This design comes from an exercise in tuning for small area on the open sky130 flow, not from production work.
The RTL was checked by simulation tests, not by an equivalence proof against the original design.
The series may have gaps, and a smaller design here may also do less where the tests do not look.
Power figures rest on the tool's default switching activity, not on a simulated workload.

<file path="flow/run.sh">
#!/bin/bash
# synth_recipe.tcl (not shown) runs the flow's synth.tcl, then flattens the netlist and writes it again
# the make line also repeats each setting of config.mk as NAME=value (left out here)
make -C /OpenROAD-flow-scripts/flow DESIGN_CONFIG=/design/flow/config.mk WORK_HOME=/design/flow/orfs CLKGATE_MAP_FILE= SYNTH_SCRIPT=/design/flow/synth_recipe.tcl finish
</file>
<file path="flow/config.mk">
export PLATFORM = sky130hd
export DESIGN_NAME = dsp
export DESIGN_NICKNAME = dsp
export VERILOG_FILES = /design/flow/design.v
export SDC_FILE = /design/flow/constraint.sdc
export NUM_CORES = 4
export LEC_CHECK = 0
export CAP_MARGIN = 20
export CORE_MARGIN = 2
export CORE_UTILIZATION = 40
export SLEW_MARGIN = 20
</file>
<file path="flow/constraint.sdc">
create_clock -name core_clock -period 12.0 [get_ports {clk}]
set_input_delay 2.4000 -clock core_clock [delete_from_list [all_inputs] [get_ports {clk}]]
set_output_delay 2.4000 -clock core_clock [all_outputs]
set_load 0.01 [all_outputs]
</file>
<file path="flow/design.v">
`timescale 1ns/1ps
module control
  #(
    parameter N = 4  
  )
  (
    output  o_valid,  
    input   i_rst  ,  
    input   clk       
  );
  localparam NB_COUNTER = $clog2(N);
  reg  [NB_COUNTER-1:0]     counter;  
  reg                   inter_valid;  
  always @(posedge clk) begin : counter_calc
    if(i_rst) begin
      counter <= {NB_COUNTER{1'b0}};
    end
    else begin
      if (counter == (N-1)) begin
        counter <= {NB_COUNTER{1'b0}};
      end
      else begin
        counter <= counter + 1'b1;
      end
    end
  end
  always @(posedge clk) begin : inter_valid_calc
    if(i_rst) begin
      inter_valid <= 1'b0;
    end else begin
      if (counter == (N-1)) begin
        inter_valid <= 1'b1;
      end
      else begin
        inter_valid <= 1'b0;
      end
    end
  end
  assign o_valid = inter_valid;
endmodule
`timescale 1ns/1ps
module prbs9
  #(
    parameter SEED = 9'h1AA  
  )
  (
    output  o_data   ,  
    input   i_valid  ,  
    input   i_en     ,  
    input   i_rst    ,  
    input   clk         
  );
  reg  [8:0] register;  
  always @(posedge clk) begin : ShiftRegister
    if(i_rst) begin
      register <= SEED;
    end
    else begin
      if (i_en && i_valid) begin
          register <= {register[7:0], register[8]^register[4]};
      end
      else begin
        register <= register;
      end
    end
  end
  assign o_data = register[8];
endmodule
`timescale 1ns/1ps
module poly_fir_filter
  #(
    parameter NB_OUTPUT  = 8,  
    parameter NBF_OUTPUT = 7,  
    parameter NB_COEFF   = 8,  
    parameter NBF_COEFF  = 7   
  ) 
  (
    output signed [NB_OUTPUT-1:0] o_data ,    
    input                         i_data ,    
    input                         i_en   ,    
    input                         i_valid,    
    input                         i_rst  ,    
    input                         clk         
  );
  localparam NB_ADD     = NB_COEFF + 5;
  localparam NBF_ADD    = NBF_COEFF;
  localparam NBI_ADD    = NB_ADD - NBF_ADD;
  localparam NBI_OUTPUT = NB_OUTPUT - NBF_OUTPUT;
  localparam NB_SAT     = (NBI_ADD) - (NBI_OUTPUT);
  reg                  [1:0] counter             ;  
  reg                  [5:1] register            ;  
  wire signed [NB_COEFF-1:0] coeff         [23:0];  
  wire signed [NB_COEFF-1:0] set_coeff [3:0][5:0];  
  assign coeff [0] = 8'b0000_0000; assign coeff [1] = 8'b0000_0010;
  assign coeff [2] = 8'b0000_0010; assign coeff [3] = 8'b0000_0000;
  assign coeff [4] = 8'b1111_1000; assign coeff [5] = 8'b1111_0000;
  assign coeff [6] = 8'b1111_0000; assign coeff [7] = 8'b1111_1111;
  assign coeff [8] = 8'b0010_0001; assign coeff [9] = 8'b0100_1100;
  assign coeff[10] = 8'b0111_0001; assign coeff[11] = 8'b0111_1111;
  assign coeff[12] = 8'b0111_0001; assign coeff[13] = 8'b0100_1100;
  assign coeff[14] = 8'b0010_0001; assign coeff[15] = 8'b0000_0000;
  assign coeff[16] = 8'b1111_0000; assign coeff[17] = 8'b1111_0000;
  assign coeff[18] = 8'b1111_1000; assign coeff[19] = 8'b1111_1111;
  assign coeff[20] = 8'b0000_0010; assign coeff[21] = 8'b0000_0010;
  assign coeff[22] = 8'b0000_0000; assign coeff[23] = 8'b0000_0000;
  generate
    genvar ptr1, ptr2;
    for(ptr1=0;ptr1<4;ptr1=ptr1+1) begin
      for (ptr2=0;ptr2<6;ptr2=ptr2+1) begin
        assign set_coeff[ptr1][ptr2] = coeff[ptr1+ptr2*4];
      end
    end    
  endgenerate
  always @(posedge clk) begin:Counter
    if (i_rst == 1'b1) begin
      counter <= 2'b00;
    end
    else begin
      if (i_en) begin
        if (counter != 2'b00) begin
          if (counter == 2'b11) begin
            counter <= 2'b00;
          end
          else begin
            counter <= counter + 1'b1;
          end
        end
        else
          if (i_valid) begin
            counter <= counter + 1'b1;
        end
      end
    end
  end
  integer ptr3;
  integer ptr4;
  always @(posedge clk) begin:shiftRegister
    if (i_rst == 1'b1) begin
      for(ptr3=1;ptr3<6;ptr3=ptr3+1) begin:init
        register[ptr3] <= 1'b0;
      end
    end else begin
      if (counter == 2'b11 && i_en) begin
        for(ptr4=1;ptr4<6;ptr4=ptr4+1) begin:srmove
          if(ptr4==1)
            register[ptr4] <= i_data;
          else
            register[ptr4] <= register[ptr4-1];
         end   
      end
    end
  end
  reg signed [NB_COEFF-1:0] prod     [5:0];  
  integer ptr;
  always @(*) begin
    for (ptr = 0; ptr < 6; ptr=ptr+1) begin
      if (ptr==0) 
        prod[ptr] =        (i_data) ? -set_coeff[counter][ptr]
                                    :  set_coeff[counter][ptr];
      else
        prod[ptr] = (register[ptr]) ? -set_coeff[counter][ptr]
                                    :  set_coeff[counter][ptr];
    end
  end
  reg signed [NB_ADD-1:0] sum;
  always @(*) begin:accum
    sum = {NB_ADD{1'b0}};
    for(ptr3=0;ptr3<6;ptr3=ptr3+1) begin:adder 
      sum = sum + prod[ptr3];
    end
  end
  assign o_data = ( ~|sum[NB_ADD-1 -: NB_SAT+1] || &sum[NB_ADD-1 -: NB_SAT+1]) ? sum[NB_ADD-(NB_SAT) - 1 -: NB_OUTPUT] :
                    (sum[NB_ADD-1]) ? {{1'b1},{NB_OUTPUT-1{1'b0}}} : {{1'b0},{NB_OUTPUT-1{1'b1}}};
endmodule
`timescale 1ns/1ps
module BER
  #(
    parameter NB_INPUT   = 8,       
    parameter NBF_INPUT  = 7,       
    parameter N_SAMPLES  = 511,     
    parameter N_POS      = 511,     
    parameter N_PHASES   = 4,       
    parameter SEED       = 9'h1AA,  
    parameter NB_BER_CNT = 64       
  ) 
  (
    output                        o_ber_zero ,    
    output       [NB_BER_CNT-1:0] o_ber_samp ,    
    output       [NB_BER_CNT-1:0] o_ber_error,    
    input          [NB_INPUT-1:0] i_data     ,    
    input                         i_en       ,    
    input                         i_valid    ,    
    input          [N_PHASES-1:0] i_phase_sel,    
    input                         i_rst      ,    
    input                         clk             
  );
  localparam NB_STATE    = 2;
  localparam RESET_MODE  = 2'b00;
  localparam SYNCH_MODE  = 2'b01;
  localparam COUNT_MODE  = 2'b10;
  localparam STOP_MODE   = 2'b11;
  localparam NB_PHASES   = $clog2(N_PHASES);
  localparam NB_SAMPLES  = $clog2(N_SAMPLES);
  localparam NB_POS      = $clog2(N_POS);
  reg    [NB_INPUT-1:0]            phase       ;  
  reg    [NB_INPUT-1:0]   phase_register  [3:0];  
  reg   [NB_PHASES-1:0]        phase_cnt       ;  
  wire                       slice_value       ;  
  wire                   prbs9_rx_o_data       ;  
  reg       [N_POS-1:0]     dly_register       ;  
  reg  [NB_SAMPLES-1:0]      min_cnt_pos       ;  
  reg  [NB_SAMPLES-1:0]      min_err_cnt       ;  
  reg  [NB_BER_CNT-1:0]          err_cnt       ;  
  reg  [NB_BER_CNT-1:0]         samp_cnt       ;  
  reg      [NB_POS-1:0]          pos_cnt       ;  
  reg    [NB_STATE-1:0]            state       ;  
  reg    [NB_STATE-1:0]       next_state       ;  
  reg                     inter_ber_zero       ;  
  assign o_ber_samp  = samp_cnt;
  assign o_ber_error = err_cnt;
  prbs9
  #(
    .SEED(SEED)
  )
  prbs9_rx
  (
    .o_data(prbs9_rx_o_data),
    .i_valid(i_valid), 
    .i_en(i_en), 
    .i_rst(i_rst), 
    .clk(clk)      
  );
  always @(posedge clk) begin : phase_cnt_cal
    if(i_rst) begin
      phase_cnt <= {NB_POS{1'b0}};
    end
    else begin
      if (i_en) begin
        if (phase_cnt == (N_PHASES-1))
          phase_cnt <= {NB_POS{1'b0}};
        else
          phase_cnt <= phase_cnt + 1'b1;
      end
    end
  end
  integer ptr1;
  always @(posedge clk) begin : proc_phase_register
    if(i_rst) begin
      for (ptr1 = 0; ptr1 < N_PHASES; ptr1=ptr1+1) begin
        phase_register[ptr1] <= {NB_INPUT{1'b0}};
      end
    end
    else begin
      if (i_en) begin
        if (phase_cnt == 0) 
          phase_register[0] <= i_data;
        else if (phase_cnt == 1) 
          phase_register[1] <= i_data;
        else if (phase_cnt == 2) 
          phase_register[2] <= i_data;
        else
          phase_register[3] <= i_data;
      end
    end
  end
  always @(*) begin : downsampling
    case (i_phase_sel)
      2'b00:
      begin
        phase = phase_register[0];
      end
      2'b01:
      begin
        phase = phase_register[1];
      end
      2'b10:
      begin
        phase = phase_register[2];
      end
      2'b11:
      begin
        phase = phase_register[3];
      end
      default:
      begin
        phase = phase_register[0];
      end
    endcase
  end
  assign slice_value = phase[NB_INPUT-1];
  integer ptr2;
  always @(posedge clk) begin:delayShiftRegister
    if (i_rst == 1'b1) begin:init
      for (ptr2 = 0; ptr2 < N_POS; ptr2=ptr2+1)
        dly_register[ptr2] <= 1'b0;
    end
    else if (i_en && i_valid) begin :dsrmove
      dly_register <= {dly_register[N_POS-2:0],prbs9_rx_o_data}; 
    end
  end
  always @(posedge clk) begin : samp_cnt_cal
    if(i_rst) begin
      samp_cnt <= {NB_BER_CNT{1'b0}};
    end
    else if (state == RESET_MODE) begin
      samp_cnt <= {NB_BER_CNT{1'b0}};
    end
    else if(state == SYNCH_MODE) begin
      if (i_en && i_valid) begin
        if (samp_cnt == (N_SAMPLES-1))
          samp_cnt <= {NB_BER_CNT{1'b0}};
        else
          samp_cnt <= samp_cnt + 1'b1;
      end
    end
    else if(state == COUNT_MODE) begin
      if (i_en && i_valid) begin
        if (samp_cnt < (64'hFFFF_FFFF_FFFF_FFFF))  
          samp_cnt <= samp_cnt + 1'b1;
      end
    end
  end
  always @(posedge clk) begin : pos_cnt_cal
    if(i_rst) begin
      pos_cnt <= {NB_POS{1'b0}};
    end
    else if (state == RESET_MODE) begin
      pos_cnt <= {NB_POS{1'b0}};
    end
    else if(state == SYNCH_MODE) begin
      if (i_en && i_valid && (samp_cnt == (N_SAMPLES-1))) begin
        if (pos_cnt == (N_SAMPLES-1)) begin
          if (err_cnt > min_err_cnt)            
            pos_cnt <= min_cnt_pos;
        end
        else
          pos_cnt <= pos_cnt + 1'b1;
      end
    end
  end
  always @(posedge clk) begin : err_cnt_cal
    if(i_rst) begin
      err_cnt <= {NB_BER_CNT{1'b0}};
    end
    else if (state == RESET_MODE) begin
      err_cnt <= {NB_BER_CNT{1'b0}};
    end
    else if(state == SYNCH_MODE) begin
      if (i_en && i_valid) begin
        if (samp_cnt == (N_SAMPLES-1))
          err_cnt <= {NB_BER_CNT{1'b0}};
        else
          err_cnt <= err_cnt + (dly_register[pos_cnt] ^ slice_value);
      end
    end
    else if(state == COUNT_MODE) begin
      if (i_en && i_valid) begin
        if (err_cnt < (64'hFFFF_FFFF_FFFF_FFFF))  
          err_cnt <= err_cnt + (dly_register[pos_cnt] ^ slice_value);
      end
    end
  end
  always @(posedge clk) begin : min_err_cnt_cal
    if(i_rst) begin
      min_err_cnt <= {NB_SAMPLES{1'b1}};
    end
    else if (state == RESET_MODE) begin
      min_err_cnt <= {NB_SAMPLES{1'b1}};
    end
    else if(state == SYNCH_MODE) begin
      if (i_en && i_valid && samp_cnt == (N_SAMPLES-1)) begin
        if (err_cnt < min_err_cnt)
          min_err_cnt <= err_cnt;
      end
    end
  end
  always @(posedge clk) begin : min_cnt_pos_cal
    if(i_rst) begin
      min_cnt_pos <= {NB_SAMPLES{1'b0}};
    end
    else if (state == RESET_MODE) begin
      min_cnt_pos <= {NB_SAMPLES{1'b0}};
    end
    else if(state == SYNCH_MODE) begin
      if (i_en && i_valid && samp_cnt == (N_SAMPLES-1)) begin
        if (err_cnt < min_err_cnt)
          min_cnt_pos <= pos_cnt;
      end
    end
  end
  always @(posedge clk) begin : state_calc
    if(i_rst) begin
      state <= RESET_MODE;
    end else begin
      state <= next_state;
    end
  end
  always @(*) begin : next_state_calc
    case(state)
      RESET_MODE:
      begin
        if (i_en == 1)
          next_state = SYNCH_MODE;
        else
          next_state = RESET_MODE;
      end
      SYNCH_MODE:
      begin
        if ((i_en == 1) && (i_valid==1) && (pos_cnt == N_SAMPLES-1) && (samp_cnt == N_SAMPLES-1))
          next_state = COUNT_MODE;
        else
          next_state = state;
      end
      COUNT_MODE:
      begin
        if ((!i_en) || ((pos_cnt == 64'hFFFF_FFFF_FFFF_FFFE) && (samp_cnt == 64'hFFFF_FFFF_FFFF_FFFE) && i_en && i_valid))  
          next_state = STOP_MODE;
        else
          next_state = state;
      end
      STOP_MODE:
      begin
        if (i_en) 
          next_state = RESET_MODE;
        else
          next_state = state;
      end
      default:
      begin
        next_state = RESET_MODE;
      end
    endcase  
  end
  always @(posedge clk) begin : proc_inter_ber_zero
    if(i_rst) begin
      inter_ber_zero <= 1'b0;
    end else begin
      if (i_en && err_cnt == {NB_BER_CNT{1'b0}}) begin
        inter_ber_zero <= 1'b1;
      end
      else
        inter_ber_zero <= 1'b0;
    end
  end
  assign o_ber_zero = inter_ber_zero;
endmodule
`timescale 1ns/1ps
module dsp
  #(
    parameter SEED_I        = 9'h1AA,  
    parameter SEED_Q        = 9'h1FE,  
    parameter N_SAMPLES     = 511,    
    parameter N_POS         = 511,    
    parameter N_PHASES      = 4,      
    parameter NB_OUTPUT_TX  = 8,  
    parameter NBF_OUTPUT_TX = 7,  
    parameter NB_COEFF      = 8,  
    parameter NBF_COEFF     = 7,   
    parameter NB_SWITCH     = 4,   
    parameter NB_LEDS       = 4,   
    parameter NB_BER_CNT    = 64
  ) 
  (
    output [2*NB_OUTPUT_TX-1:0] o_filter_data,  
    output        [NB_LEDS-1:0] o_led        ,  
    output     [NB_BER_CNT-1:0] o_ber_samp_I ,  
    output     [NB_BER_CNT-1:0] o_ber_samp_Q ,  
    output     [NB_BER_CNT-1:0] o_ber_error_I,  
    output     [NB_BER_CNT-1:0] o_ber_error_Q,  
    input       [NB_SWITCH-1:0] i_sw         ,  
    input                       i_rstn       ,  
    input                       clk             
  );
  wire                    control_o_valid;           
  wire                    data_prbs9I_tx_to_RC_TxI;  
  wire                    data_prbs9Q_tx_to_RC_TxQ;  
  wire [NB_OUTPUT_TX-1:0] data_RC_TxI_to_BER_I;      
  wire [NB_OUTPUT_TX-1:0] data_RC_TxQ_to_BER_Q;      
  wire                    o_ber_zero_I;              
  wire                    o_ber_zero_Q;              
  wire    [NB_SWITCH-1:0] sw_from_vio;
  wire                    reset_from_vio;
  wire                    sel_mux;
  wire    [NB_SWITCH-1:0] sw_w;
  wire                    reset;
  assign  sw_w = i_sw;
  assign reset = ~i_rstn;
  assign o_filter_data = {data_RC_TxI_to_BER_I, data_RC_TxQ_to_BER_Q};
  assign o_led[0]      = reset; 
  assign o_led[1]      = sw_w[0]; 
  assign o_led[2]      = sw_w[1]; 
  assign o_led[3]      = o_ber_zero_I & o_ber_zero_Q; 
  control
  #(
    .N(N_PHASES)
  )
  u_control
  (
    .o_valid(control_o_valid),
    .i_rst(reset), 
    .clk(clk)      
  );
  prbs9
  #(
    .SEED(SEED_I)
  )
  u_prbs9I_tx
  (
    .o_data(data_prbs9I_tx_to_RC_TxI),
    .i_valid(control_o_valid), 
    .i_en(sw_w[0]), 
    .i_rst(reset), 
    .clk(clk)      
  );
  prbs9
  #(
    .SEED(SEED_Q)
  )
  u_prbs9Q_tx
  (
    .o_data(data_prbs9Q_tx_to_RC_TxQ),
    .i_valid(control_o_valid), 
    .i_en(sw_w[0]), 
    .i_rst(reset), 
    .clk(clk)      
  );
  poly_fir_filter
    #(
      .NB_OUTPUT  (NB_OUTPUT_TX),  
      .NBF_OUTPUT (NBF_OUTPUT_TX),  
      .NB_COEFF   (NB_COEFF),  
      .NBF_COEFF  (NBF_COEFF)   
    )
    u_RC_TxI
      (
        .o_data  (data_RC_TxI_to_BER_I),
        .i_data  (data_prbs9I_tx_to_RC_TxI),
        .i_en        (sw_w[0]),
        .i_valid  (control_o_valid),
        .i_rst      (reset),
        .clk        (clk)
      );
  poly_fir_filter
    #(
      .NB_OUTPUT  (NB_OUTPUT_TX),  
      .NBF_OUTPUT (NBF_OUTPUT_TX),  
      .NB_COEFF   (NB_COEFF),  
      .NBF_COEFF  (NBF_COEFF)   
    )
    u_RC_TxQ
      (
        .o_data  (data_RC_TxQ_to_BER_Q),
        .i_data  (data_prbs9Q_tx_to_RC_TxQ),
        .i_en        (sw_w[0]),
        .i_valid  (control_o_valid),
        .i_rst      (reset),
        .clk        (clk)
      );
  BER
    #(
      .NB_INPUT  (NB_OUTPUT_TX),
      .NBF_INPUT (NBF_OUTPUT_TX), 
      .N_SAMPLES   (N_SAMPLES),
      .N_POS  (N_POS),
      .N_PHASES  (N_PHASES),
      .SEED  (SEED_I)
    )
    u_BER_I 
      (
        .o_ber_zero (o_ber_zero_I),
        .o_ber_samp(o_ber_samp_I),
        .o_ber_error(o_ber_error_I),
        .i_data (data_RC_TxI_to_BER_I),
        .i_en   (sw_w[1]),
        .i_valid(control_o_valid),
        .i_phase_sel(sw_w[3:2]),
        .i_rst  (reset),
        .clk    (clk)
      );
  BER
    #(
      .NB_INPUT  (NB_OUTPUT_TX),
      .NBF_INPUT (NBF_OUTPUT_TX), 
      .N_SAMPLES   (N_SAMPLES),
      .N_POS  (N_POS),
      .N_PHASES  (N_PHASES),
      .SEED  (SEED_Q)
    )
    u_BER_Q 
      (
        .o_ber_zero (o_ber_zero_Q),
        .o_ber_samp(o_ber_samp_Q),
        .o_ber_error(o_ber_error_Q),
        .i_data (data_RC_TxQ_to_BER_Q),
        .i_en   (sw_w[1]),
        .i_valid(control_o_valid),
        .i_phase_sel(sw_w[3:2]),
        .i_rst  (reset),
        .clk    (clk)
      );
endmodule
</file>
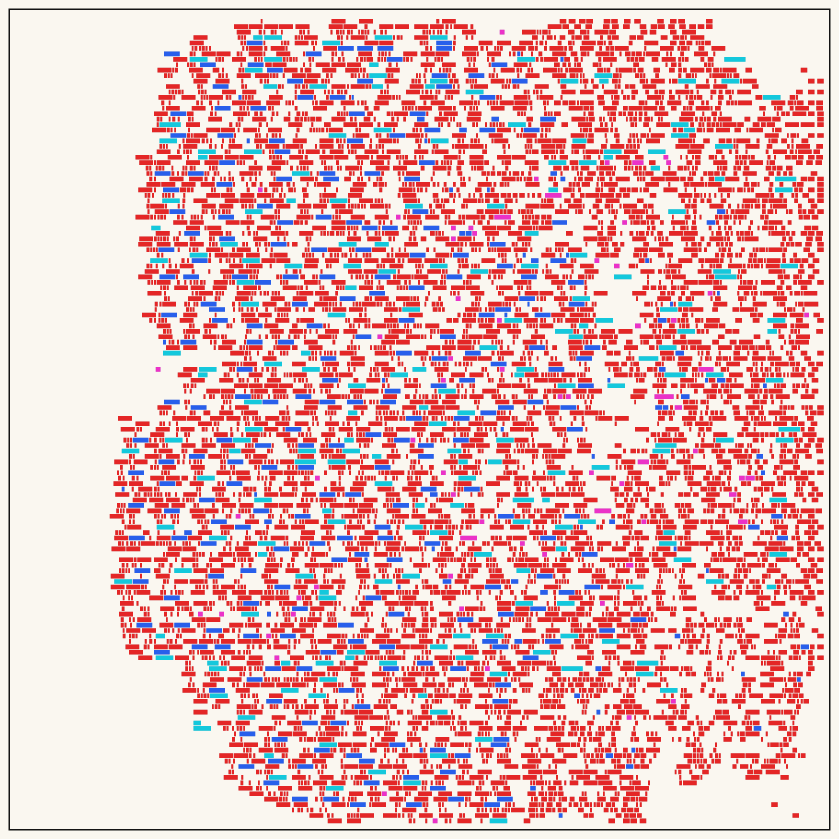
Figure 1: run 1, drive-strength map.
(2 px per um)
| colour | size | cells | most used |
|---|---|---|---|
| blue | x2 | 331 | mux4_2 |
| red | x1 and smaller | 7382 | nand2_1 |
| magenta | x3 and x4 | 68 | buf_4 |
| cyan | x6 and larger | 217 | clkbuf_16 |
Synth-to-Final Area Change: 13.8%
final worst slack: 0.941 ns
Non-CTS buffers: 340
post-route cell area: 74800 um^2

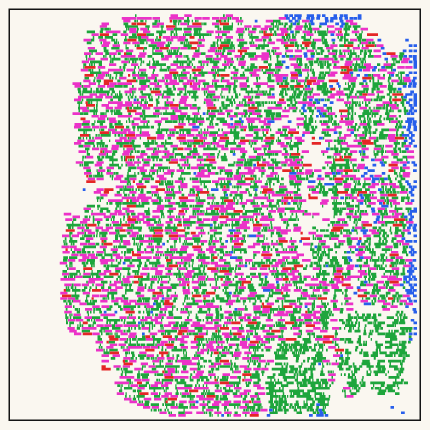
Figure 2: run 1, placement by cell class.
(1 px per um)
| colour | class | cells |
|---|---|---|
| red | clock drivers and dummy loads | 270 |
| magenta | registers | 1403 |
| blue | remaining buffers and delay cells | 340 |
| green | remaining logic cells | 5985 |
Cell Rows: 148
area of the core: 163000 um^2
sequential cell area share: 37.6%
Post-Route Utilization: 45.9%

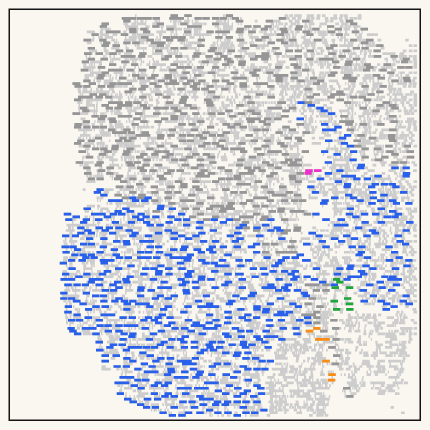
Figure 3: run 1, hierarchy map of the flops.
(1 px per um) Other sequential cells in the stronger grey, the rest of the logic in the fainter grey.
| colour | scope | sequential cells |
|---|---|---|
| magenta | `u_control` | 3 |
| orange | `u_RC_TxQ` | 7 |
| green | `u_prbs9I_tx` | 9 |
| blue | `u_BER_Q` | 684 |
not coloured: 700
die area: 168000 um^2
Non-Filler Instances: 10200

==> results.sh, run 1 <==
export IMPL_synth_cells=7939
export IMPL_worst_slew_pin_slew_ns=1.23
export IMPL_synth_most_common_cell="nand2_1"
export IMPL_critical_path_arrival_ns=8.66
export IMPL_hold_viol_final=0
export IMPL_drc_errors=0
export IMPL_drive_gt1_share_pct=7.70
export IMPL_power_combinational_mw=2.07
export IMPL_muxShareOfSynthArea_pct=10.3
export IMPL_wl_met1_um=79300
export IMPL_period_needed_ns=11.06
export IMPL_fin_nets=8053
export IMPL_pre_cts_ws_ns=1.45
export IMPL_synthAdderAreaFrac_pct=3.82
export IMPL_grt_max_degree=244
export IMPL_max_cap_viol_count=0
export IMPL_hold_buffers=0
export IMPL_crit_cells=27
export IMPL_rsz0062_at_grt="false"
export IMPL_numPortBuffers=281
export IMPL_pwr_share_clk_pct=41.2
export IMPL_clock_buffer_count=221
export IMPL_dr_total_vias=54700
export IMPL_hold_class="flop to flop"
export IMPL_cp_required_ns=9.60
export IMPL_place_congestion=0.856
export IMPL_synth_simple_area_share_pct=22.4
export IMPL_status="timing/DRC/antenna clean"
export IMPL_yosysTopAreaCell="dfxtp_1"
export IMPL_final_cell_mix="nand2_1, dfxtp_1, a21oi_1"
export IMPL_holdPathStages=1
export IMPL_powerDensity_nw_per_um2=154
export IMPL_min_to="u_control.counter[0]"
export IMPL_cp_endpoint="o_filter_data[5]"
export IMPL_io_pins=282
export IMPL_nFlopsAndLatches=1403
export IMPL_use_met3_pct=2.98
export IMPL_clk_path_buf_depth=3
export IMPL_leakagePower_nw=24.3
export IMPL_synth_nets=8112
export IMPL_netlist_area_um2=65800
export IMPL_comb_power_share_pct=18.0
export IMPL_ys_types=86
export IMPL_yosys_register_bits=1403
export IMPL_fin_crit_sh_pct=92.2
export IMPL_clock_latency_ns=0.79
export IMPL_dp_hpwl_um=108000
export IMPL_yosysTopAreaCellShare_pct=42.7
export IMPL_reg2reg_to="u_BER_I.phase_register[1][7]"
export IMPL_globalRouteTotalUtil_pct=19.8
export IMPL_synth_edf_count=0
export IMPL_cts_root_buf="clkbuf_16"
export IMPL_p_switching_mw=3.11
export IMPL_fp_dieH_um=410
export IMPL_reg2reg_slack_ns=5.20
export IMPL_met3_wirelength_um=8240
export IMPL_routedWlPerCell_um=16.8
export IMPL_seq_cell_power_mw=4.69
export IMPL_path_clk_slew_ns=0.06
export IMPL_slowest_delay_ns=0.73
export IMPL_fillers=15700
export IMPL_grt_pass1_wl_um=277000
export IMPL_seqCellArea_um2=28100
export IMPL_seq_power_share_pct=40.8
export IMPL_cts_num_sinks=1403
export IMPL_clockNetworkAreaShare_pct=6.78
export IMPL_antenna_cells=0
export IMPL_multi_input_area_share_pct=46.7
export IMPL_dr_pass1_iters=5
export IMPL_inv_count=167
export IMPL_slew_violations=0
export IMPL_critPathTopFamily="adder cells"
export IMPL_multi_input_gates=5818
export IMPL_largest_class="multi-input combinational cells"
export IMPL_top_layer="met4"
export IMPL_critPathBufInv=6
export IMPL_multi_input_area_um2=34900
export IMPL_largest_registers="u_BER_I.dly_register (511), u_BER_Q.dly_register (511)"
export IMPL_cts_resized_gates=0
export IMPL_cts_setup_buffers=0
export IMPL_ys_flop_type="dfxtp_1"
export IMPL_worst_path_max_delay_cell="o31ai_1"
export IMPL_crit_type="flop to primary output"
export IMPL_synthXorXnorAreaFrac_pct=3.72
export IMPL_hold_start="u_control.counter[0]"
export IMPL_buf_share_pct=4.50
export IMPL_finClkSkew_ns=0.0423
export IMPL_r2r_start="u_RC_TxI.counter[1]"
export IMPL_grt_overflow=0
export IMPL_drt_wl_total_um=171000
export IMPL_crit_start="u_RC_TxQ.counter[0]"
export IMPL_seq_area_frac_synth_pct=42.7
export IMPL_synth_top_family_by_area="simple AND/OR/NAND/NOR gates"
export IMPL_max_slew_margin_pct=17.9
export IMPL_power_group_top="clock"
export IMPL_p_total_mw=11.5
export IMPL_crit_top_cell="inv_1"
==> run 2: a larger rewrite; changed files in full <==
==> flow/design.v <==
`timescale 1ns/1ps
module control
  #(
    parameter N = 4
  )
  (
    output  o_valid,
    input   i_rst  ,
    input   clk
  );
  localparam NB_COUNTER = $clog2(N);
  reg  [NB_COUNTER-1:0] counter;
  reg                   inter_valid;
  always @(posedge clk) begin
    if (i_rst) begin
      counter     <= {NB_COUNTER{1'b0}};
      inter_valid <= 1'b0;
    end
    else begin
      counter     <= (counter == (N-1)) ? {NB_COUNTER{1'b0}} : counter + 1'b1;
      inter_valid <= (counter == (N-1));
    end
  end
  assign o_valid = inter_valid;
endmodule
`timescale 1ns/1ps
module prbs9
  #(
    parameter SEED = 9'h1AA
  )
  (
    output  o_data_I ,
    output  o_data_Q ,
    input   i_valid  ,
    input   i_en     ,
    input   i_rst    ,
    input   clk
  );
  reg [8:0] register;
  always @(posedge clk) begin
    if (i_rst)
      register <= SEED;
    else if (i_en && i_valid)
      register <= {register[7:0], register[8]^register[4]};
  end
  assign o_data_I = register[8];
  assign o_data_Q = register[5] ^ register[6];
endmodule
`timescale 1ns/1ps
module poly_fir_filter
  (
    output [7:0] o_data_I,
    output [7:0] o_data_Q,
    input        i_data_I,
    input        i_data_Q,
    input        i_en    ,
    input        i_valid ,
    input        i_rst   ,
    input        clk
  );
  reg [1:0] counter;
  reg [5:1] reg_I;
  reg [5:1] reg_Q;
  always @(posedge clk) begin
    if (i_rst)
      counter <= 2'b00;
    else if (i_en && (counter != 2'b00 || i_valid))
      counter <= counter + 1'b1;
  end
  always @(posedge clk) begin
    if (i_rst) begin
      reg_I <= 5'b0;
      reg_Q <= 5'b0;
    end
    else if (counter == 2'b11 && i_en) begin
      reg_I <= {reg_I[4:1], i_data_I};
      reg_Q <= {reg_Q[4:1], i_data_Q};
    end
  end
  fir_phase u_I (.o_data(o_data_I), .i_bits({reg_I, i_data_I}), .i_phase(counter));
  fir_phase u_Q (.o_data(o_data_Q), .i_bits({reg_Q, i_data_Q}), .i_phase(counter));
endmodule
module fir_phase
  (
    output [7:0] o_data ,
    input  [5:0] i_bits ,  
    input  [1:0] i_phase
  );
  wire signed [7:0] coeff [23:0];
  assign coeff [0] = 8'b0000_0000; assign coeff [1] = 8'b0000_0010;
  assign coeff [2] = 8'b0000_0010; assign coeff [3] = 8'b0000_0000;
  assign coeff [4] = 8'b1111_1000; assign coeff [5] = 8'b1111_0000;
  assign coeff [6] = 8'b1111_0000; assign coeff [7] = 8'b1111_1111;
  assign coeff [8] = 8'b0010_0001; assign coeff [9] = 8'b0100_1100;
  assign coeff[10] = 8'b0111_0001; assign coeff[11] = 8'b0111_1111;
  assign coeff[12] = 8'b0111_0001; assign coeff[13] = 8'b0100_1100;
  assign coeff[14] = 8'b0010_0001; assign coeff[15] = 8'b0000_0000;
  assign coeff[16] = 8'b1111_0000; assign coeff[17] = 8'b1111_0000;
  assign coeff[18] = 8'b1111_1000; assign coeff[19] = 8'b1111_1111;
  assign coeff[20] = 8'b0000_0010; assign coeff[21] = 8'b0000_0010;
  assign coeff[22] = 8'b0000_0000; assign coeff[23] = 8'b0000_0000;
  reg signed [12:0] sum;
  integer k;
  always @(*) begin
    sum = 13'sd0;
    for (k = 0; k < 6; k = k + 1)
      sum = sum + (i_bits[k] ? -coeff[i_phase + 4*k] : coeff[i_phase + 4*k]);
  end
  assign o_data = (~|sum[12:7] || &sum[12:7]) ? sum[7:0] :
                  (sum[12] ? 8'h80 : 8'h7F);
endmodule
`timescale 1ns/1ps
module BER
  (
    output        o_ber_zero   ,  
    output [63:0] o_ber_samp   ,  
    output [63:0] o_ber_error_I,  
    output [63:0] o_ber_error_Q,  
    input         i_sign_I     ,  
    input         i_sign_Q     ,  
    input         i_en         ,
    input         i_valid      ,
    input   [1:0] i_phase_sel  ,
    input         i_rst        ,
    input         clk
  );
  localparam [8:0] SEED = 9'h1AA;
  localparam [1:0] RESET_MODE = 2'b00;
  localparam [1:0] SYNCH_MODE = 2'b01;
  localparam [1:0] COUNT_MODE = 2'b10;
  localparam [1:0] STOP_MODE  = 2'b11;
  function [8:0] adv;
    input [8:0] x;
    adv = {x[7:0], x[8] ^ x[4]};
  endfunction
  reg  [1:0] state;
  reg  [1:0] phase_cnt;
  reg  [3:0] ph_I, ph_Q;
  reg  [8:0] prbs_st;          
  reg  [8:0] dly_st;           
  reg  [8:0] min_st_I, min_st_Q;  
  reg  [8:0] min_err_I, min_err_Q;
  reg        shifted;          
  reg        first_blk;        
  reg        zero_I, zero_Q;   
  reg        ber_zero;
  reg [63:0] samp_cnt, err_I, err_Q;
  wire adv_e  = i_en & i_valid;
  wire s_rst  = (state == RESET_MODE);
  wire s_sync = (state == SYNCH_MODE);
  wire s_cnt  = (state == COUNT_MODE);
  wire clr    = i_rst | s_rst;
  wire blk    = &samp_cnt[8:1];             
  wire last   = (dly_st == adv(prbs_st));   
  wire blk_end = s_sync & adv_e & blk;
  wire slice_I = ph_I[i_phase_sel];
  wire slice_Q = ph_Q[i_phase_sel];
  wire [8:0] d_st  = state[1] ? min_st_I : dly_st;
  wire [8:0] dq_st = state[1] ? min_st_Q : dly_st;
  wire dly_I = shifted & (d_st[0]  ^ d_st[5]);
  wire dly_Q = shifted & (dq_st[6] ^ dq_st[7]);
  wire e_I = dly_I ^ slice_I;
  wire e_Q = dly_Q ^ slice_Q;
  wire [8:0] prbs_nx = i_rst ? SEED : (adv_e ? adv(prbs_st) : prbs_st);
  always @(posedge clk) begin
    if (i_rst) begin
      phase_cnt <= 2'b00;
      ph_I <= 4'b0;
      ph_Q <= 4'b0;
    end
    else if (i_en) begin
      phase_cnt <= phase_cnt + 1'b1;
      ph_I[phase_cnt] <= i_sign_I;
      ph_Q[phase_cnt] <= i_sign_Q;
    end
  end
  always @(posedge clk) begin
    if (i_rst)
      state <= RESET_MODE;
    else case (state)
      RESET_MODE: if (i_en) state <= SYNCH_MODE;
      SYNCH_MODE: if (adv_e & blk & last) state <= COUNT_MODE;
      COUNT_MODE: if (!i_en) state <= STOP_MODE;
      default:    if (i_en) state <= RESET_MODE;
    endcase
  end
  always @(posedge clk) begin
    prbs_st <= prbs_nx;
    if (clr)
      dly_st <= prbs_nx;
    else if (adv_e & ~blk)
      dly_st <= adv(dly_st);
    if (i_rst)
      shifted <= 1'b0;
    else if (adv_e)
      shifted <= 1'b1;
    if (clr)
      first_blk <= 1'b1;
    else if (blk_end)
      first_blk <= 1'b0;
  end
  wire lt_I = err_I[8:0] < min_err_I;
  wire gt_I = err_I[8:0] > min_err_I;
  wire lt_Q = err_Q[8:0] < min_err_Q;
  wire gt_Q = err_Q[8:0] > min_err_Q;
  wire upd_I = first_blk | lt_I;
  wire upd_Q = first_blk | lt_Q;
  wire ld_I  = last ? ~gt_I : upd_I;
  wire ld_Q  = last ? ~gt_Q : upd_Q;
  always @(posedge clk) begin
    if (blk_end & upd_I) min_err_I <= err_I[8:0];
    if (blk_end & upd_Q) min_err_Q <= err_Q[8:0];
    if (blk_end & ld_I)  min_st_I <= adv(dly_st);
    else if (adv_e)      min_st_I <= adv(min_st_I);
    if (blk_end & ld_Q)  min_st_Q <= adv(dly_st);
    else if (adv_e)      min_st_Q <= adv(min_st_Q);
  end
  wire run = adv_e & (s_sync | s_cnt);
  always @(posedge clk) begin
    if (clr)
      samp_cnt <= 64'd0;
    else if (blk_end)
      samp_cnt <= 64'd0;
    else if (run & ~&samp_cnt)
      samp_cnt <= samp_cnt + 1'b1;
    if (clr)
      err_I <= 64'd0;
    else if (blk_end)
      err_I <= 64'd0;
    else if (run & ~&err_I)
      err_I <= err_I + e_I;
    if (clr)
      err_Q <= 64'd0;
    else if (blk_end)
      err_Q <= 64'd0;
    else if (run & ~&err_Q)
      err_Q <= err_Q + e_Q;
    if (clr | blk_end)
      zero_I <= 1'b1;
    else if (run & e_I)
      zero_I <= 1'b0;
    if (clr | blk_end)
      zero_Q <= 1'b1;
    else if (run & e_Q)
      zero_Q <= 1'b0;
    if (i_rst)
      ber_zero <= 1'b0;
    else
      ber_zero <= i_en & zero_I & zero_Q;
  end
  assign o_ber_zero    = ber_zero;
  assign o_ber_samp    = samp_cnt;
  assign o_ber_error_I = err_I;
  assign o_ber_error_Q = err_Q;
endmodule
`timescale 1ns/1ps
module dsp
  (
    output [15:0] o_filter_data,  
    output  [3:0] o_led        ,  
    output [63:0] o_ber_samp_I ,
    output [63:0] o_ber_samp_Q ,
    output [63:0] o_ber_error_I,
    output [63:0] o_ber_error_Q,
    input   [3:0] i_sw         ,  
    input         i_rstn       ,
    input         clk
  );
  wire        reset = ~i_rstn;
  wire        valid;
  wire        tx_I, tx_Q;
  wire  [7:0] fir_I, fir_Q;
  wire        ber_zero;
  wire [63:0] samp;
  assign o_filter_data = {fir_I, fir_Q};
  assign o_led         = {ber_zero, i_sw[1], i_sw[0], reset};
  assign o_ber_samp_I  = samp;
  assign o_ber_samp_Q  = samp;
  control #(.N(4)) u_control (.o_valid(valid), .i_rst(reset), .clk(clk));
  prbs9 #(.SEED(9'h1AA)) u_prbs9_tx
    (.o_data_I(tx_I), .o_data_Q(tx_Q), .i_valid(valid), .i_en(i_sw[0]), .i_rst(reset), .clk(clk));
  poly_fir_filter u_RC_Tx
    (.o_data_I(fir_I), .o_data_Q(fir_Q), .i_data_I(tx_I), .i_data_Q(tx_Q),
     .i_en(i_sw[0]), .i_valid(valid), .i_rst(reset), .clk(clk));
  BER u_BER
    (.o_ber_zero(ber_zero), .o_ber_samp(samp), .o_ber_error_I(o_ber_error_I), .o_ber_error_Q(o_ber_error_Q),
     .i_sign_I(fir_I[7]), .i_sign_Q(fir_Q[7]), .i_en(i_sw[1]), .i_valid(valid),
     .i_phase_sel(i_sw[3:2]), .i_rst(reset), .clk(clk));
endmodule
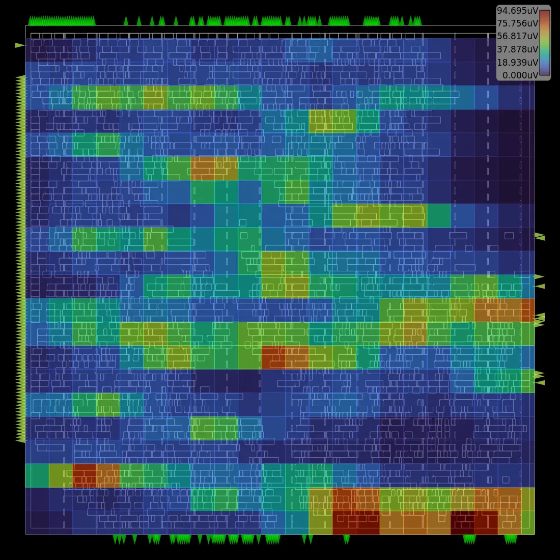
Figure 4: run 2, IR drop map.
internal power: 2.12 mW
Power Total: 3.08 mW
Pwr Density: 141 nW/um^2
switching power total: 966 uW

==> run 2 against run 1 <==
Against the previous run: still clean; register-to-register slack better by 0.46 ns; final cell count decreased by 72%; hold slack better by 0.0066 ns; first-iteration DRC count down 85%; sequential cell count down 1116; via count down 73%; clock power fell by 77%; maximum frequency up 10%; clock-buffer cell count down 175; critical endpoint is now o_filter_data[4]; largest power group unchanged; highest routed layer unchanged.
==> results.sh, run 2 <==
export IMPL_fillers=4208
export IMPL_cp_required_ns=9.60
export IMPL_power_combinational_uw=964
export IMPL_fp_dieArea_um2=46400
export IMPL_inv_count=182
export IMPL_hold_class="flop to flop"
export IMPL_netlist_area_um2=17900
export IMPL_seq_area_share_pct=28.3
export IMPL_crit_top_cell="inv_1"
export IMPL_synth_most_common_cell="dfxtp_1"
export IMPL_multi_input_area_share_pct=46.7
export IMPL_drive_gt1_share_pct=4.74
export IMPL_crit_cells=23
export IMPL_clockNetworkAreaShare_pct=5.36
export IMPL_reg2reg_to="u_BER.ph_I[1]"
export IMPL_place_congestion=0.882
export IMPL_numPortBuffers=281
export IMPL_met3_wirelength_um=2370
export IMPL_power_group_top="clock"
export IMPL_clock_latency_ns=0.52
export IMPL_cts_setup_buffers=0
export IMPL_r2r_start="u_RC_Tx.counter[0]"
export IMPL_coreArea_um2=44200
export IMPL_synth_cells=2066
export IMPL_wl_met1_um=21600
export IMPL_slowest_delay_ns=0.68
export IMPL_nFlopsAndLatches=287
export IMPL_ys_flop_type="dfxtp_1"
export IMPL_max_cap_viol_count=0
export IMPL_synthAdderAreaFrac_pct=12.7
export IMPL_min_to="u_control.counter[0]"
export IMPL_yosys_register_bits=287
export IMPL_hold_viol_final=0
export IMPL_path_clk_slew_ns=0.06
export IMPL_dr_total_vias=14900
export IMPL_muxShareOfSynthArea_pct=2.46
export IMPL_worst_path_max_delay_cell="a41oi_1"
export IMPL_leakagePower_nw=7.49
export IMPL_fin_util_pct=49.6
export IMPL_yosysTopAreaCellShare_pct=27.1
export IMPL_critical_path_arrival_ns=7.62
export IMPL_final_cell_mix="clkdlybuf4s50_1, dfxtp_1, nor2_1"
export IMPL_crit_start="u_RC_Tx.counter[0]"
export IMPL_grt_overflow=0
export IMPL_io_pins=282
export IMPL_slew_violations=0
export IMPL_finalNonFillerCells=2872
export IMPL_period_needed_ns=10.02
export IMPL_antenna_cells=0
export IMPL_seq_area_frac_synth_pct=34.6
export IMPL_grt_max_degree=89
export IMPL_hold_buffers=0
export IMPL_critPathBufInv=7
export IMPL_seqCellArea_um2=6200
export IMPL_use_met3_pct=3.76
export IMPL_worst_slew_pin_slew_ns=1.11
export IMPL_reg2reg_slack_ns=5.66
export IMPL_multi_input_gates=1458
export IMPL_worst_slack_ns=1.98
export IMPL_fp_dieH_um=215
export IMPL_seq_power_share_pct=33.3
export IMPL_yosysTopAreaCell="dfxtp_1"
export IMPL_status="timing/DRC/antenna clean"
export IMPL_largest_class="multi-input combinational cells"
export IMPL_crit_type="flop to primary output"
export IMPL_cts_resized_gates=0
export IMPL_drc_errors=0
export IMPL_cts_num_sinks=287
export IMPL_cp_endpoint="o_filter_data[4]"
export IMPL_buf_share_pct=13.2
export IMPL_top_layer="met4"
export IMPL_comb_power_share_pct=31.3
export IMPL_fp_dieW_um=215
export IMPL_critPathTopFamily="adder cells"
export IMPL_hold_start="u_control.counter[0]"
export IMPL_holdPathStages=1
export IMPL_grt_pass1_wl_um=76300
export IMPL_rsz0062_at_grt="false"
export IMPL_clock_buffer_count=46
export IMPL_synthXorXnorAreaFrac_pct=10.4
export IMPL_finClkSkew_ns=0.0277
export IMPL_globalRouteTotalUtil_pct=19.9
export IMPL_synth_nets=2207
export IMPL_drt_vias_per_instance=5.19
export IMPL_pwr_share_clk_pct=35.4
export IMPL_ys_types=72
export IMPL_fin_crit_sh_pct=83.5
export IMPL_max_slew_margin_pct=26.0
export IMPL_syn_to_final_growth_pct=22.5
export IMPL_num_rows=77
export IMPL_met2_usage_pct=34.0
export IMPL_synth_edf_count=45
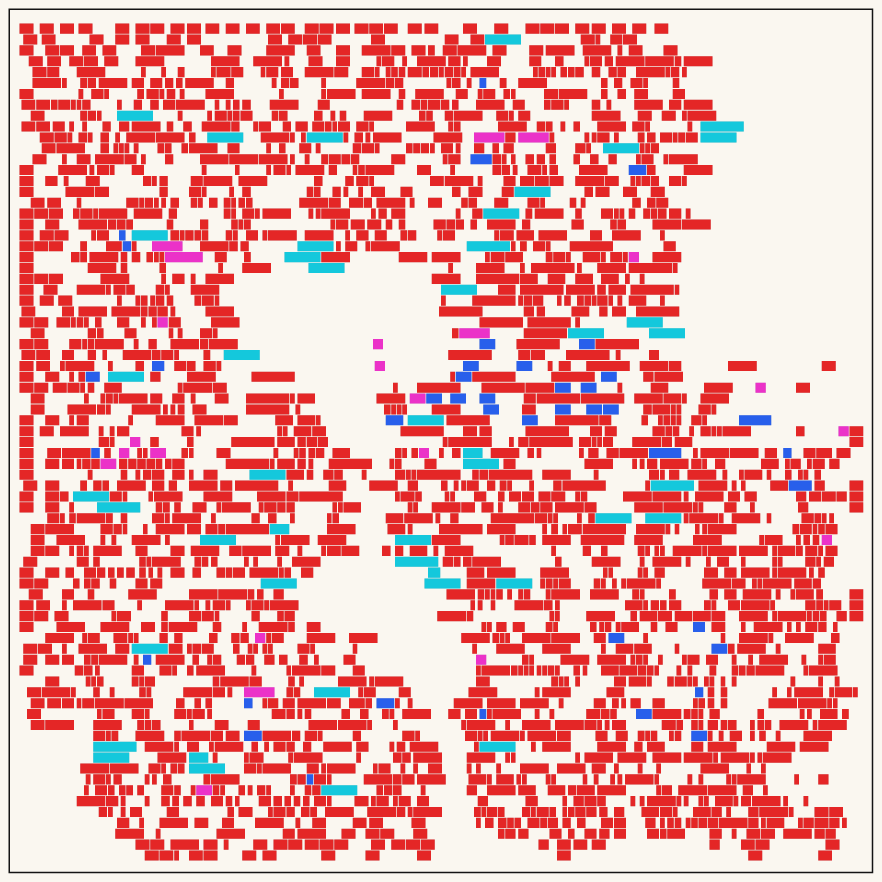
Figure 5: run 2, drive-strength map.
(4 px per um)
| colour | size | cells | most used |
|---|---|---|---|
| red | x1 and smaller | 2172 | clkdlybuf4s50_1 |
| cyan | x6 and larger | 45 | clkbuf_16 |
| magenta | x3 and x4 | 22 | buf_4 |
| blue | x2 | 41 | mux2_2 |
Non-CTS buffers: 292
post-route cell area: 21900 um^2

--- run 3 (changed files replaced; the others as in run 2) ---
removed: flow/run.sh
==> flow/design.v <==
`timescale 1ns/1ps
module control
  #(
    parameter N = 4
  )
  (
    output  o_valid,
    input   i_rst  ,
    input   clk
  );
  localparam NB_COUNTER = $clog2(N);
  reg  [NB_COUNTER-1:0] counter;
  reg                   inter_valid;
  always @(posedge clk) begin
    if (i_rst) begin
      counter     <= {NB_COUNTER{1'b0}};
      inter_valid <= 1'b0;
    end
    else begin
      counter     <= (counter == (N-1)) ? {NB_COUNTER{1'b0}} : counter + 1'b1;
      inter_valid <= (counter == (N-1));
    end
  end
  assign o_valid = inter_valid;
endmodule
`timescale 1ns/1ps
module prbs9
  #(
    parameter SEED = 9'h1AA
  )
  (
    output  o_data_I ,
    output  o_data_Q ,
    input   i_valid  ,
    input   i_en     ,
    input   i_rst    ,
    input   clk
  );
  reg [8:0] register;
  always @(posedge clk) begin
    if (i_rst)
      register <= SEED;
    else if (i_en && i_valid)
      register <= {register[7:0], register[8]^register[4]};
  end
  assign o_data_I = register[8];
  assign o_data_Q = register[5] ^ register[6];
endmodule
`timescale 1ns/1ps
module poly_fir_filter
  (
    output [7:0] o_data_I,
    output [7:0] o_data_Q,
    input        i_data_I,
    input        i_data_Q,
    input        i_en    ,
    input        i_valid ,
    input        i_rst   ,
    input        clk
  );
  reg [1:0] counter;
  reg [5:1] reg_I;
  reg [5:1] reg_Q;
  always @(posedge clk) begin
    if (i_rst)
      counter <= 2'b00;
    else if (i_en && (counter != 2'b00 || i_valid))
      counter <= counter + 1'b1;
  end
  always @(posedge clk) begin
    if (i_rst) begin
      reg_I <= 5'b0;
      reg_Q <= 5'b0;
    end
    else if (counter == 2'b11 && i_en) begin
      reg_I <= {reg_I[4:1], i_data_I};
      reg_Q <= {reg_Q[4:1], i_data_Q};
    end
  end
  fir_phase u_I (.o_data(o_data_I), .i_bits({reg_I, i_data_I}), .i_phase(counter));
  fir_phase u_Q (.o_data(o_data_Q), .i_bits({reg_Q, i_data_Q}), .i_phase(counter));
endmodule
module fir_phase(o_data, i_bits, i_phase);
  output [7:0] o_data;
  wire [7:0] o_data;
  input [5:0] i_bits;
  wire [5:0] i_bits;
  input [1:0] i_phase;
  wire [1:0] i_phase;
  wire _000_;
  wire _001_;
  wire _002_;
  wire _003_;
  wire _004_;
  wire _005_;
  wire _006_;
  wire _007_;
  wire _008_;
  wire _009_;
  wire _010_;
  wire _011_;
  wire _012_;
  wire _013_;
  wire _014_;
  wire _015_;
  wire _016_;
  wire _017_;
  wire _018_;
  wire _019_;
  wire _020_;
  wire _021_;
  wire _022_;
  wire _023_;
  wire _024_;
  wire _025_;
  wire _026_;
  wire _027_;
  wire _028_;
  wire _029_;
  wire _030_;
  wire _031_;
  wire _032_;
  wire _033_;
  wire _034_;
  wire _035_;
  wire _036_;
  wire _037_;
  wire _038_;
  wire _039_;
  wire _040_;
  wire _041_;
  wire _042_;
  wire _043_;
  wire _044_;
  wire _045_;
  wire _046_;
  wire _047_;
  wire _048_;
  wire _049_;
  wire _050_;
  wire _051_;
  wire _052_;
  wire _053_;
  wire _054_;
  wire _055_;
  wire _056_;
  wire _057_;
  wire _058_;
  wire _059_;
  wire _060_;
  wire _061_;
  wire _062_;
  wire _063_;
  wire _064_;
  wire _065_;
  wire _066_;
  wire _067_;
  wire _068_;
  wire _069_;
  wire _070_;
  wire _071_;
  wire _072_;
  wire _073_;
  wire _074_;
  wire _075_;
  wire _076_;
  wire _077_;
  wire _078_;
  wire _079_;
  wire _080_;
  wire _081_;
  wire _082_;
  wire _083_;
  wire _084_;
  wire _085_;
  wire _086_;
  wire _087_;
  wire _088_;
  wire _089_;
  wire _090_;
  wire _091_;
  wire _092_;
  wire _093_;
  assign _015_ = ~i_phase[0];
  assign _016_ = ~i_bits[2];
  assign _017_ = ~i_bits[3];
  assign _018_ = _017_ & _016_;
  assign _019_ = ~_018_;
  assign _020_ = _019_ & _015_;
  assign _021_ = ~_020_;
  assign _022_ = ~i_phase[1];
  assign _023_ = _022_ & _017_;
  assign _024_ = ~_023_;
  assign _025_ = _024_ & i_bits[2];
  assign _026_ = ~_025_;
  assign _027_ = _026_ & _021_;
  assign _028_ = i_phase[1] ? _016_ : _017_;
  assign _029_ = i_phase[0] & i_bits[2];
  assign _030_ = ~_029_;
  assign _031_ = _030_ & _028_;
  assign _032_ = ~_031_;
  assign _033_ = i_phase[0] ? i_bits[0] : _019_;
  assign _034_ = i_phase[1] ? i_bits[0] : i_bits[5];
  assign _035_ = _034_ & _033_;
  assign _036_ = ~_035_;
  assign _037_ = _036_ & _027_;
  assign _038_ = ~_037_;
  assign _039_ = _038_ & _032_;
  assign _040_ = i_bits[4] & i_bits[1];
  assign _041_ = ~_040_;
  assign _042_ = _041_ & _039_;
  assign _043_ = ~_042_;
  assign _044_ = _019_ & _022_;
  assign _045_ = ~_044_;
  assign _046_ = _045_ & _021_;
  assign _047_ = ~_046_;
  assign _048_ = i_bits[3] & i_bits[2];
  assign _049_ = ~_048_;
  assign _050_ = ~i_bits[1];
  assign _051_ = ~i_bits[4];
  assign _052_ = _051_ & _050_;
  assign _053_ = ~_052_;
  assign _054_ = _053_ & _049_;
  assign _055_ = _054_ & _047_;
  assign _056_ = _055_ & _043_;
  assign o_data[6] = _056_ ^ _027_;
  assign _057_ = _056_ & _041_;
  assign _058_ = ~_057_;
  assign _059_ = _048_ & _041_;
  assign _060_ = ~_059_;
  assign _061_ = _048_ & _022_;
  assign _062_ = ~_061_;
  assign _063_ = _062_ & i_phase[0];
  assign _064_ = ~_063_;
  assign _065_ = _064_ & _060_;
  assign _066_ = ~_065_;
  assign _067_ = _066_ & _025_;
  assign _068_ = ~_067_;
  assign _069_ = _053_ & _041_;
  assign _070_ = _069_ & _068_;
  assign _071_ = ~_070_;
  assign _072_ = _071_ & _039_;
  assign _073_ = ~_072_;
  assign o_data[5] = _073_ & _058_;
  assign _074_ = ~_039_;
  assign _075_ = _053_ & _046_;
  assign _076_ = ~_075_;
  assign _077_ = i_phase[1] & _016_;
  assign _078_ = _077_ & i_phase[0];
  assign _079_ = ~_078_;
  assign _080_ = _079_ & _076_;
  assign _081_ = _080_ & _074_;
  assign _082_ = ~_081_;
  assign _083_ = _082_ & _027_;
  assign _084_ = ~_083_;
  assign _085_ = _066_ & _019_;
  assign _086_ = ~_085_;
  assign _087_ = _022_ ? _050_ : _051_;
  assign _088_ = _087_ & _086_;
  assign _089_ = ~_088_;
  assign _090_ = _089_ & _084_;
  assign o_data[4] = ~_090_;
  assign _091_ = _086_ & _036_;
  assign _092_ = ~_091_;
  assign _093_ = _092_ & _084_;
  assign o_data[3] = ~_093_;
  assign _000_ = ~_033_;
  assign _001_ = ~_034_;
  assign _002_ = _001_ & _000_;
  assign _003_ = ~_002_;
  assign _004_ = _076_ & _036_;
  assign _005_ = _004_ & _003_;
  assign _006_ = ~_005_;
  assign o_data[2] = _006_ & _068_;
  assign _007_ = _041_ & _029_;
  assign _008_ = ~_007_;
  assign _009_ = _049_ & _020_;
  assign _010_ = ~_009_;
  assign _011_ = _010_ & _076_;
  assign _012_ = ~_011_;
  assign o_data[1] = _012_ & _008_;
  assign o_data[0] = ~_080_;
  assign _013_ = _056_ & _027_;
  assign _014_ = ~_013_;
  assign o_data[7] = _014_ & _032_;
endmodule
`timescale 1ns/1ps
module BER
  (
    output        o_ber_zero   ,  
    output [63:0] o_ber_samp   ,  
    output [63:0] o_ber_error_I,  
    output [63:0] o_ber_error_Q,  
    input         i_sign_I     ,  
    input         i_sign_Q     ,  
    input         i_en         ,
    input         i_valid      ,
    input   [1:0] i_phase_sel  ,
    input         i_rst        ,
    input         clk
  );
  localparam [8:0] SEED = 9'h1AA;
  localparam [1:0] RESET_MODE = 2'b00;
  localparam [1:0] SYNCH_MODE = 2'b01;
  localparam [1:0] COUNT_MODE = 2'b10;
  localparam [1:0] STOP_MODE  = 2'b11;
  function [8:0] adv;
    input [8:0] x;
    adv = {x[7:0], x[8] ^ x[4]};
  endfunction
  reg  [1:0] state;
  reg  [1:0] phase_cnt;
  reg  [3:0] ph_I, ph_Q;
  reg  [8:0] prbs_st;          
  reg  [8:0] dly_st;           
  reg  [8:0] min_st_I, min_st_Q;  
  reg  [8:0] min_err_I, min_err_Q;
  reg        shifted;          
  reg        first_blk;        
  reg        zero_I, zero_Q;   
  reg        ber_zero;
  wire [63:0] samp_cnt, err_I, err_Q;
  wire adv_e  = i_en & i_valid;
  wire s_rst  = (state == RESET_MODE);
  wire s_sync = (state == SYNCH_MODE);
  wire s_cnt  = (state == COUNT_MODE);
  wire clr    = i_rst | s_rst;
  wire blk    = &samp_cnt[8:1];             
  wire last   = (dly_st == adv(prbs_st));   
  wire blk_end = s_sync & adv_e & blk;
  wire slice_I = ph_I[i_phase_sel];
  wire slice_Q = ph_Q[i_phase_sel];
  wire [8:0] d_st  = state[1] ? min_st_I : dly_st;
  wire [8:0] dq_st = state[1] ? min_st_Q : dly_st;
  wire dly_I = shifted & (d_st[0]  ^ d_st[5]);
  wire dly_Q = shifted & (dq_st[6] ^ dq_st[7]);
  wire e_I = dly_I ^ slice_I;
  wire e_Q = dly_Q ^ slice_Q;
  wire [8:0] prbs_nx = i_rst ? SEED : (adv_e ? adv(prbs_st) : prbs_st);
  always @(posedge clk) begin
    if (i_rst) begin
      phase_cnt <= 2'b00;
      ph_I <= 4'b0;
      ph_Q <= 4'b0;
    end
    else if (i_en) begin
      phase_cnt <= phase_cnt + 1'b1;
      ph_I[phase_cnt] <= i_sign_I;
      ph_Q[phase_cnt] <= i_sign_Q;
    end
  end
  always @(posedge clk) begin
    if (i_rst)
      state <= RESET_MODE;
    else case (state)
      RESET_MODE: if (i_en) state <= SYNCH_MODE;
      SYNCH_MODE: if (adv_e & blk & last) state <= COUNT_MODE;
      COUNT_MODE: if (!i_en) state <= STOP_MODE;
      default:    if (i_en) state <= RESET_MODE;
    endcase
  end
  always @(posedge clk) begin
    prbs_st <= prbs_nx;
    if (clr)
      dly_st <= prbs_nx;
    else if (adv_e & ~blk)
      dly_st <= adv(dly_st);
    if (i_rst)
      shifted <= 1'b0;
    else if (adv_e)
      shifted <= 1'b1;
    if (clr)
      first_blk <= 1'b1;
    else if (blk_end)
      first_blk <= 1'b0;
  end
  function borrow;
    input [8:0] a, b;
    input       bin;
    integer k;
    begin
      borrow = bin;
      for (k = 0; k < 9; k = k + 1)
        borrow = (~a[k] & b[k]) | (~(a[k] ^ b[k]) & borrow);
    end
  endfunction
  wire ld_I = first_blk | ~borrow(min_err_I, err_I[8:0], ~last);
  wire ld_Q = first_blk | ~borrow(min_err_Q, err_Q[8:0], ~last);
  always @(posedge clk) begin
    if (blk_end & ld_I) min_err_I <= err_I[8:0];
    if (blk_end & ld_Q) min_err_Q <= err_Q[8:0];
    if (blk_end & ld_I)  min_st_I <= adv(dly_st);
    else if (adv_e)      min_st_I <= adv(min_st_I);
    if (blk_end & ld_Q)  min_st_Q <= adv(dly_st);
    else if (adv_e)      min_st_Q <= adv(min_st_Q);
  end
  wire run = adv_e & (s_sync | s_cnt);
  wire clr_cnt = clr | blk_end;
  sat_cnt64 u_samp  (.q(samp_cnt), .i_clr(clr_cnt), .i_inc(run),       .clk(clk));
  sat_cnt64 u_err_I (.q(err_I),    .i_clr(clr_cnt), .i_inc(run & e_I), .clk(clk));
  sat_cnt64 u_err_Q (.q(err_Q),    .i_clr(clr_cnt), .i_inc(run & e_Q), .clk(clk));
  always @(posedge clk) begin
    if (clr | blk_end)
      zero_I <= 1'b1;
    else if (run & e_I)
      zero_I <= 1'b0;
    if (clr | blk_end)
      zero_Q <= 1'b1;
    else if (run & e_Q)
      zero_Q <= 1'b0;
    if (i_rst)
      ber_zero <= 1'b0;
    else
      ber_zero <= i_en & zero_I & zero_Q;
  end
  assign o_ber_zero    = ber_zero;
  assign o_ber_samp    = samp_cnt;
  assign o_ber_error_I = err_I;
  assign o_ber_error_Q = err_Q;
endmodule
module sat_cnt64
  (
    output reg [63:0] q    ,
    input             i_clr,
    input             i_inc,
    input             clk
  );
  wire [7:0] ones;   
  wire [8:0] bc;     
  wire [63:0] t;     
  genvar b, i;
  generate
    for (b = 0; b < 8; b = b + 1) begin : g_blk
      assign ones[b] = &q[8*b+7:8*b];
      assign bc[b+1] = bc[b] & ones[b];
      assign t[8*b] = bc[b];
      for (i = 1; i < 8; i = i + 1) begin : g_bit
        assign t[8*b+i] = t[8*b+i-1] & q[8*b+i-1];
      end
    end
  endgenerate
  assign bc[0] = i_inc & ~&ones;
  always @(posedge clk)
    q <= i_clr ? 64'd0 : (q ^ t);
endmodule
`timescale 1ns/1ps
module dsp
  (
    output [15:0] o_filter_data,  
    output  [3:0] o_led        ,  
    output [63:0] o_ber_samp_I ,
    output [63:0] o_ber_samp_Q ,
    output [63:0] o_ber_error_I,
    output [63:0] o_ber_error_Q,
    input   [3:0] i_sw         ,  
    input         i_rstn       ,
    input         clk
  );
  wire        reset = ~i_rstn;
  wire        valid;
  wire        tx_I, tx_Q;
  wire  [7:0] fir_I, fir_Q;
  wire        ber_zero;
  wire [63:0] samp;
  assign o_filter_data = {fir_I, fir_Q};
  assign o_led         = {ber_zero, i_sw[1], i_sw[0], reset};
  assign o_ber_samp_I  = samp;
  assign o_ber_samp_Q  = samp;
  control #(.N(4)) u_control (.o_valid(valid), .i_rst(reset), .clk(clk));
  prbs9 #(.SEED(9'h1AA)) u_prbs9_tx
    (.o_data_I(tx_I), .o_data_Q(tx_Q), .i_valid(valid), .i_en(i_sw[0]), .i_rst(reset), .clk(clk));
  poly_fir_filter u_RC_Tx
    (.o_data_I(fir_I), .o_data_Q(fir_Q), .i_data_I(tx_I), .i_data_Q(tx_Q),
     .i_en(i_sw[0]), .i_valid(valid), .i_rst(reset), .clk(clk));
  BER u_BER
    (.o_ber_zero(ber_zero), .o_ber_samp(samp), .o_ber_error_I(o_ber_error_I), .o_ber_error_Q(o_ber_error_Q),
     .i_sign_I(fir_I[7]), .i_sign_Q(fir_Q[7]), .i_en(i_sw[1]), .i_valid(valid),
     .i_phase_sel(i_sw[3:2]), .i_rst(reset), .clk(clk));
endmodule
==> flow/flow/run.sh <==
#!/bin/bash
# Standard ORFS layout with two changes: ports are buffered with the smallest
# buffer (buf_1) instead of the default choice, and clock tree synthesis uses
# small clock buffers without dummy loads.
set -e
export BUFFER_PORTS_ARGS="-buffer_cell sky130_fd_sc_hd__buf_1"
export CTS_ARGS="-sink_clustering_enable -repair_clock_nets -dont_use_dummy_load -buf_list sky130_fd_sc_hd__clkbuf_4"
bash standard.sh finish > standard_flow.log 2>&1
==> flow/standard.sh <==
#!/bin/bash
# synth_recipe.tcl (not shown) runs the flow's synth.tcl, then flattens the netlist and writes it again
# the make line also repeats each setting of config.mk as NAME=value (left out here)
make -C /OpenROAD-flow-scripts/flow DESIGN_CONFIG=/design/flow/config.mk WORK_HOME=/design/flow/orfs CLKGATE_MAP_FILE= SYNTH_SCRIPT=/design/flow/synth_recipe.tcl "${@:-finish}"
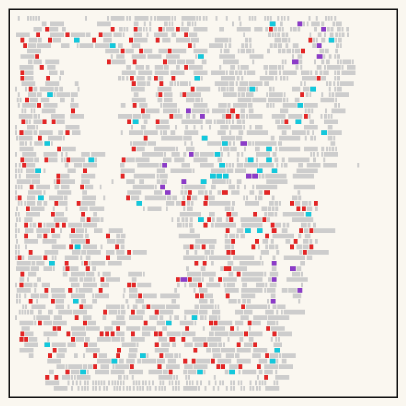
Figure 6: run 3, logic cells by family.
(2 px per um)
| colour | family | cells |
|---|---|---|
| purple | non-inverting ao/oa cells | 21 |
| red | and/or cells | 222 |
| cyan | xor and xnor cells | 48 |
multi-input gate share of the layout cell area: 45.3%
Non-Filler Instances: 2107
commonest non-fill, non-tap cell in the layout: buf_1

==> run 3 against run 2 <==
Against the previous run: via count is 27% lower; combinational power is 86% lower; core utilization shrank 4.9 points; design area is 28% lower; still clean; largest cell class unchanged; final cell count shrank 27%; first-iteration DRC count fell by 24%; non-clock buffer count decreased by 5; setup slack better by 3.7 ns; synthesized cell count fell by 32%.
==> results.sh, run 3 <==
export IMPL_met1_usage_pct=22.5
export IMPL_critPathTopFamily="buffers and inverters"
export IMPL_final_cell_mix="buf_1, dfxtp_1, ha_1"
export IMPL_synth_async_sr_flop_share_pct=0
export IMPL_seq_area_frac_synth_pct=43.3
export IMPL_crit_start="i_rstn"
export IMPL_postRouteAntennaNets=0
export IMPL_pre_cts_ws_ns=5.71
export IMPL_period_needed_ns=6.31
export IMPL_num_rows=69
export IMPL_finClkSkew_ns=0.0846
export IMPL_cp_endpoint="o_led[0]"
export IMPL_clock_latency_ns=0.70
export IMPL_antenna_found_initial=1
export IMPL_cts_tree="done"
export IMPL_start_util_pct=40.5
export IMPL_use_met3_pct=5.25
export IMPL_power_combinational_uw=136
export IMPL_holdPathStages=1
export IMPL_grt_pass1_wl_um=55000
export IMPL_status="timing/DRC/antenna clean"
export IMPL_io_pins=282
export IMPL_cts_resized_gates=0
export IMPL_synth_cells=1409
export IMPL_place_inst=2027
export IMPL_hold_viol_final=0
export IMPL_ys_types=71
export IMPL_drc_errors=0
export IMPL_min_to="u_control.counter[0]"
export IMPL_critPathBufInv=3
export IMPL_place_area_um2=15200
export IMPL_antenna_cells=1
export IMPL_synth_top_family_by_area="simple AND/OR/NAND/NOR gates"
export IMPL_multi_input_gates=947
export IMPL_seq_power_share_pct=56.8
export IMPL_synth_compound_area_share_pct=8.02
export IMPL_r2r_cells=13
export IMPL_fp_dieH_um=193
export IMPL_crit_type="primary input to primary output"
export IMPL_max_slew_margin_pct=35.3
export IMPL_drt_wl_total_um=34200
export IMPL_yosysTopAreaCell="dfxtp_1"
export IMPL_power_group_top="sequential cells"
export IMPL_dp_hpwl_um=24800
export IMPL_cts_num_sinks=287
export IMPL_largest_registers="u_BER.u_err_I.q (64), u_BER.u_err_Q.q (64), u_BER.u_samp.q (64)"
export IMPL_multi_input_area_um2=7160
export IMPL_reg2reg_to="u_BER.u_samp.q[6]"
export IMPL_met3_wirelength_um=2250
export IMPL_synthAdderAreaFrac_pct=17.7
export IMPL_met2_usage_pct=29.4
export IMPL_crit_cells=3
export IMPL_yosysTopAreaCellShare_pct=33.8
export IMPL_pwr_share_clk_pct=35.7
export IMPL_hold_buffers=0
export IMPL_powerDensity_nw_per_um2=114
export IMPL_fin_util_pct=44.7
export IMPL_place_congestion=0.851
export IMPL_seq_cell_power_mw=1.03
export IMPL_critical_path_arrival_ns=3.91
export IMPL_cp_end_kind="primary output"
export IMPL_grt_overflow=0
export IMPL_p_int_mw=1.33
export IMPL_fin_nets=1856
export IMPL_power_clock_uw=645
export IMPL_comb_power_share_pct=7.5
export IMPL_worst_path_max_delay_cell="buf_1"
export IMPL_nFlopsAndLatches=287
export IMPL_clock_fmax_mhz=159
export IMPL_tns_ns=0
export IMPL_routedWlPerCell_um=16.2
export IMPL_grt_pass1_vias=10400
export IMPL_seqCellArea_um2=6200
export IMPL_synthTopCellsByCount="dfxtp_1, ha_1, and2_1, nor2_1, nand2_1"
export IMPL_drt_vias_per_instance=5.15
export IMPL_rsz0062_at_grt="false"
export IMPL_r2r_start="u_BER.u_samp.q[4]"
export IMPL_top_layer="met4"
export IMPL_crit_top_cell="buf_1"
export IMPL_cts_buffers=79
export IMPL_p_sw_share_pct=26.5
export IMPL_slew_violations=0
export IMPL_crit_chain="buf_1, inv_2, buf_1"
export IMPL_p_total_mw=1.81
export IMPL_reg2reg_slack_ns=8.37
export IMPL_globalRouteTotalUtil_pct=18.0
export IMPL_muxShareOfSynthArea_pct=0.943
export IMPL_yosys_register_bits=287
export IMPL_max_cap_viol_count=0
export IMPL_clk_path_buf_depth=3
export IMPL_cp_required_ns=9.60
export IMPL_fin_crit_sh_pct=52.6
export IMPL_dr_total_vias=10800
export IMPL_synth_area_leaders="dfxtp_1, ha_1, edfxtp_1, and2_1, buf_4"
export IMPL_synth_simple_area_share_pct=20.2
export IMPL_synth_warning_count=5
export IMPL_cts_setup_buffers=0
export IMPL_path_max_fanout=37
export IMPL_path_clk_slew_ns=0.05
export IMPL_ys_flop_type="dfxtp_1"
export IMPL_buf_share_pct=6.98
export IMPL_wl_met1_um=15000
export IMPL_synth_nets=1618
export IMPL_cts_root_buf="clkbuf_4"
export IMPL_startpoint_type="primary input"
export IMPL_clock_buffer_count=79
export IMPL_leakagePower_nw=6.99
export IMPL_hold_class="flop to flop"
export IMPL_synth_edf_count=45
export IMPL_drive_gt1_share_pct=6.57
export IMPL_largest_class="multi-input combinational cells"
export IMPL_clockNetworkAreaShare_pct=3.75
export IMPL_dr_pass1_iters=5
export IMPL_syn_area_per_cell_um2=10.2
export IMPL_hold_start="u_control.counter[0]"
export IMPL_netlist_area_um2=14300
export IMPL_slowest_delay_ns=0.70
export IMPL_fillers=3454
export IMPL_coreArea_um2=35400
export IMPL_drt_iter0_drc=586
export IMPL_worst_slew_pin_slew_ns=0.970
export IMPL_seq_area_share_pct=39.2
export IMPL_peakVddDrop_mv=0.0512
export IMPL_setup_violations=0
export IMPL_synth_most_common_cell="dfxtp_1"
export IMPL_inv_count=45
export IMPL_fp_dieArea_um2=37300
export IMPL_p_switching_uw=478
export IMPL_wl_met2_um=16200
export IMPL_htreeDepth=3
export IMPL_grt_max_degree=135
export IMPL_numPortBuffers=281
export IMPL_whs_ns=0.435
export IMPL_synthXorXnorAreaFrac_pct=2.93
export IMPL_taps=461
export IMPL_fp_dieW_um=193
export IMPL_grt_busiest_layer="met2"
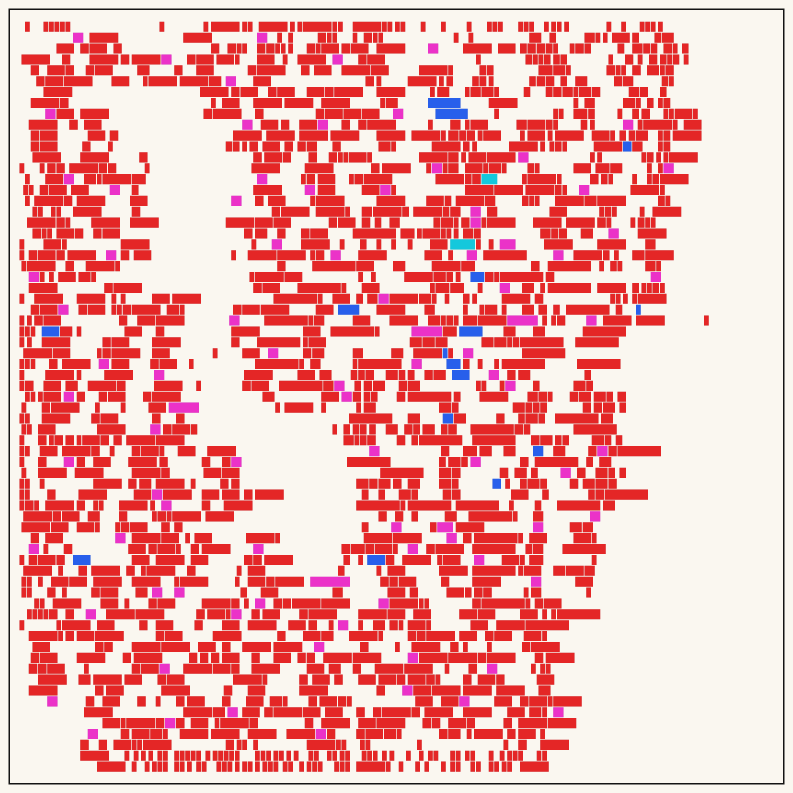
Figure 7: run 3, drive-strength map.
(4 px per um)
| colour | size | cells |
|---|---|---|
| blue | x2 | 16 |
| red | x1 and smaller | 1537 |
| magenta | x3 and x4 | 90 |
| cyan | x6 and larger | 2 |
Synth-to-Final Area Change: 10.4%
Non-CTS buffers: 287
final worst slack: 5.69 ns
post-route cell area: 15800 um^2

==> run 3 -> run 4 <==
==> flow/run.sh (new file) <==
#!/bin/bash
# synth_recipe.tcl (not shown) runs the flow's synth.tcl, then flattens the netlist and writes it again
# the make line also repeats each setting of config.mk as NAME=value (left out here)
make -C /OpenROAD-flow-scripts/flow DESIGN_CONFIG=/design/flow/config.mk WORK_HOME=/design/flow/orfs CLKGATE_MAP_FILE= SYNTH_SCRIPT=/design/flow/synth_recipe.tcl finish
removed: flow/flow/run.sh
removed: flow/standard.sh
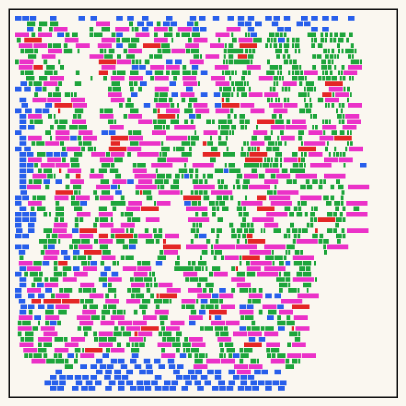
Figure 8: run 4, placement by cell class.
(2 px per um)
| colour | class | cells |
|---|---|---|
| red | clock drivers and dummy loads | 61 |
| blue | remaining buffers and delay cells | 286 |
| magenta | registers | 287 |
| green | remaining logic cells | 992 |
Cell Rows: 69
Post-Route Utilization: 51.0%
post-route cell area: 18000 um^2
area of the core: 35400 um^2

==> run 4 against run 3 <==
Against the previous run: clock power increased by 53%; core utilization up 6.3 points; still clean on timing, DRC and antenna; synthesized cell count unchanged; clock skew down 0.060 ns; critical endpoint unchanged.
==> results.sh, run 4 <==
export IMPL_place_congestion=0.826
export IMPL_cts_tree="done"
export IMPL_synthTopCellsByCount="dfxtp_1, ha_1, and2_1, nor2_1, nand2_1"
export IMPL_netlist_area_um2=14300
export IMPL_cts_num_sinks=287
export IMPL_synth_compound_area_share_pct=8.02
export IMPL_worst_slew_pin_slew_ns=0.911
export IMPL_drt_vias_per_instance=5.11
export IMPL_finClkSkew_ns=0.0249
export IMPL_critical_path_arrival_ns=4.60
export IMPL_met3_wirelength_um=2150
export IMPL_hold_buffers=0
export IMPL_inv_count=45
export IMPL_rsz0062_at_grt="false"
export IMPL_synth_top_family_by_area="simple AND/OR/NAND/NOR gates"
export IMPL_antenna_cells=0
export IMPL_whs_ns=0.427
export IMPL_nNonClkBuffers=286
export IMPL_synth_cells=1409
export IMPL_leakagePower_nw=7.80
export IMPL_htreeDepth=2
export IMPL_setup_violations=0
export IMPL_grt_busiest_layer="met2"
export IMPL_grt_pass1_vias=10400
export IMPL_peakVddDrop_mv=0.123
export IMPL_p_sw_share_pct=24.4
export IMPL_multi_input_area_um2=7160
export IMPL_postRouteAntennaNets=0
export IMPL_cts_buffers=34
export IMPL_dr_pass1_iters=5
export IMPL_holdPathStages=1
export IMPL_grt_max_degree=140
export IMPL_cp_endpoint="o_led[0]"
export IMPL_critPathTopFamily="buffers and inverters"
export IMPL_yosysTopAreaCell="dfxtp_1"
export IMPL_buf_share_pct=15.8
export IMPL_clock_fmax_mhz=143
export IMPL_hold_viol_final=0
export IMPL_fillers=3283
export IMPL_grt_overflow=0
export IMPL_seq_power_share_pct=47.7
export IMPL_seqCellArea_um2=6200
export IMPL_syn_area_per_cell_um2=10.2
export IMPL_grt_pass1_wl_um=57100
export IMPL_met2_usage_pct=31.1
export IMPL_clock_buffer_count=54
export IMPL_globalRouteTotalUtil_pct=18.6
export IMPL_period_needed_ns=7.00
export IMPL_cts_setup_buffers=0
export IMPL_p_switching_uw=525
export IMPL_taps=461
export IMPL_dp_hpwl_um=26000
export IMPL_power_group_top="sequential cells"
export IMPL_slew_violations=0
export IMPL_fin_nets=1810
export IMPL_seq_area_share_pct=34.3
export IMPL_synth_async_sr_flop_share_pct=0
export IMPL_drive_gt1_share_pct=4.92
export IMPL_cts_resized_gates=0
export IMPL_status="timing/DRC/antenna clean"
export IMPL_synth_simple_area_share_pct=20.2
export IMPL_met1_usage_pct=24.2
export IMPL_pwr_share_clk_pct=46.0
export IMPL_antenna_found_initial=0
export IMPL_synth_warning_count=5
export IMPL_worst_path_max_delay_cell="clkdlybuf4s50_1"
export IMPL_p_int_mw=1.63
export IMPL_ys_types=71
export IMPL_path_max_fanout=37
export IMPL_r2r_cells=13
export IMPL_io_pins=282
export IMPL_synthAdderAreaFrac_pct=17.7
export IMPL_routedWlPerCell_um=17.2
export IMPL_crit_chain="clkdlybuf4s50_1, inv_2, clkdlybuf4s50_1"
export IMPL_drt_wl_total_um=35900
export IMPL_muxShareOfSynthArea_pct=0.943
export IMPL_top_layer="met4"
export IMPL_synthXorXnorAreaFrac_pct=2.93
export IMPL_crit_top_cell="clkdlybuf4s50_1"
export IMPL_pre_cts_ws_ns=4.98
export IMPL_yosys_register_bits=287
export IMPL_final_cell_mix="clkdlybuf4s50_1, dfxtp_1, ha_1"
export IMPL_min_to="u_control.counter[0]"
export IMPL_max_cap_viol_count=0
export IMPL_cts_root_buf="clkbuf_16"
export IMPL_power_combinational_uw=137
export IMPL_wl_met1_um=16000
export IMPL_largest_registers="u_BER.u_err_I.q (64), u_BER.u_err_Q.q (64), u_BER.u_samp.q (64)"
export IMPL_reg2reg_slack_ns=8.34
export IMPL_reg2reg_to="u_BER.u_samp.q[62]"
export IMPL_wl_met2_um=17100
export IMPL_fp_dieW_um=193
export IMPL_max_slew_margin_pct=39.3
export IMPL_synth_most_common_cell="dfxtp_1"
export IMPL_seq_cell_power_mw=1.03
export IMPL_start_util_pct=40.5
export IMPL_numPortBuffers=281
export IMPL_nFlopsAndLatches=287
export IMPL_place_inst=2026
export IMPL_final_common_cell="clkdlybuf4s50_1"
export IMPL_hold_start="u_control.counter[0]"
export IMPL_path_clk_slew_ns=0.05
export IMPL_clock_latency_ns=0.52
export IMPL_largest_class="multi-input combinational cells"
export IMPL_startpoint_type="primary input"
export IMPL_tns_ns=0
export IMPL_powerDensity_nw_per_um2=119
export IMPL_syn_to_final_growth_pct=26.0
export IMPL_drc_errors=0
export IMPL_crit_type="primary input to primary output"
export IMPL_fin_crit_sh_pct=58.4
export IMPL_cp_end_kind="primary output"
export IMPL_synth_nets=1618
export IMPL_seq_area_frac_synth_pct=43.3
export IMPL_hold_class="flop to flop"
export IMPL_power_clock_uw=989
export IMPL_worst_slack_ns=5.00
export IMPL_comb_power_share_pct=6.4
export IMPL_ys_flop_type="dfxtp_1"
export IMPL_dr_total_vias=10700
export IMPL_use_met3_pct=4.39
export IMPL_cp_required_ns=9.60
export IMPL_crit_cells=3
export IMPL_crit_start="i_rstn"
export IMPL_synth_edf_count=45
export IMPL_fp_dieH_um=193
export IMPL_drt_iter0_drc=585
export IMPL_multi_input_area_share_pct=39.7
export IMPL_clockNetworkAreaShare_pct=5.98
export IMPL_clk_path_buf_depth=3
export IMPL_yosysTopAreaCellShare_pct=33.8
export IMPL_p_total_mw=2.15
export IMPL_r2r_start="u_control.inter_valid"
export IMPL_critPathBufInv=3
export IMPL_slowest_delay_ns=0.81
export IMPL_place_area_um2=17000
export IMPL_multi_input_gates=947
export IMPL_synth_area_leaders="dfxtp_1, ha_1, edfxtp_1, and2_1, buf_4"
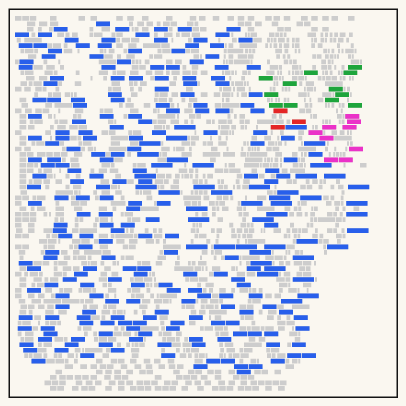
Figure 9: run 4, hierarchy map of the flops.
(2 px per um) Other cells in grey.
| colour | scope | sequential cells |
|---|---|---|
| blue | `u_BER` | 263 |
| green | `u_RC_Tx` | 12 |
| magenta | `u_prbs9_tx` | 9 |
| red | `u_control` | 3 |
die area: 37300 um^2
Non-Filler Instances: 2087

==> run 4 -> run 5 <==
==> flow/flow/run.sh (new file) <==
#!/bin/bash
# Standard ORFS layout (standard.sh, unchanged synthesis, floorplan,
# power grid, placement and routing) with two settings changed:
#  - every port is buffered with the smallest buffer, buf_1, instead of the
#    default clkdlybuf4s50_1;
#  - clock tree synthesis uses clkbuf_8 leaf buffers on clusters of up to 15
#    flip-flops and inserts no dummy loads.
# All output goes to standard_flow.log (ORFS keeps per-step logs in orfs/logs).
set -e
export BUFFER_PORTS_ARGS="-buffer_cell sky130_fd_sc_hd__buf_1"
export CTS_ARGS="-sink_clustering_enable -repair_clock_nets -dont_use_dummy_load -buf_list sky130_fd_sc_hd__clkbuf_8 -sink_clustering_size 15 -sink_clustering_max_diameter 60"
bash standard.sh finish > standard_flow.log 2>&1
==> flow/standard.sh (new file) <==
#!/bin/bash
# synth_recipe.tcl (not shown) runs the flow's synth.tcl, then flattens the netlist and writes it again
# the make line also repeats each setting of config.mk as NAME=value (left out here)
make -C /OpenROAD-flow-scripts/flow DESIGN_CONFIG=/design/flow/config.mk WORK_HOME=/design/flow/orfs CLKGATE_MAP_FILE= SYNTH_SCRIPT=/design/flow/synth_recipe.tcl "${@:-finish}"
removed: flow/run.sh
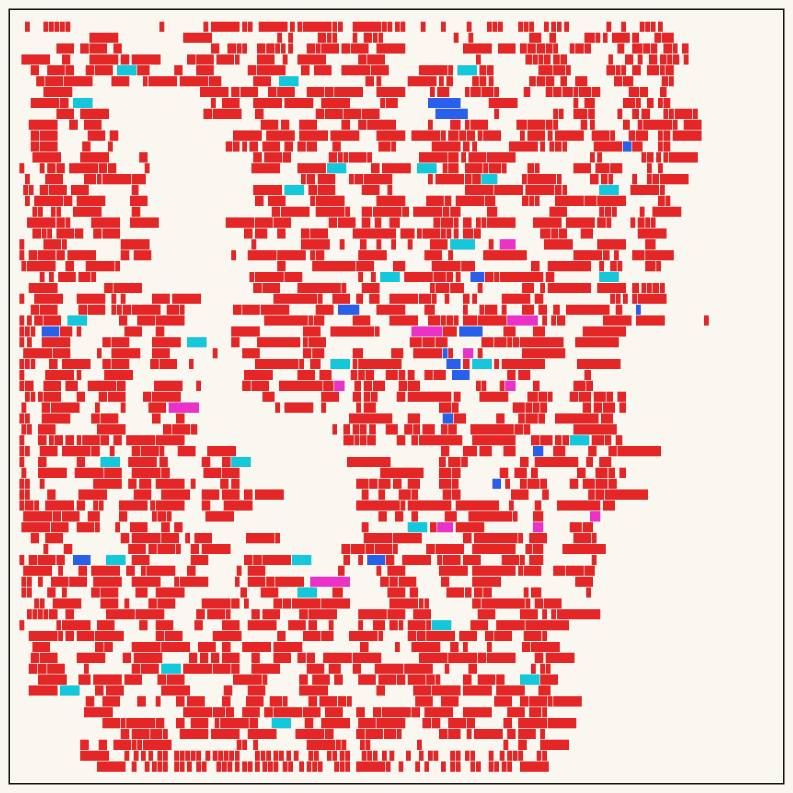
Figure 10: run 5, drive-strength map.
(4 px per um)
| colour | size | cells |
|---|---|---|
| cyan | x6 and larger | 28 |
| magenta | x3 and x4 | 11 |
| blue | x2 | 16 |
| red | x1 and smaller | 1537 |
post-route cell area: 15600 um^2
Synth-to-Final Area Change: 8.71%
final worst slack: 5.70 ns

==> run 5 against run 4 <==
Against the previous run: still clean; die area did not move; via count fell by 0.93%; clock-buffer cell count fell by 28; sequential cell count did not move; clock power fell by 49%; synthesized area did not move; sequential share of layout area rose by 5.5 points; global-route usage fell by 1.2 points; total power fell by 23%; critical path type unchanged.
==> results.sh, run 5 <==
export IMPL_cts_resized_gates=0
export IMPL_seq_area_share_pct=39.8
export IMPL_wl_met2_um=15800
export IMPL_reg2reg_slack_ns=8.39
export IMPL_hold_class="flop to flop"
export IMPL_hold_buffers=0
export IMPL_path_max_fanout=37
export IMPL_netlist_area_um2=14300
export IMPL_worst_slew_pin_slew_ns=0.961
export IMPL_fin_util_pct=44.0
export IMPL_drt_iter0_drc=646
export IMPL_worst_path_max_delay_cell="buf_1"
export IMPL_yosysTopAreaCellShare_pct=33.8
export IMPL_drc_errors=0
export IMPL_crit_start="i_rstn"
export IMPL_rsz0062_at_grt="false"
export IMPL_status="timing/DRC/antenna clean"
export IMPL_place_inst=2027
export IMPL_synth_edf_count=45
export IMPL_crit_cells=3
export IMPL_finClkSkew_ns=0.0525
export IMPL_setup_violations=0
export IMPL_ys_types=71
export IMPL_io_pins=282
export IMPL_critPathTopFamily="buffers and inverters"
export IMPL_pre_cts_ws_ns=5.71
export IMPL_synth_async_sr_flop_share_pct=0
export IMPL_crit_type="primary input to primary output"
export IMPL_synth_top_family_by_area="simple AND/OR/NAND/NOR gates"
export IMPL_taps=461
export IMPL_use_met3_pct=3.66
export IMPL_ys_flop_type="dfxtp_1"
export IMPL_multi_input_area_share_pct=46.0
export IMPL_crit_top_cell="buf_1"
export IMPL_synth_most_common_cell="dfxtp_1"
export IMPL_dr_pass1_iters=5
export IMPL_met2_usage_pct=28.9
export IMPL_clock_buffer_count=26
export IMPL_startpoint_type="primary input"
export IMPL_cts_num_sinks=287
export IMPL_fp_dieH_um=193
export IMPL_hold_start="u_control.counter[0]"
export IMPL_clock_fmax_mhz=159
export IMPL_period_needed_ns=6.30
export IMPL_max_slew_margin_pct=36.0
export IMPL_hold_viol_final=0
export IMPL_multi_input_area_um2=7160
export IMPL_synth_compound_area_share_pct=8.02
export IMPL_power_combinational_uw=136
export IMPL_cp_end_kind="primary output"
export IMPL_drive_gt1_share_pct=3.45
export IMPL_cts_tree="done"
export IMPL_cts_setup_buffers=0
export IMPL_max_cap_viol_count=0
export IMPL_dr_total_vias=10600
export IMPL_coreArea_um2=35400
export IMPL_numPortBuffers=281
export IMPL_num_rows=69
export IMPL_dp_hpwl_um=24800
export IMPL_slew_violations=0
export IMPL_buf_share_pct=7.09
export IMPL_met1_usage_pct=23.1
export IMPL_seq_power_share_pct=61.6
export IMPL_fin_nets=1803
export IMPL_clockNetworkAreaShare_pct=2.30
export IMPL_fp_dieArea_um2=37300
export IMPL_final_common_cell="buf_1"
export IMPL_critPathBufInv=3
export IMPL_largest_class="multi-input combinational cells"
export IMPL_inv_count=45
export IMPL_yosys_register_bits=287
export IMPL_finalNonFillerCells=2053
export IMPL_largest_registers="u_BER.u_err_I.q (64), u_BER.u_err_Q.q (64), u_BER.u_samp.q (64)"
export IMPL_synth_nets=1618
export IMPL_multi_input_gates=947
export IMPL_leakagePower_nw=6.82
export IMPL_path_clk_slew_ns=0.09
export IMPL_slowest_delay_ns=0.69
export IMPL_drt_vias_per_instance=5.15
export IMPL_top_layer="met4"
export IMPL_fp_dieW_um=193
export IMPL_htreeDepth=1
export IMPL_min_to="u_control.counter[0]"
export IMPL_cp_required_ns=9.60
export IMPL_synth_cells=1409
export IMPL_seq_cell_power_mw=1.03
export IMPL_grt_pass1_vias=9902
export IMPL_synth_warning_count=5
export IMPL_place_congestion=0.851
export IMPL_power_group_top="sequential cells"
export IMPL_fillers=3446
export IMPL_r2r_start="u_control.inter_valid"
export IMPL_nNonClkBuffers=287
export IMPL_antenna_found_initial=0
export IMPL_comb_power_share_pct=8.1
export IMPL_routedWlPerCell_um=16.5
export IMPL_met3_wirelength_um=2180
export IMPL_whs_ns=0.441
export IMPL_crit_chain="buf_1, inv_2, buf_1"
export IMPL_reg2reg_to="u_BER.u_samp.q[62]"
export IMPL_drt_wl_total_um=33900
export IMPL_clock_latency_ns=0.59
export IMPL_nFlopsAndLatches=287
export IMPL_power_clock_uw=504
export IMPL_yosysTopAreaCell="dfxtp_1"
export IMPL_peakVddDrop_mv=0.0673
export IMPL_synthTopCellsByCount="dfxtp_1, ha_1, and2_1, nor2_1, nand2_1"
export IMPL_final_cell_mix="buf_1, dfxtp_1, ha_1"
export IMPL_grt_overflow=0
export IMPL_globalRouteTotalUtil_pct=17.5
export IMPL_holdPathStages=1
export IMPL_grt_busiest_layer="met2"
export IMPL_place_area_um2=15200
export IMPL_synthXorXnorAreaFrac_pct=2.93
export IMPL_fin_crit_sh_pct=52.5
export IMPL_start_util_pct=40.5
export IMPL_seq_area_frac_synth_pct=43.3
export IMPL_clk_path_buf_depth=3
export IMPL_seqCellArea_um2=6200
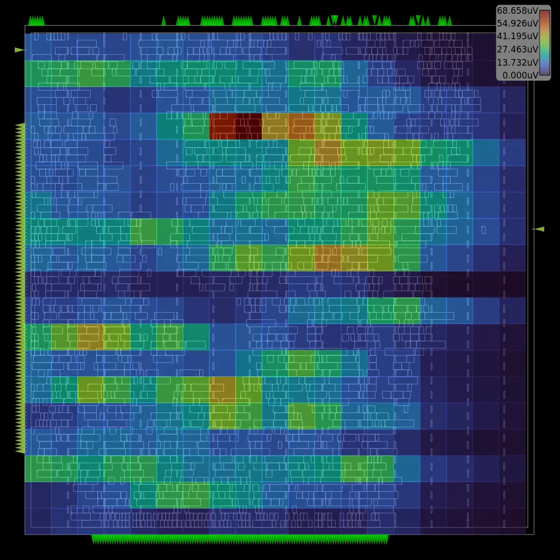
Figure 11: run 5, IR drop map.
switching power total: 442 uW
Power Total: 1.67 mW
internal power: 1.22 mW
Pwr Density: 107 nW/um^2

--- run 6: outline of the changes from run 5 ---
flow/design.v: 479 -> 1769 lines; modules unchanged: 1
  dsp: edited, 33 -> 1742 lines
  removed: control, prbs9, poly_fir_filter, fir_phase, BER
--- a/flow/config.mk
+++ b/flow/config.mk
@@ -8,4 +8,5 @@
 export CAP_MARGIN = 20
 export CORE_MARGIN = 2
-export CORE_UTILIZATION = 40
+export CORE_UTILIZATION = 70
+export PLACE_DENSITY = 0.8
 export SLEW_MARGIN = 20
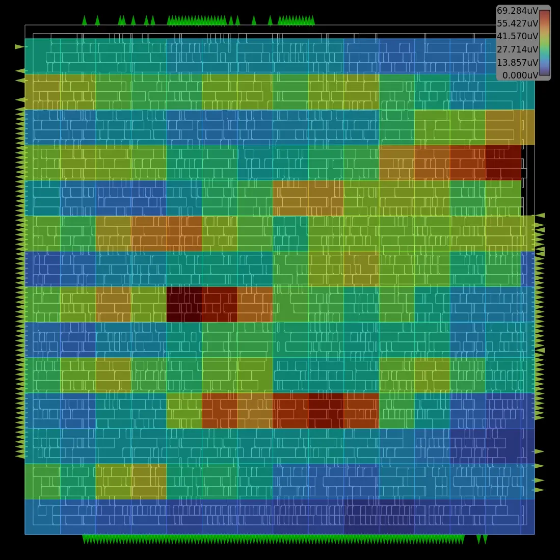
Figure 12: run 6, IR drop map.
switching power total: 429 uW
Power Total: 1.65 mW
Pwr Density: 111 nW/um^2

==> run 6 against run 5 <==
Against the previous run: design area fell by 5.0%; setup slack improved by 0.52 ns; register-to-register slack about the same; die area down 45%; final cell count shrank 12%; clock-buffer cell count is 2 lower; synthesized area decreased by 4.4%; critical endpoint unchanged.
==> results.sh, run 6 <==
export IMPL_stdcell_area_um2=14800
export IMPL_globalRouteTotalUtil_pct=27.3
export IMPL_worst_slack_ns=6.23
export IMPL_dr_pass1_iters=5
export IMPL_syn_to_final_growth_pct=8.01
export IMPL_grt_pass1_wl_um=45600
export IMPL_clock_fmax_mhz=173
export IMPL_wl_met2_um=13200
export IMPL_holdPathStages=1
export IMPL_hold_class="flop to flop"
export IMPL_setup_violations=0
export IMPL_grt_busiest_layer="met2"
export IMPL_clk_path_buf_depth=3
export IMPL_multi_input_area_um2=6660
export IMPL_yosysTopAreaCellShare_pct=35.4
export IMPL_seq_power_share_pct=62.2
export IMPL_cts_tree="done"
export IMPL_ys_types=64
export IMPL_synth_async_sr_flop_share_pct=0
export IMPL_leakagePower_nw=6.47
export IMPL_max_slew_margin_pct=36.9
export IMPL_seq_cell_power_mw=1.03
export IMPL_dp_hpwl_um=21600
export IMPL_final_common_cell="buf_1"
export IMPL_reg2reg_slack_ns=8.40
export IMPL_cts_num_sinks=287
export IMPL_rsz0062_at_grt="false"
export IMPL_cts_resized_gates=0
export IMPL_crit_cells=4
export IMPL_met3_wirelength_um=2120
export IMPL_cts_setup_buffers=0
export IMPL_drive_gt1_share_pct=4.15
export IMPL_drt_vias_per_instance=5.58
export IMPL_path_clk_slew_ns=0.09
export IMPL_pre_cts_ws_ns=6.17
export IMPL_critPathBufInv=4
export IMPL_p_int_mw=1.22
export IMPL_grt_overflow=0
export IMPL_synth_top_family_by_area="simple AND/OR/NAND/NOR gates"
export IMPL_reg2reg_to="u_BER_u_err_Q.q[63]"
export IMPL_critPathTopFamily="buffers and inverters"
export IMPL_seqCellArea_um2=6200
export IMPL_final_cell_mix="buf_1, dfxtp_1, ha_1"
export IMPL_multi_input_gates=900
export IMPL_synthXorXnorAreaFrac_pct=3.01
export IMPL_fillers=1397
export IMPL_taps=265
export IMPL_synth_compound_area_share_pct=6.19
export IMPL_fp_dieH_um=144
export IMPL_largest_class="multi-input combinational cells"
export IMPL_grt_pass1_vias=9208
export IMPL_hold_start="u_control_counter[0]"
export IMPL_min_to="u_control_counter[0]"
export IMPL_worst_slew_pin_slew_ns=0.944
export IMPL_inv_count=42
export IMPL_max_cap_viol_count=0
export IMPL_top_layer="met4"
export IMPL_place_inst=1783
export IMPL_routedWlPerCell_um=15.9
export IMPL_coreArea_um2=19300
export IMPL_synth_nets=1535
export IMPL_start_util_pct=70.8
export IMPL_fin_nets=1736
export IMPL_largest_registers="u_BER_u_err_I.q (64), u_BER_u_err_Q.q (64), u_BER_u_samp.q (64)"
export IMPL_worst_path_max_delay_cell="inv_2"
export IMPL_seq_area_share_pct=41.9
export IMPL_yosys_register_bits=287
export IMPL_num_rows=51
export IMPL_slew_violations=0
export IMPL_synth_edf_count=45
export IMPL_dr_total_vias=10100
export IMPL_buf_share_pct=7.54
export IMPL_crit_top_cell="buf_1"
export IMPL_power_group_top="sequential cells"
export IMPL_met1_usage_pct=35.9
export IMPL_drt_wl_total_um=28800
export IMPL_power_clock_uw=475
export IMPL_fin_crit_sh_pct=48.1
export IMPL_fp_dieArea_um2=20700
export IMPL_cp_end_kind="primary output"
export IMPL_clock_buffer_count=24
export IMPL_crit_type="primary input to primary output"
export IMPL_drc_errors=0
export IMPL_fp_dieW_um=144
export IMPL_hold_viol_final=0
export IMPL_power_combinational_uw=148
export IMPL_comb_power_share_pct=9.0
export IMPL_drt_iter0_drc=551
export IMPL_crit_chain="buf_1, buf_4, inv_2, buf_1"
export IMPL_status="timing/DRC/antenna clean"
export IMPL_r2r_start="u_BER_u_err_Q.q[8]"
export IMPL_netlist_area_um2=13700
export IMPL_whs_ns=0.424
export IMPL_antenna_found_initial=0
export IMPL_synthAdderAreaFrac_pct=17.9
export IMPL_synthTopCellsByCount="dfxtp_1, ha_1, and2_1, nand2_1, nor2_1"
export IMPL_startpoint_type="primary input"
export IMPL_synth_most_common_cell="dfxtp_1"
export IMPL_clockNetworkAreaShare_pct=2.23
export IMPL_finClkSkew_ns=0.0834
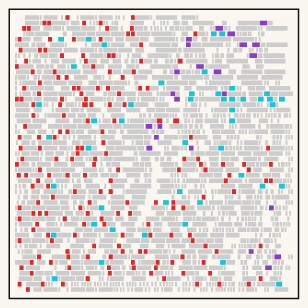
Figure 13: run 6, logic cells by family.
(2 px per um)
| colour | family | cells |
|---|---|---|
| cyan | xor and xnor cells | 47 |
| purple | non-inverting ao/oa cells | 23 |
| red | and/or cells | 189 |
multi-input gate share of the layout cell area: 45.0%
Non-Filler Instances: 1807

==> run 7: too many edits to list; what changed since run 6 <==
flow/design.v: 1769 -> 1601 lines; modules unchanged: 1
  dsp: edited, 1742 -> 1574 lines
--- a/flow/config.mk
+++ b/flow/config.mk
@@ -9,4 +9,6 @@
 export CORE_MARGIN = 2
 export CORE_UTILIZATION = 70
+export GPL_ROUTABILITY_DRIVEN = 0
+export GPL_TIMING_DRIVEN = 0
 export PLACE_DENSITY = 0.8
 export SLEW_MARGIN = 20
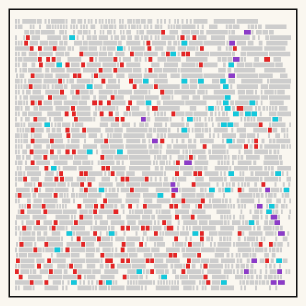
Figure 14: run 7, logic cells by family.
(2 px per um)
| colour | family | cells |
|---|---|---|
| purple | non-inverting ao/oa cells | 19 |
| cyan | xor and xnor cells | 51 |
| red | and/or cells | 198 |
multi-input gate share of the layout cell area: 42.4%
Non-Filler Instances: 1871

==> run 7 against run 6 <==
Against the previous run: wire length is 11% higher; first-iteration DRC count is 4.9% lower; register-to-register slack worse by 0.59 ns; hold slack better by 0.0044 ns; combinational power is 9% higher; final cell count is 3.5% higher; clock-buffer cell count is 1 lower; setup slack worse by 0.51 ns; clock skew is 0.028 ns lower; synthesized area is 1.2% lower; critical path type unchanged; highest routed layer unchanged.
==> results.sh, run 7 <==
export IMPL_status="timing/DRC/antenna clean"
export IMPL_p_switching_uw=432
export IMPL_max_cap_viol_count=0
export IMPL_comb_power_share_pct=9.8
export IMPL_synth_async_sr_flop_share_pct=0
export IMPL_buf_share_pct=11.8
export IMPL_hold_start="u_control_counter[0]"
export IMPL_coreArea_um2=18800
export IMPL_seq_area_share_pct=40.5
export IMPL_grt_pass1_wl_um=50200
export IMPL_wl_met2_um=15700
export IMPL_slew_violations=0
export IMPL_final_common_cell="buf_1"
export IMPL_power_combinational_uw=162
export IMPL_drt_vias_per_instance=5.65
export IMPL_crit_cells=6
export IMPL_powerDensity_nw_per_um2=108
export IMPL_fp_dieH_um=143
export IMPL_cts_setup_buffers=0
export IMPL_yosys_register_bits=286
export IMPL_seq_area_frac_synth_pct=45.6
export IMPL_drc_errors=0
export IMPL_clock_fmax_mhz=159
export IMPL_multi_input_gates=853
export IMPL_stdcell_area_um2=15200
export IMPL_synth_compound_area_share_pct=5.84
export IMPL_drt_wl_total_um=32000
export IMPL_r2r_start="u_BER_u_err_I.q[5]"
export IMPL_fin_nets=1803
export IMPL_top_layer="met4"
export IMPL_setup_violations=0
export IMPL_cts_resized_gates=0
export IMPL_taps=260
export IMPL_syn_to_final_growth_pct=12.6
export IMPL_netlist_area_um2=13500
export IMPL_pre_cts_ws_ns=5.72
export IMPL_io_pins=282
export IMPL_clockNetworkAreaShare_pct=2.08
export IMPL_power_group_top="sequential cells"
export IMPL_largest_class="multi-input combinational cells"
export IMPL_cts_num_sinks=286
export IMPL_synth_edf_count=45
export IMPL_worst_slack_ns=5.72
export IMPL_fillers=1281
export IMPL_ys_types=64
export IMPL_final_cell_mix="buf_1, dfxtp_1, ha_1"
export IMPL_met1_usage_pct=38.2
export IMPL_min_to="u_control_counter[0]"
export IMPL_dr_total_vias=10600
export IMPL_power_clock_uw=466
export IMPL_grt_overflow=0
export IMPL_grt_max_degree=28
export IMPL_drive_gt1_share_pct=7.76
export IMPL_startpoint_type="primary input"
export IMPL_yosysTopAreaCellShare_pct=35.7
export IMPL_path_clk_slew_ns=0.08
export IMPL_cp_end_kind="primary output"
export IMPL_whs_ns=0.428
export IMPL_holdPathStages=1
export IMPL_reg2reg_slack_ns=7.81
export IMPL_place_inst=1848
export IMPL_clock_buffer_count=23
export IMPL_worst_slew_pin_slew_ns=0.934
export IMPL_hold_class="flop to flop"
export IMPL_grt_busiest_layer="met2"
export IMPL_hold_viol_final=0
export IMPL_synth_nets=1497
export IMPL_crit_type="primary input to primary output"
export IMPL_finClkSkew_ns=0.0553
export IMPL_rsz0062_at_grt="false"
export IMPL_leakagePower_nw=7.39
export IMPL_synth_top_family_by_area="simple AND/OR/NAND/NOR gates"
export IMPL_synth_most_common_cell="dfxtp_1"
export IMPL_num_rows=50
export IMPL_fp_dieArea_um2=20500
export IMPL_dr_pass1_iters=5
export IMPL_antenna_found_initial=0
export IMPL_fp_dieW_um=143
export IMPL_critPathTopFamily="buffers and inverters"
export IMPL_multi_input_area_um2=6470
export IMPL_synthTopCellsByCount="dfxtp_1, ha_1, and3_1, nor2_1, buf_4"
export IMPL_crit_top_cell="buf_1"
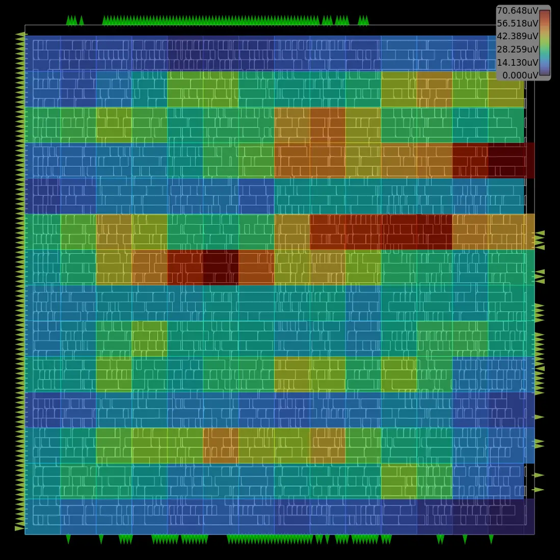
Figure 15: run 7, IR drop map.
internal power: 1.22 mW
Power Total: 1.65 mW

==> run 7 -> run 8 <==
--- a/flow/config.mk
+++ b/flow/config.mk
@@ -9,6 +9,4 @@
 export CORE_MARGIN = 2
 export CORE_UTILIZATION = 70
-export GPL_ROUTABILITY_DRIVEN = 0
-export GPL_TIMING_DRIVEN = 0
 export PLACE_DENSITY = 0.8
 export SLEW_MARGIN = 20
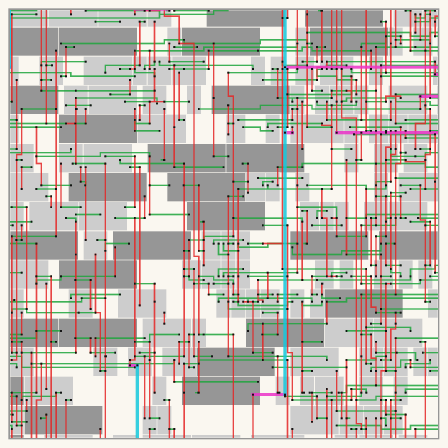
Figure 16: run 8, a small window of the routed layout.
Window x 87 to 127, y 16 to 56 um. Cells in grey, sequential cells in the stronger grey; small squares are vias.
| colour | layer |
|---|---|
| cyan | M4 |
| red | M2 |
| green | M1 |
| magenta | M3 |
cells with their middle in the window: 133
netlist names of flops here include: `u_BER_u_err_Q.q` (14), `u_RC_Tx_reg_I` (5), `u_RC_Tx_reg_Q` (5)
most frequent: dfxtp_1 (26), nand2_1 (20), ha_1 (18)
sequential cells in the window: 26

==> run 8 against run 7 <==
Against the previous run: still clean on timing, DRC and antenna; non-clock buffer count is 122 lower; wire length is 5.8% lower; synthesized cell count stayed put; die area stayed put; setup slack worse by 0.13 ns; hold slack better by 0.013 ns; critical path depth is 3 lower; highest routed layer unchanged.
==> results.sh, run 8 <==
export IMPL_num_rows=50
export IMPL_max_slew_margin_pct=34.2
export IMPL_peakVddDrop_mv=0.110
export IMPL_wl_met1_um=12600
export IMPL_holdPathStages=1
export IMPL_place_area_um2=14200
export IMPL_min_to="u_control_counter[0]"
export IMPL_hold_viol_final=0
export IMPL_pwr_share_clk_pct=28.7
export IMPL_netlist_area_um2=13500
export IMPL_whs_ns=0.442
export IMPL_place_congestion=0.902
export IMPL_syn_to_final_growth_pct=7.57
export IMPL_critPathTopFamily="buffers and inverters"
export IMPL_dp_hpwl_um=21800
export IMPL_crit_chain="buf_1, inv_1, buf_1"
export IMPL_cts_buffers=24
export IMPL_finalNonFillerCells=1750
export IMPL_grt_overflow=0
export IMPL_globalRouteTotalUtil_pct=28.7
export IMPL_fp_dieW_um=143
export IMPL_synth_warning_count=2
export IMPL_drc_errors=0
export IMPL_clock_fmax_mhz=156
export IMPL_multi_input_area_um2=6470
export IMPL_clockNetworkAreaShare_pct=2.27
export IMPL_seq_area_frac_synth_pct=45.6
export IMPL_fin_crit_sh_pct=53.4
export IMPL_fin_nets=1682
export IMPL_synth_async_sr_flop_share_pct=0
export IMPL_path_max_fanout=29
export IMPL_hold_start="u_control_counter[0]"
export IMPL_reg2reg_to="u_BER_u_err_I.q[7]"
export IMPL_power_combinational_uw=150
export IMPL_io_pins=282
export IMPL_multi_input_gates=853
export IMPL_met1_usage_pct=37.7
export IMPL_rsz0062_at_grt="false"
export IMPL_use_met3_pct=5.70
export IMPL_grt_busiest_layer="met2"
export IMPL_yosysTopAreaCell="dfxtp_1"
export IMPL_r2r_start="u_BER_u_err_I.q[3]"
export IMPL_cts_num_sinks=286
export IMPL_stdcell_area_um2=14600
export IMPL_r2r_cells=15
export IMPL_grt_max_degree=101
export IMPL_comb_power_share_pct=9.1
export IMPL_worst_path_max_delay_cell="inv_1"
export IMPL_place_inst=1726
export IMPL_leakagePower_nw=6.98
export IMPL_multi_input_area_share_pct=44.5
export IMPL_path_clk_slew_ns=0.09
export IMPL_buf_share_pct=7.56
export IMPL_startpoint_type="primary input"
export IMPL_ys_types=64
export IMPL_hold_buffers=0
export IMPL_reg2reg_slack_ns=7.84
export IMPL_pre_cts_ws_ns=5.62
export IMPL_yosys_register_bits=286
export IMPL_numPortBuffers=281
export IMPL_finClkSkew_ns=0.0391
export IMPL_drt_iter0_drc=640
export IMPL_dr_total_vias=10200
export IMPL_cts_setup_buffers=0
export IMPL_worst_slack_ns=5.59
export IMPL_fp_dieArea_um2=20500
export IMPL_power_clock_uw=471
export IMPL_routedWlPerCell_um=17.2
export IMPL_largest_class="multi-input combinational cells"
export IMPL_top_layer="met4"
export IMPL_max_cap_viol_count=0
export IMPL_final_cell_mix="buf_1, dfxtp_1, ha_1"
export IMPL_cp_end_kind="primary output"
export IMPL_final_common_cell="buf_1"
export IMPL_synthXorXnorAreaFrac_pct=3.30
export IMPL_antenna_found_initial=0
export IMPL_met2_usage_pct=48.6
export IMPL_grt_pass1_wl_um=47200
export IMPL_grt_pass1_vias=9189
export IMPL_coreArea_um2=18800
export IMPL_wl_met2_um=14900
export IMPL_yosysTopAreaCellShare_pct=35.7
export IMPL_seq_area_share_pct=42.4
export IMPL_seq_power_share_pct=62.2
export IMPL_taps=260
export IMPL_ys_flop_type="dfxtp_1"
export IMPL_status="timing/DRC/antenna clean"
export IMPL_clock_buffer_count=24
export IMPL_period_needed_ns=6.41
export IMPL_start_util_pct=71.9
export IMPL_crit_cells=3
export IMPL_slew_violations=0
export IMPL_syn_area_per_cell_um2=10.4
export IMPL_synth_most_common_cell="dfxtp_1"
export IMPL_nNonClkBuffers=287
export IMPL_synth_compound_area_share_pct=5.84
export IMPL_cts_resized_gates=0
export IMPL_drt_vias_per_instance=5.81
export IMPL_fin_util_pct=77.3
export IMPL_drive_gt1_share_pct=4.16
export IMPL_fillers=1323
export IMPL_hold_class="flop to flop"
export IMPL_synth_top_family_by_area="simple AND/OR/NAND/NOR gates"
export IMPL_synth_cells=1307
export IMPL_htreeDepth=1
export IMPL_fp_dieH_um=143
export IMPL_crit_top_cell="buf_1"
export IMPL_worst_slew_pin_slew_ns=0.985
export IMPL_crit_type="primary input to primary output"
export IMPL_synthTopCellsByCount="dfxtp_1, ha_1, and3_1, nor2_1, buf_4"
export IMPL_synth_edf_count=45
export IMPL_nFlopsAndLatches=286
export IMPL_inv_count=40
export IMPL_largest_registers="u_BER_u_err_I.q (64), u_BER_u_err_Q.q (64), u_BER_u_samp.q (64)"
export IMPL_synth_nets=1497
export IMPL_p_sw_share_pct=26.0
export IMPL_power_group_top="sequential cells"
export IMPL_slowest_delay_ns=0.70
export IMPL_tns_ns=0
export IMPL_drt_wl_total_um=30200
export IMPL_cp_endpoint="o_led[0]"
export IMPL_setup_violations=0
export IMPL_dr_pass1_iters=5
export IMPL_synth_area_leaders="dfxtp_1, ha_1, edfxtp_1, and3_1, buf_4"
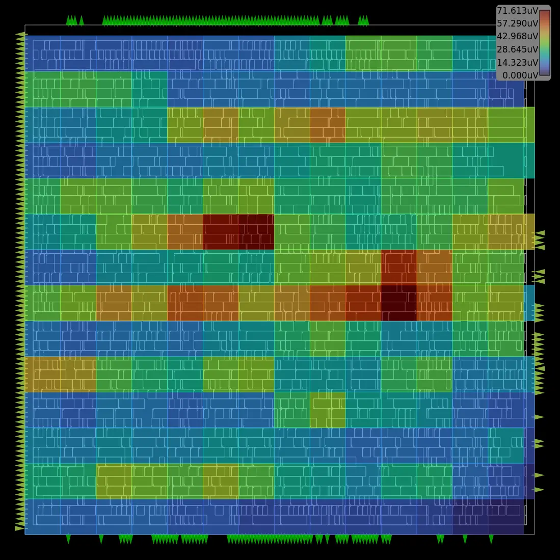
Figure 17: run 8, IR drop map.
Pwr Density: 113 nW/um^2
Power Total: 1.64 mW
internal power: 1.22 mW
switching power total: 427 uW

==> run 8 -> run 9 <==
--- a/flow/config.mk
+++ b/flow/config.mk
@@ -8,5 +8,5 @@
 export CAP_MARGIN = 20
 export CORE_MARGIN = 2
-export CORE_UTILIZATION = 70
-export PLACE_DENSITY = 0.8
+export CORE_UTILIZATION = 85
+export PLACE_DENSITY = 0.9
 export SLEW_MARGIN = 20
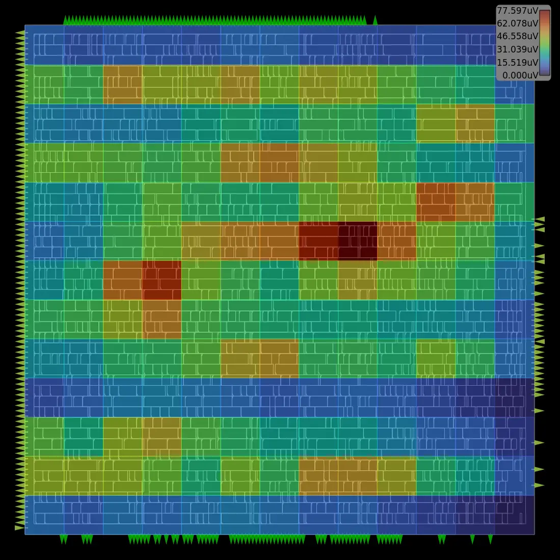
Figure 18: run 9, IR drop map.
Power Total: 1.65 mW
switching power total: 445 uW
internal power: 1.21 mW
Pwr Density: 114 nW/um^2

==> run 9 against run 8 <==
Against the previous run: register-to-register slack worse by 0.26 ns; via count rose by 12%; sequential cell count is the same; maximum frequency up 0.15%; sequential power is essentially flat; clock power about the same; still clean on timing, DRC and antenna; clock-buffer cell count is 1 lower; setup slack better by 0.0095 ns.
==> results.sh, run 9 <==
export IMPL_final_common_cell="buf_1"
export IMPL_synth_nets=1497
export IMPL_reg2reg_to="u_BER_u_err_I.q[15]"
export IMPL_worst_slew_pin_slew_ns=1.11
export IMPL_leakagePower_nw=6.96
export IMPL_synth_top_family_by_area="simple AND/OR/NAND/NOR gates"
export IMPL_fin_crit_sh_pct=53.4
export IMPL_hold_start="u_control_counter[0]"
export IMPL_numPortBuffers=281
export IMPL_crit_chain="buf_1, inv_1, buf_1"
export IMPL_comb_power_share_pct=9.3
export IMPL_r2r_start="u_BER_u_err_I.q[6]"
export IMPL_hold_viol_final=0
export IMPL_dr_pass1_iters=6
export IMPL_place_inst=1680
export IMPL_largest_class="multi-input combinational cells"
export IMPL_period_needed_ns=6.40
export IMPL_fin_nets=1679
export IMPL_num_rows=46
export IMPL_min_to="u_control_counter[0]"
export IMPL_syn_area_per_cell_um2=10.4
export IMPL_worst_path_max_delay_cell="inv_1"
export IMPL_place_area_um2=14200
export IMPL_fin_util_pct=92.1
export IMPL_power_group_top="sequential cells"
export IMPL_synth_edf_count=45
export IMPL_place_congestion=0.917
export IMPL_drt_wl_total_um=37800
export IMPL_dr_total_vias=11400
export IMPL_pwr_share_clk_pct=28.6
export IMPL_coreArea_um2=15700
export IMPL_drt_iter0_drc=1285
export IMPL_use_met3_pct=8.32
export IMPL_seq_power_share_pct=62.1
export IMPL_synth_warning_count=2
export IMPL_nFlopsAndLatches=286
export IMPL_drt_vias_per_instance=6.70
export IMPL_finalNonFillerCells=1703
export IMPL_fp_dieArea_um2=16900
export IMPL_fillers=602
export IMPL_whs_ns=0.421
export IMPL_cts_buffers=23
export IMPL_cts_resized_gates=0
export IMPL_clock_fmax_mhz=156
export IMPL_clockNetworkAreaShare_pct=2.19
export IMPL_cp_end_kind="primary output"
export IMPL_fp_dieH_um=130
export IMPL_r2r_cells=15
export IMPL_antenna_found_initial=0
export IMPL_cts_setup_buffers=0
export IMPL_slew_violations=0
export IMPL_routedWlPerCell_um=22.2
export IMPL_synthTopCellsByCount="dfxtp_1, ha_1, and3_1, nor2_1, buf_4"
export IMPL_hold_buffers=0
export IMPL_slowest_delay_ns=0.69
export IMPL_startpoint_type="primary input"
export IMPL_finClkSkew_ns=0.0613
export IMPL_path_max_fanout=29
export IMPL_crit_type="primary input to primary output"
export IMPL_seq_area_frac_synth_pct=45.6
export IMPL_met2_usage_pct=72.5
export IMPL_netlist_area_um2=13500
export IMPL_io_pins=282
export IMPL_reg2reg_slack_ns=7.58
export IMPL_grt_max_degree=132
export IMPL_crit_cells=3
export IMPL_clock_buffer_count=23
export IMPL_pre_cts_ws_ns=5.58
export IMPL_wl_met2_um=17900
export IMPL_max_slew_margin_pct=25.7
export IMPL_grt_pass1_wl_um=56700
export IMPL_ys_types=64
export IMPL_holdPathStages=1
export IMPL_synth_async_sr_flop_share_pct=0
export IMPL_multi_input_gates=853
export IMPL_final_cell_mix="buf_1, dfxtp_1, ha_1"
export IMPL_met1_usage_pct=50.6
export IMPL_wl_met1_um=13200
export IMPL_crit_top_cell="buf_1"
export IMPL_dp_hpwl_um=24100
export IMPL_grt_busiest_layer="met2"
export IMPL_tns_ns=0
export IMPL_htreeDepth=1
export IMPL_peakVddDrop_mv=0.111
export IMPL_p_sw_share_pct=26.9
export IMPL_globalRouteTotalUtil_pct=42.9
export IMPL_fp_dieW_um=130
export IMPL_power_clock_uw=473
export IMPL_grt_pass1_vias=10800
export IMPL_start_util_pct=86.1
export IMPL_cts_num_sinks=286
export IMPL_synth_cells=1307
export IMPL_synth_compound_area_share_pct=5.84
export IMPL_path_clk_slew_ns=0.09
export IMPL_drc_errors=0
export IMPL_status="timing/DRC/antenna clean"
export IMPL_setup_violations=0
export IMPL_drive_gt1_share_pct=4.03
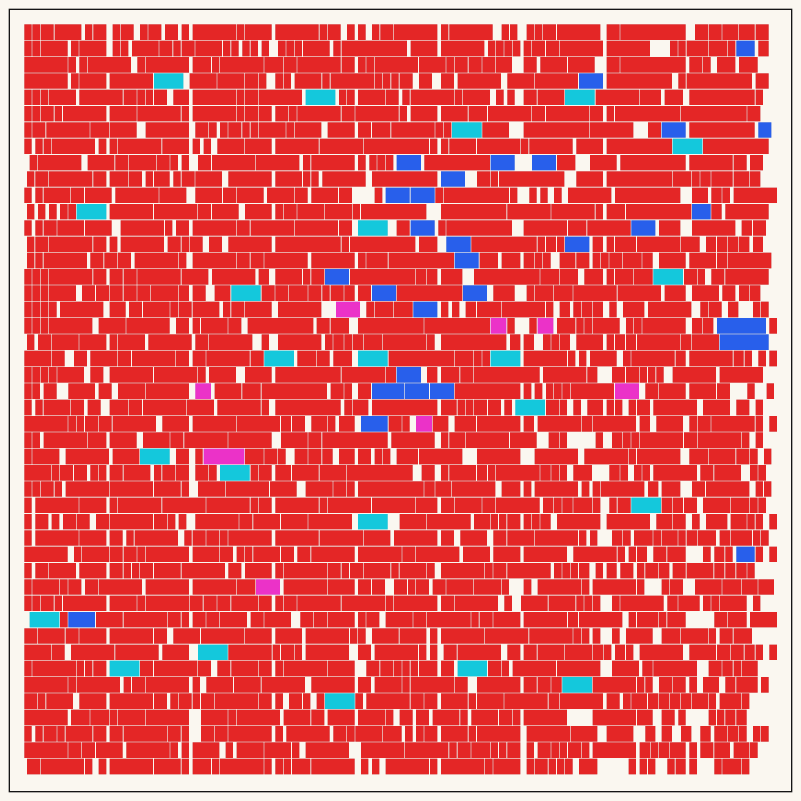
Figure 19: run 9, drive-strength map.
(6 px per um)
| colour | size | cells | most used |
|---|---|---|---|
| cyan | x6 and larger | 23 | clkbuf_8 |
| magenta | x3 and x4 | 8 | buf_4 |
| blue | x2 | 29 | mux2_2 |
| red | x1 and smaller | 1427 | buf_1 |
Non-CTS buffers: 285
post-route cell area: 14500 um^2
final worst slack: 5.60 ns
Synth-to-Final Area Change: 6.99%

static timing again, ports no longer ideal:
Ports are ideal in the flow. The routed layouts listed here were re-timed in OpenROAD.
Step 1 (the two cells are an assumption about what drives the block):
set clk [get_ports {clk}]
set_driving_cell -lib_cell sky130_fd_sc_hd__clkbuf_16 $clk
set_driving_cell -lib_cell sky130_fd_sc_hd__buf_2 [delete_from_list [all_inputs] $clk]
Step 2 adds t to the input delays and takes it off the output delays; t is the mean of the earliest and latest rising clock arrival at the registers after step 1. Input paths then give back, and output paths get back, about the clock's delay inside the block.
a / b / c = ideal / step 1 / step 2; a / b = the first two.
run	shift t [ns]	setup WS [ns]	hold WS [ns]	worst slew at a driven data input, ns
run 1	0.853	0.941 / 0.861 / 1.714	0.431 / 0.431 / 0.431	0.15
run 2	0.563	1.978 / 1.922 / 2.485	0.437 / 0.437 / 0.437	0.04
run 3	0.703	5.693 / 5.656 / 5.656	0.435 / 0.435 / 0.435	0.03
run 4	0.556	4.997 / 4.969 / 4.969	0.427 / 0.427 / 0.427	0.03
run 5	0.609	5.704 / 5.668 / 5.668	0.441 / 0.441 / 0.441	0.03
run 6	0.581	6.228 / 6.208 / 6.171	0.424 / 0.424 / 0.424	0.03
run 7	0.583	5.720 / 5.701 / 5.701	0.428 / 0.428 / 0.428	0.03
run 8	0.572	5.587 / 5.560 / 5.560	0.442 / 0.442 / 0.442	0.03
run 9	0.585	5.597 / 5.569 / 5.375	0.421 / 0.421 / 0.421	0.03
After both steps every run listed still meets setup and hold. The setup slack of run 9, which loses most, moves by -0.028 ns with the drivers and by -0.222 ns with both steps.
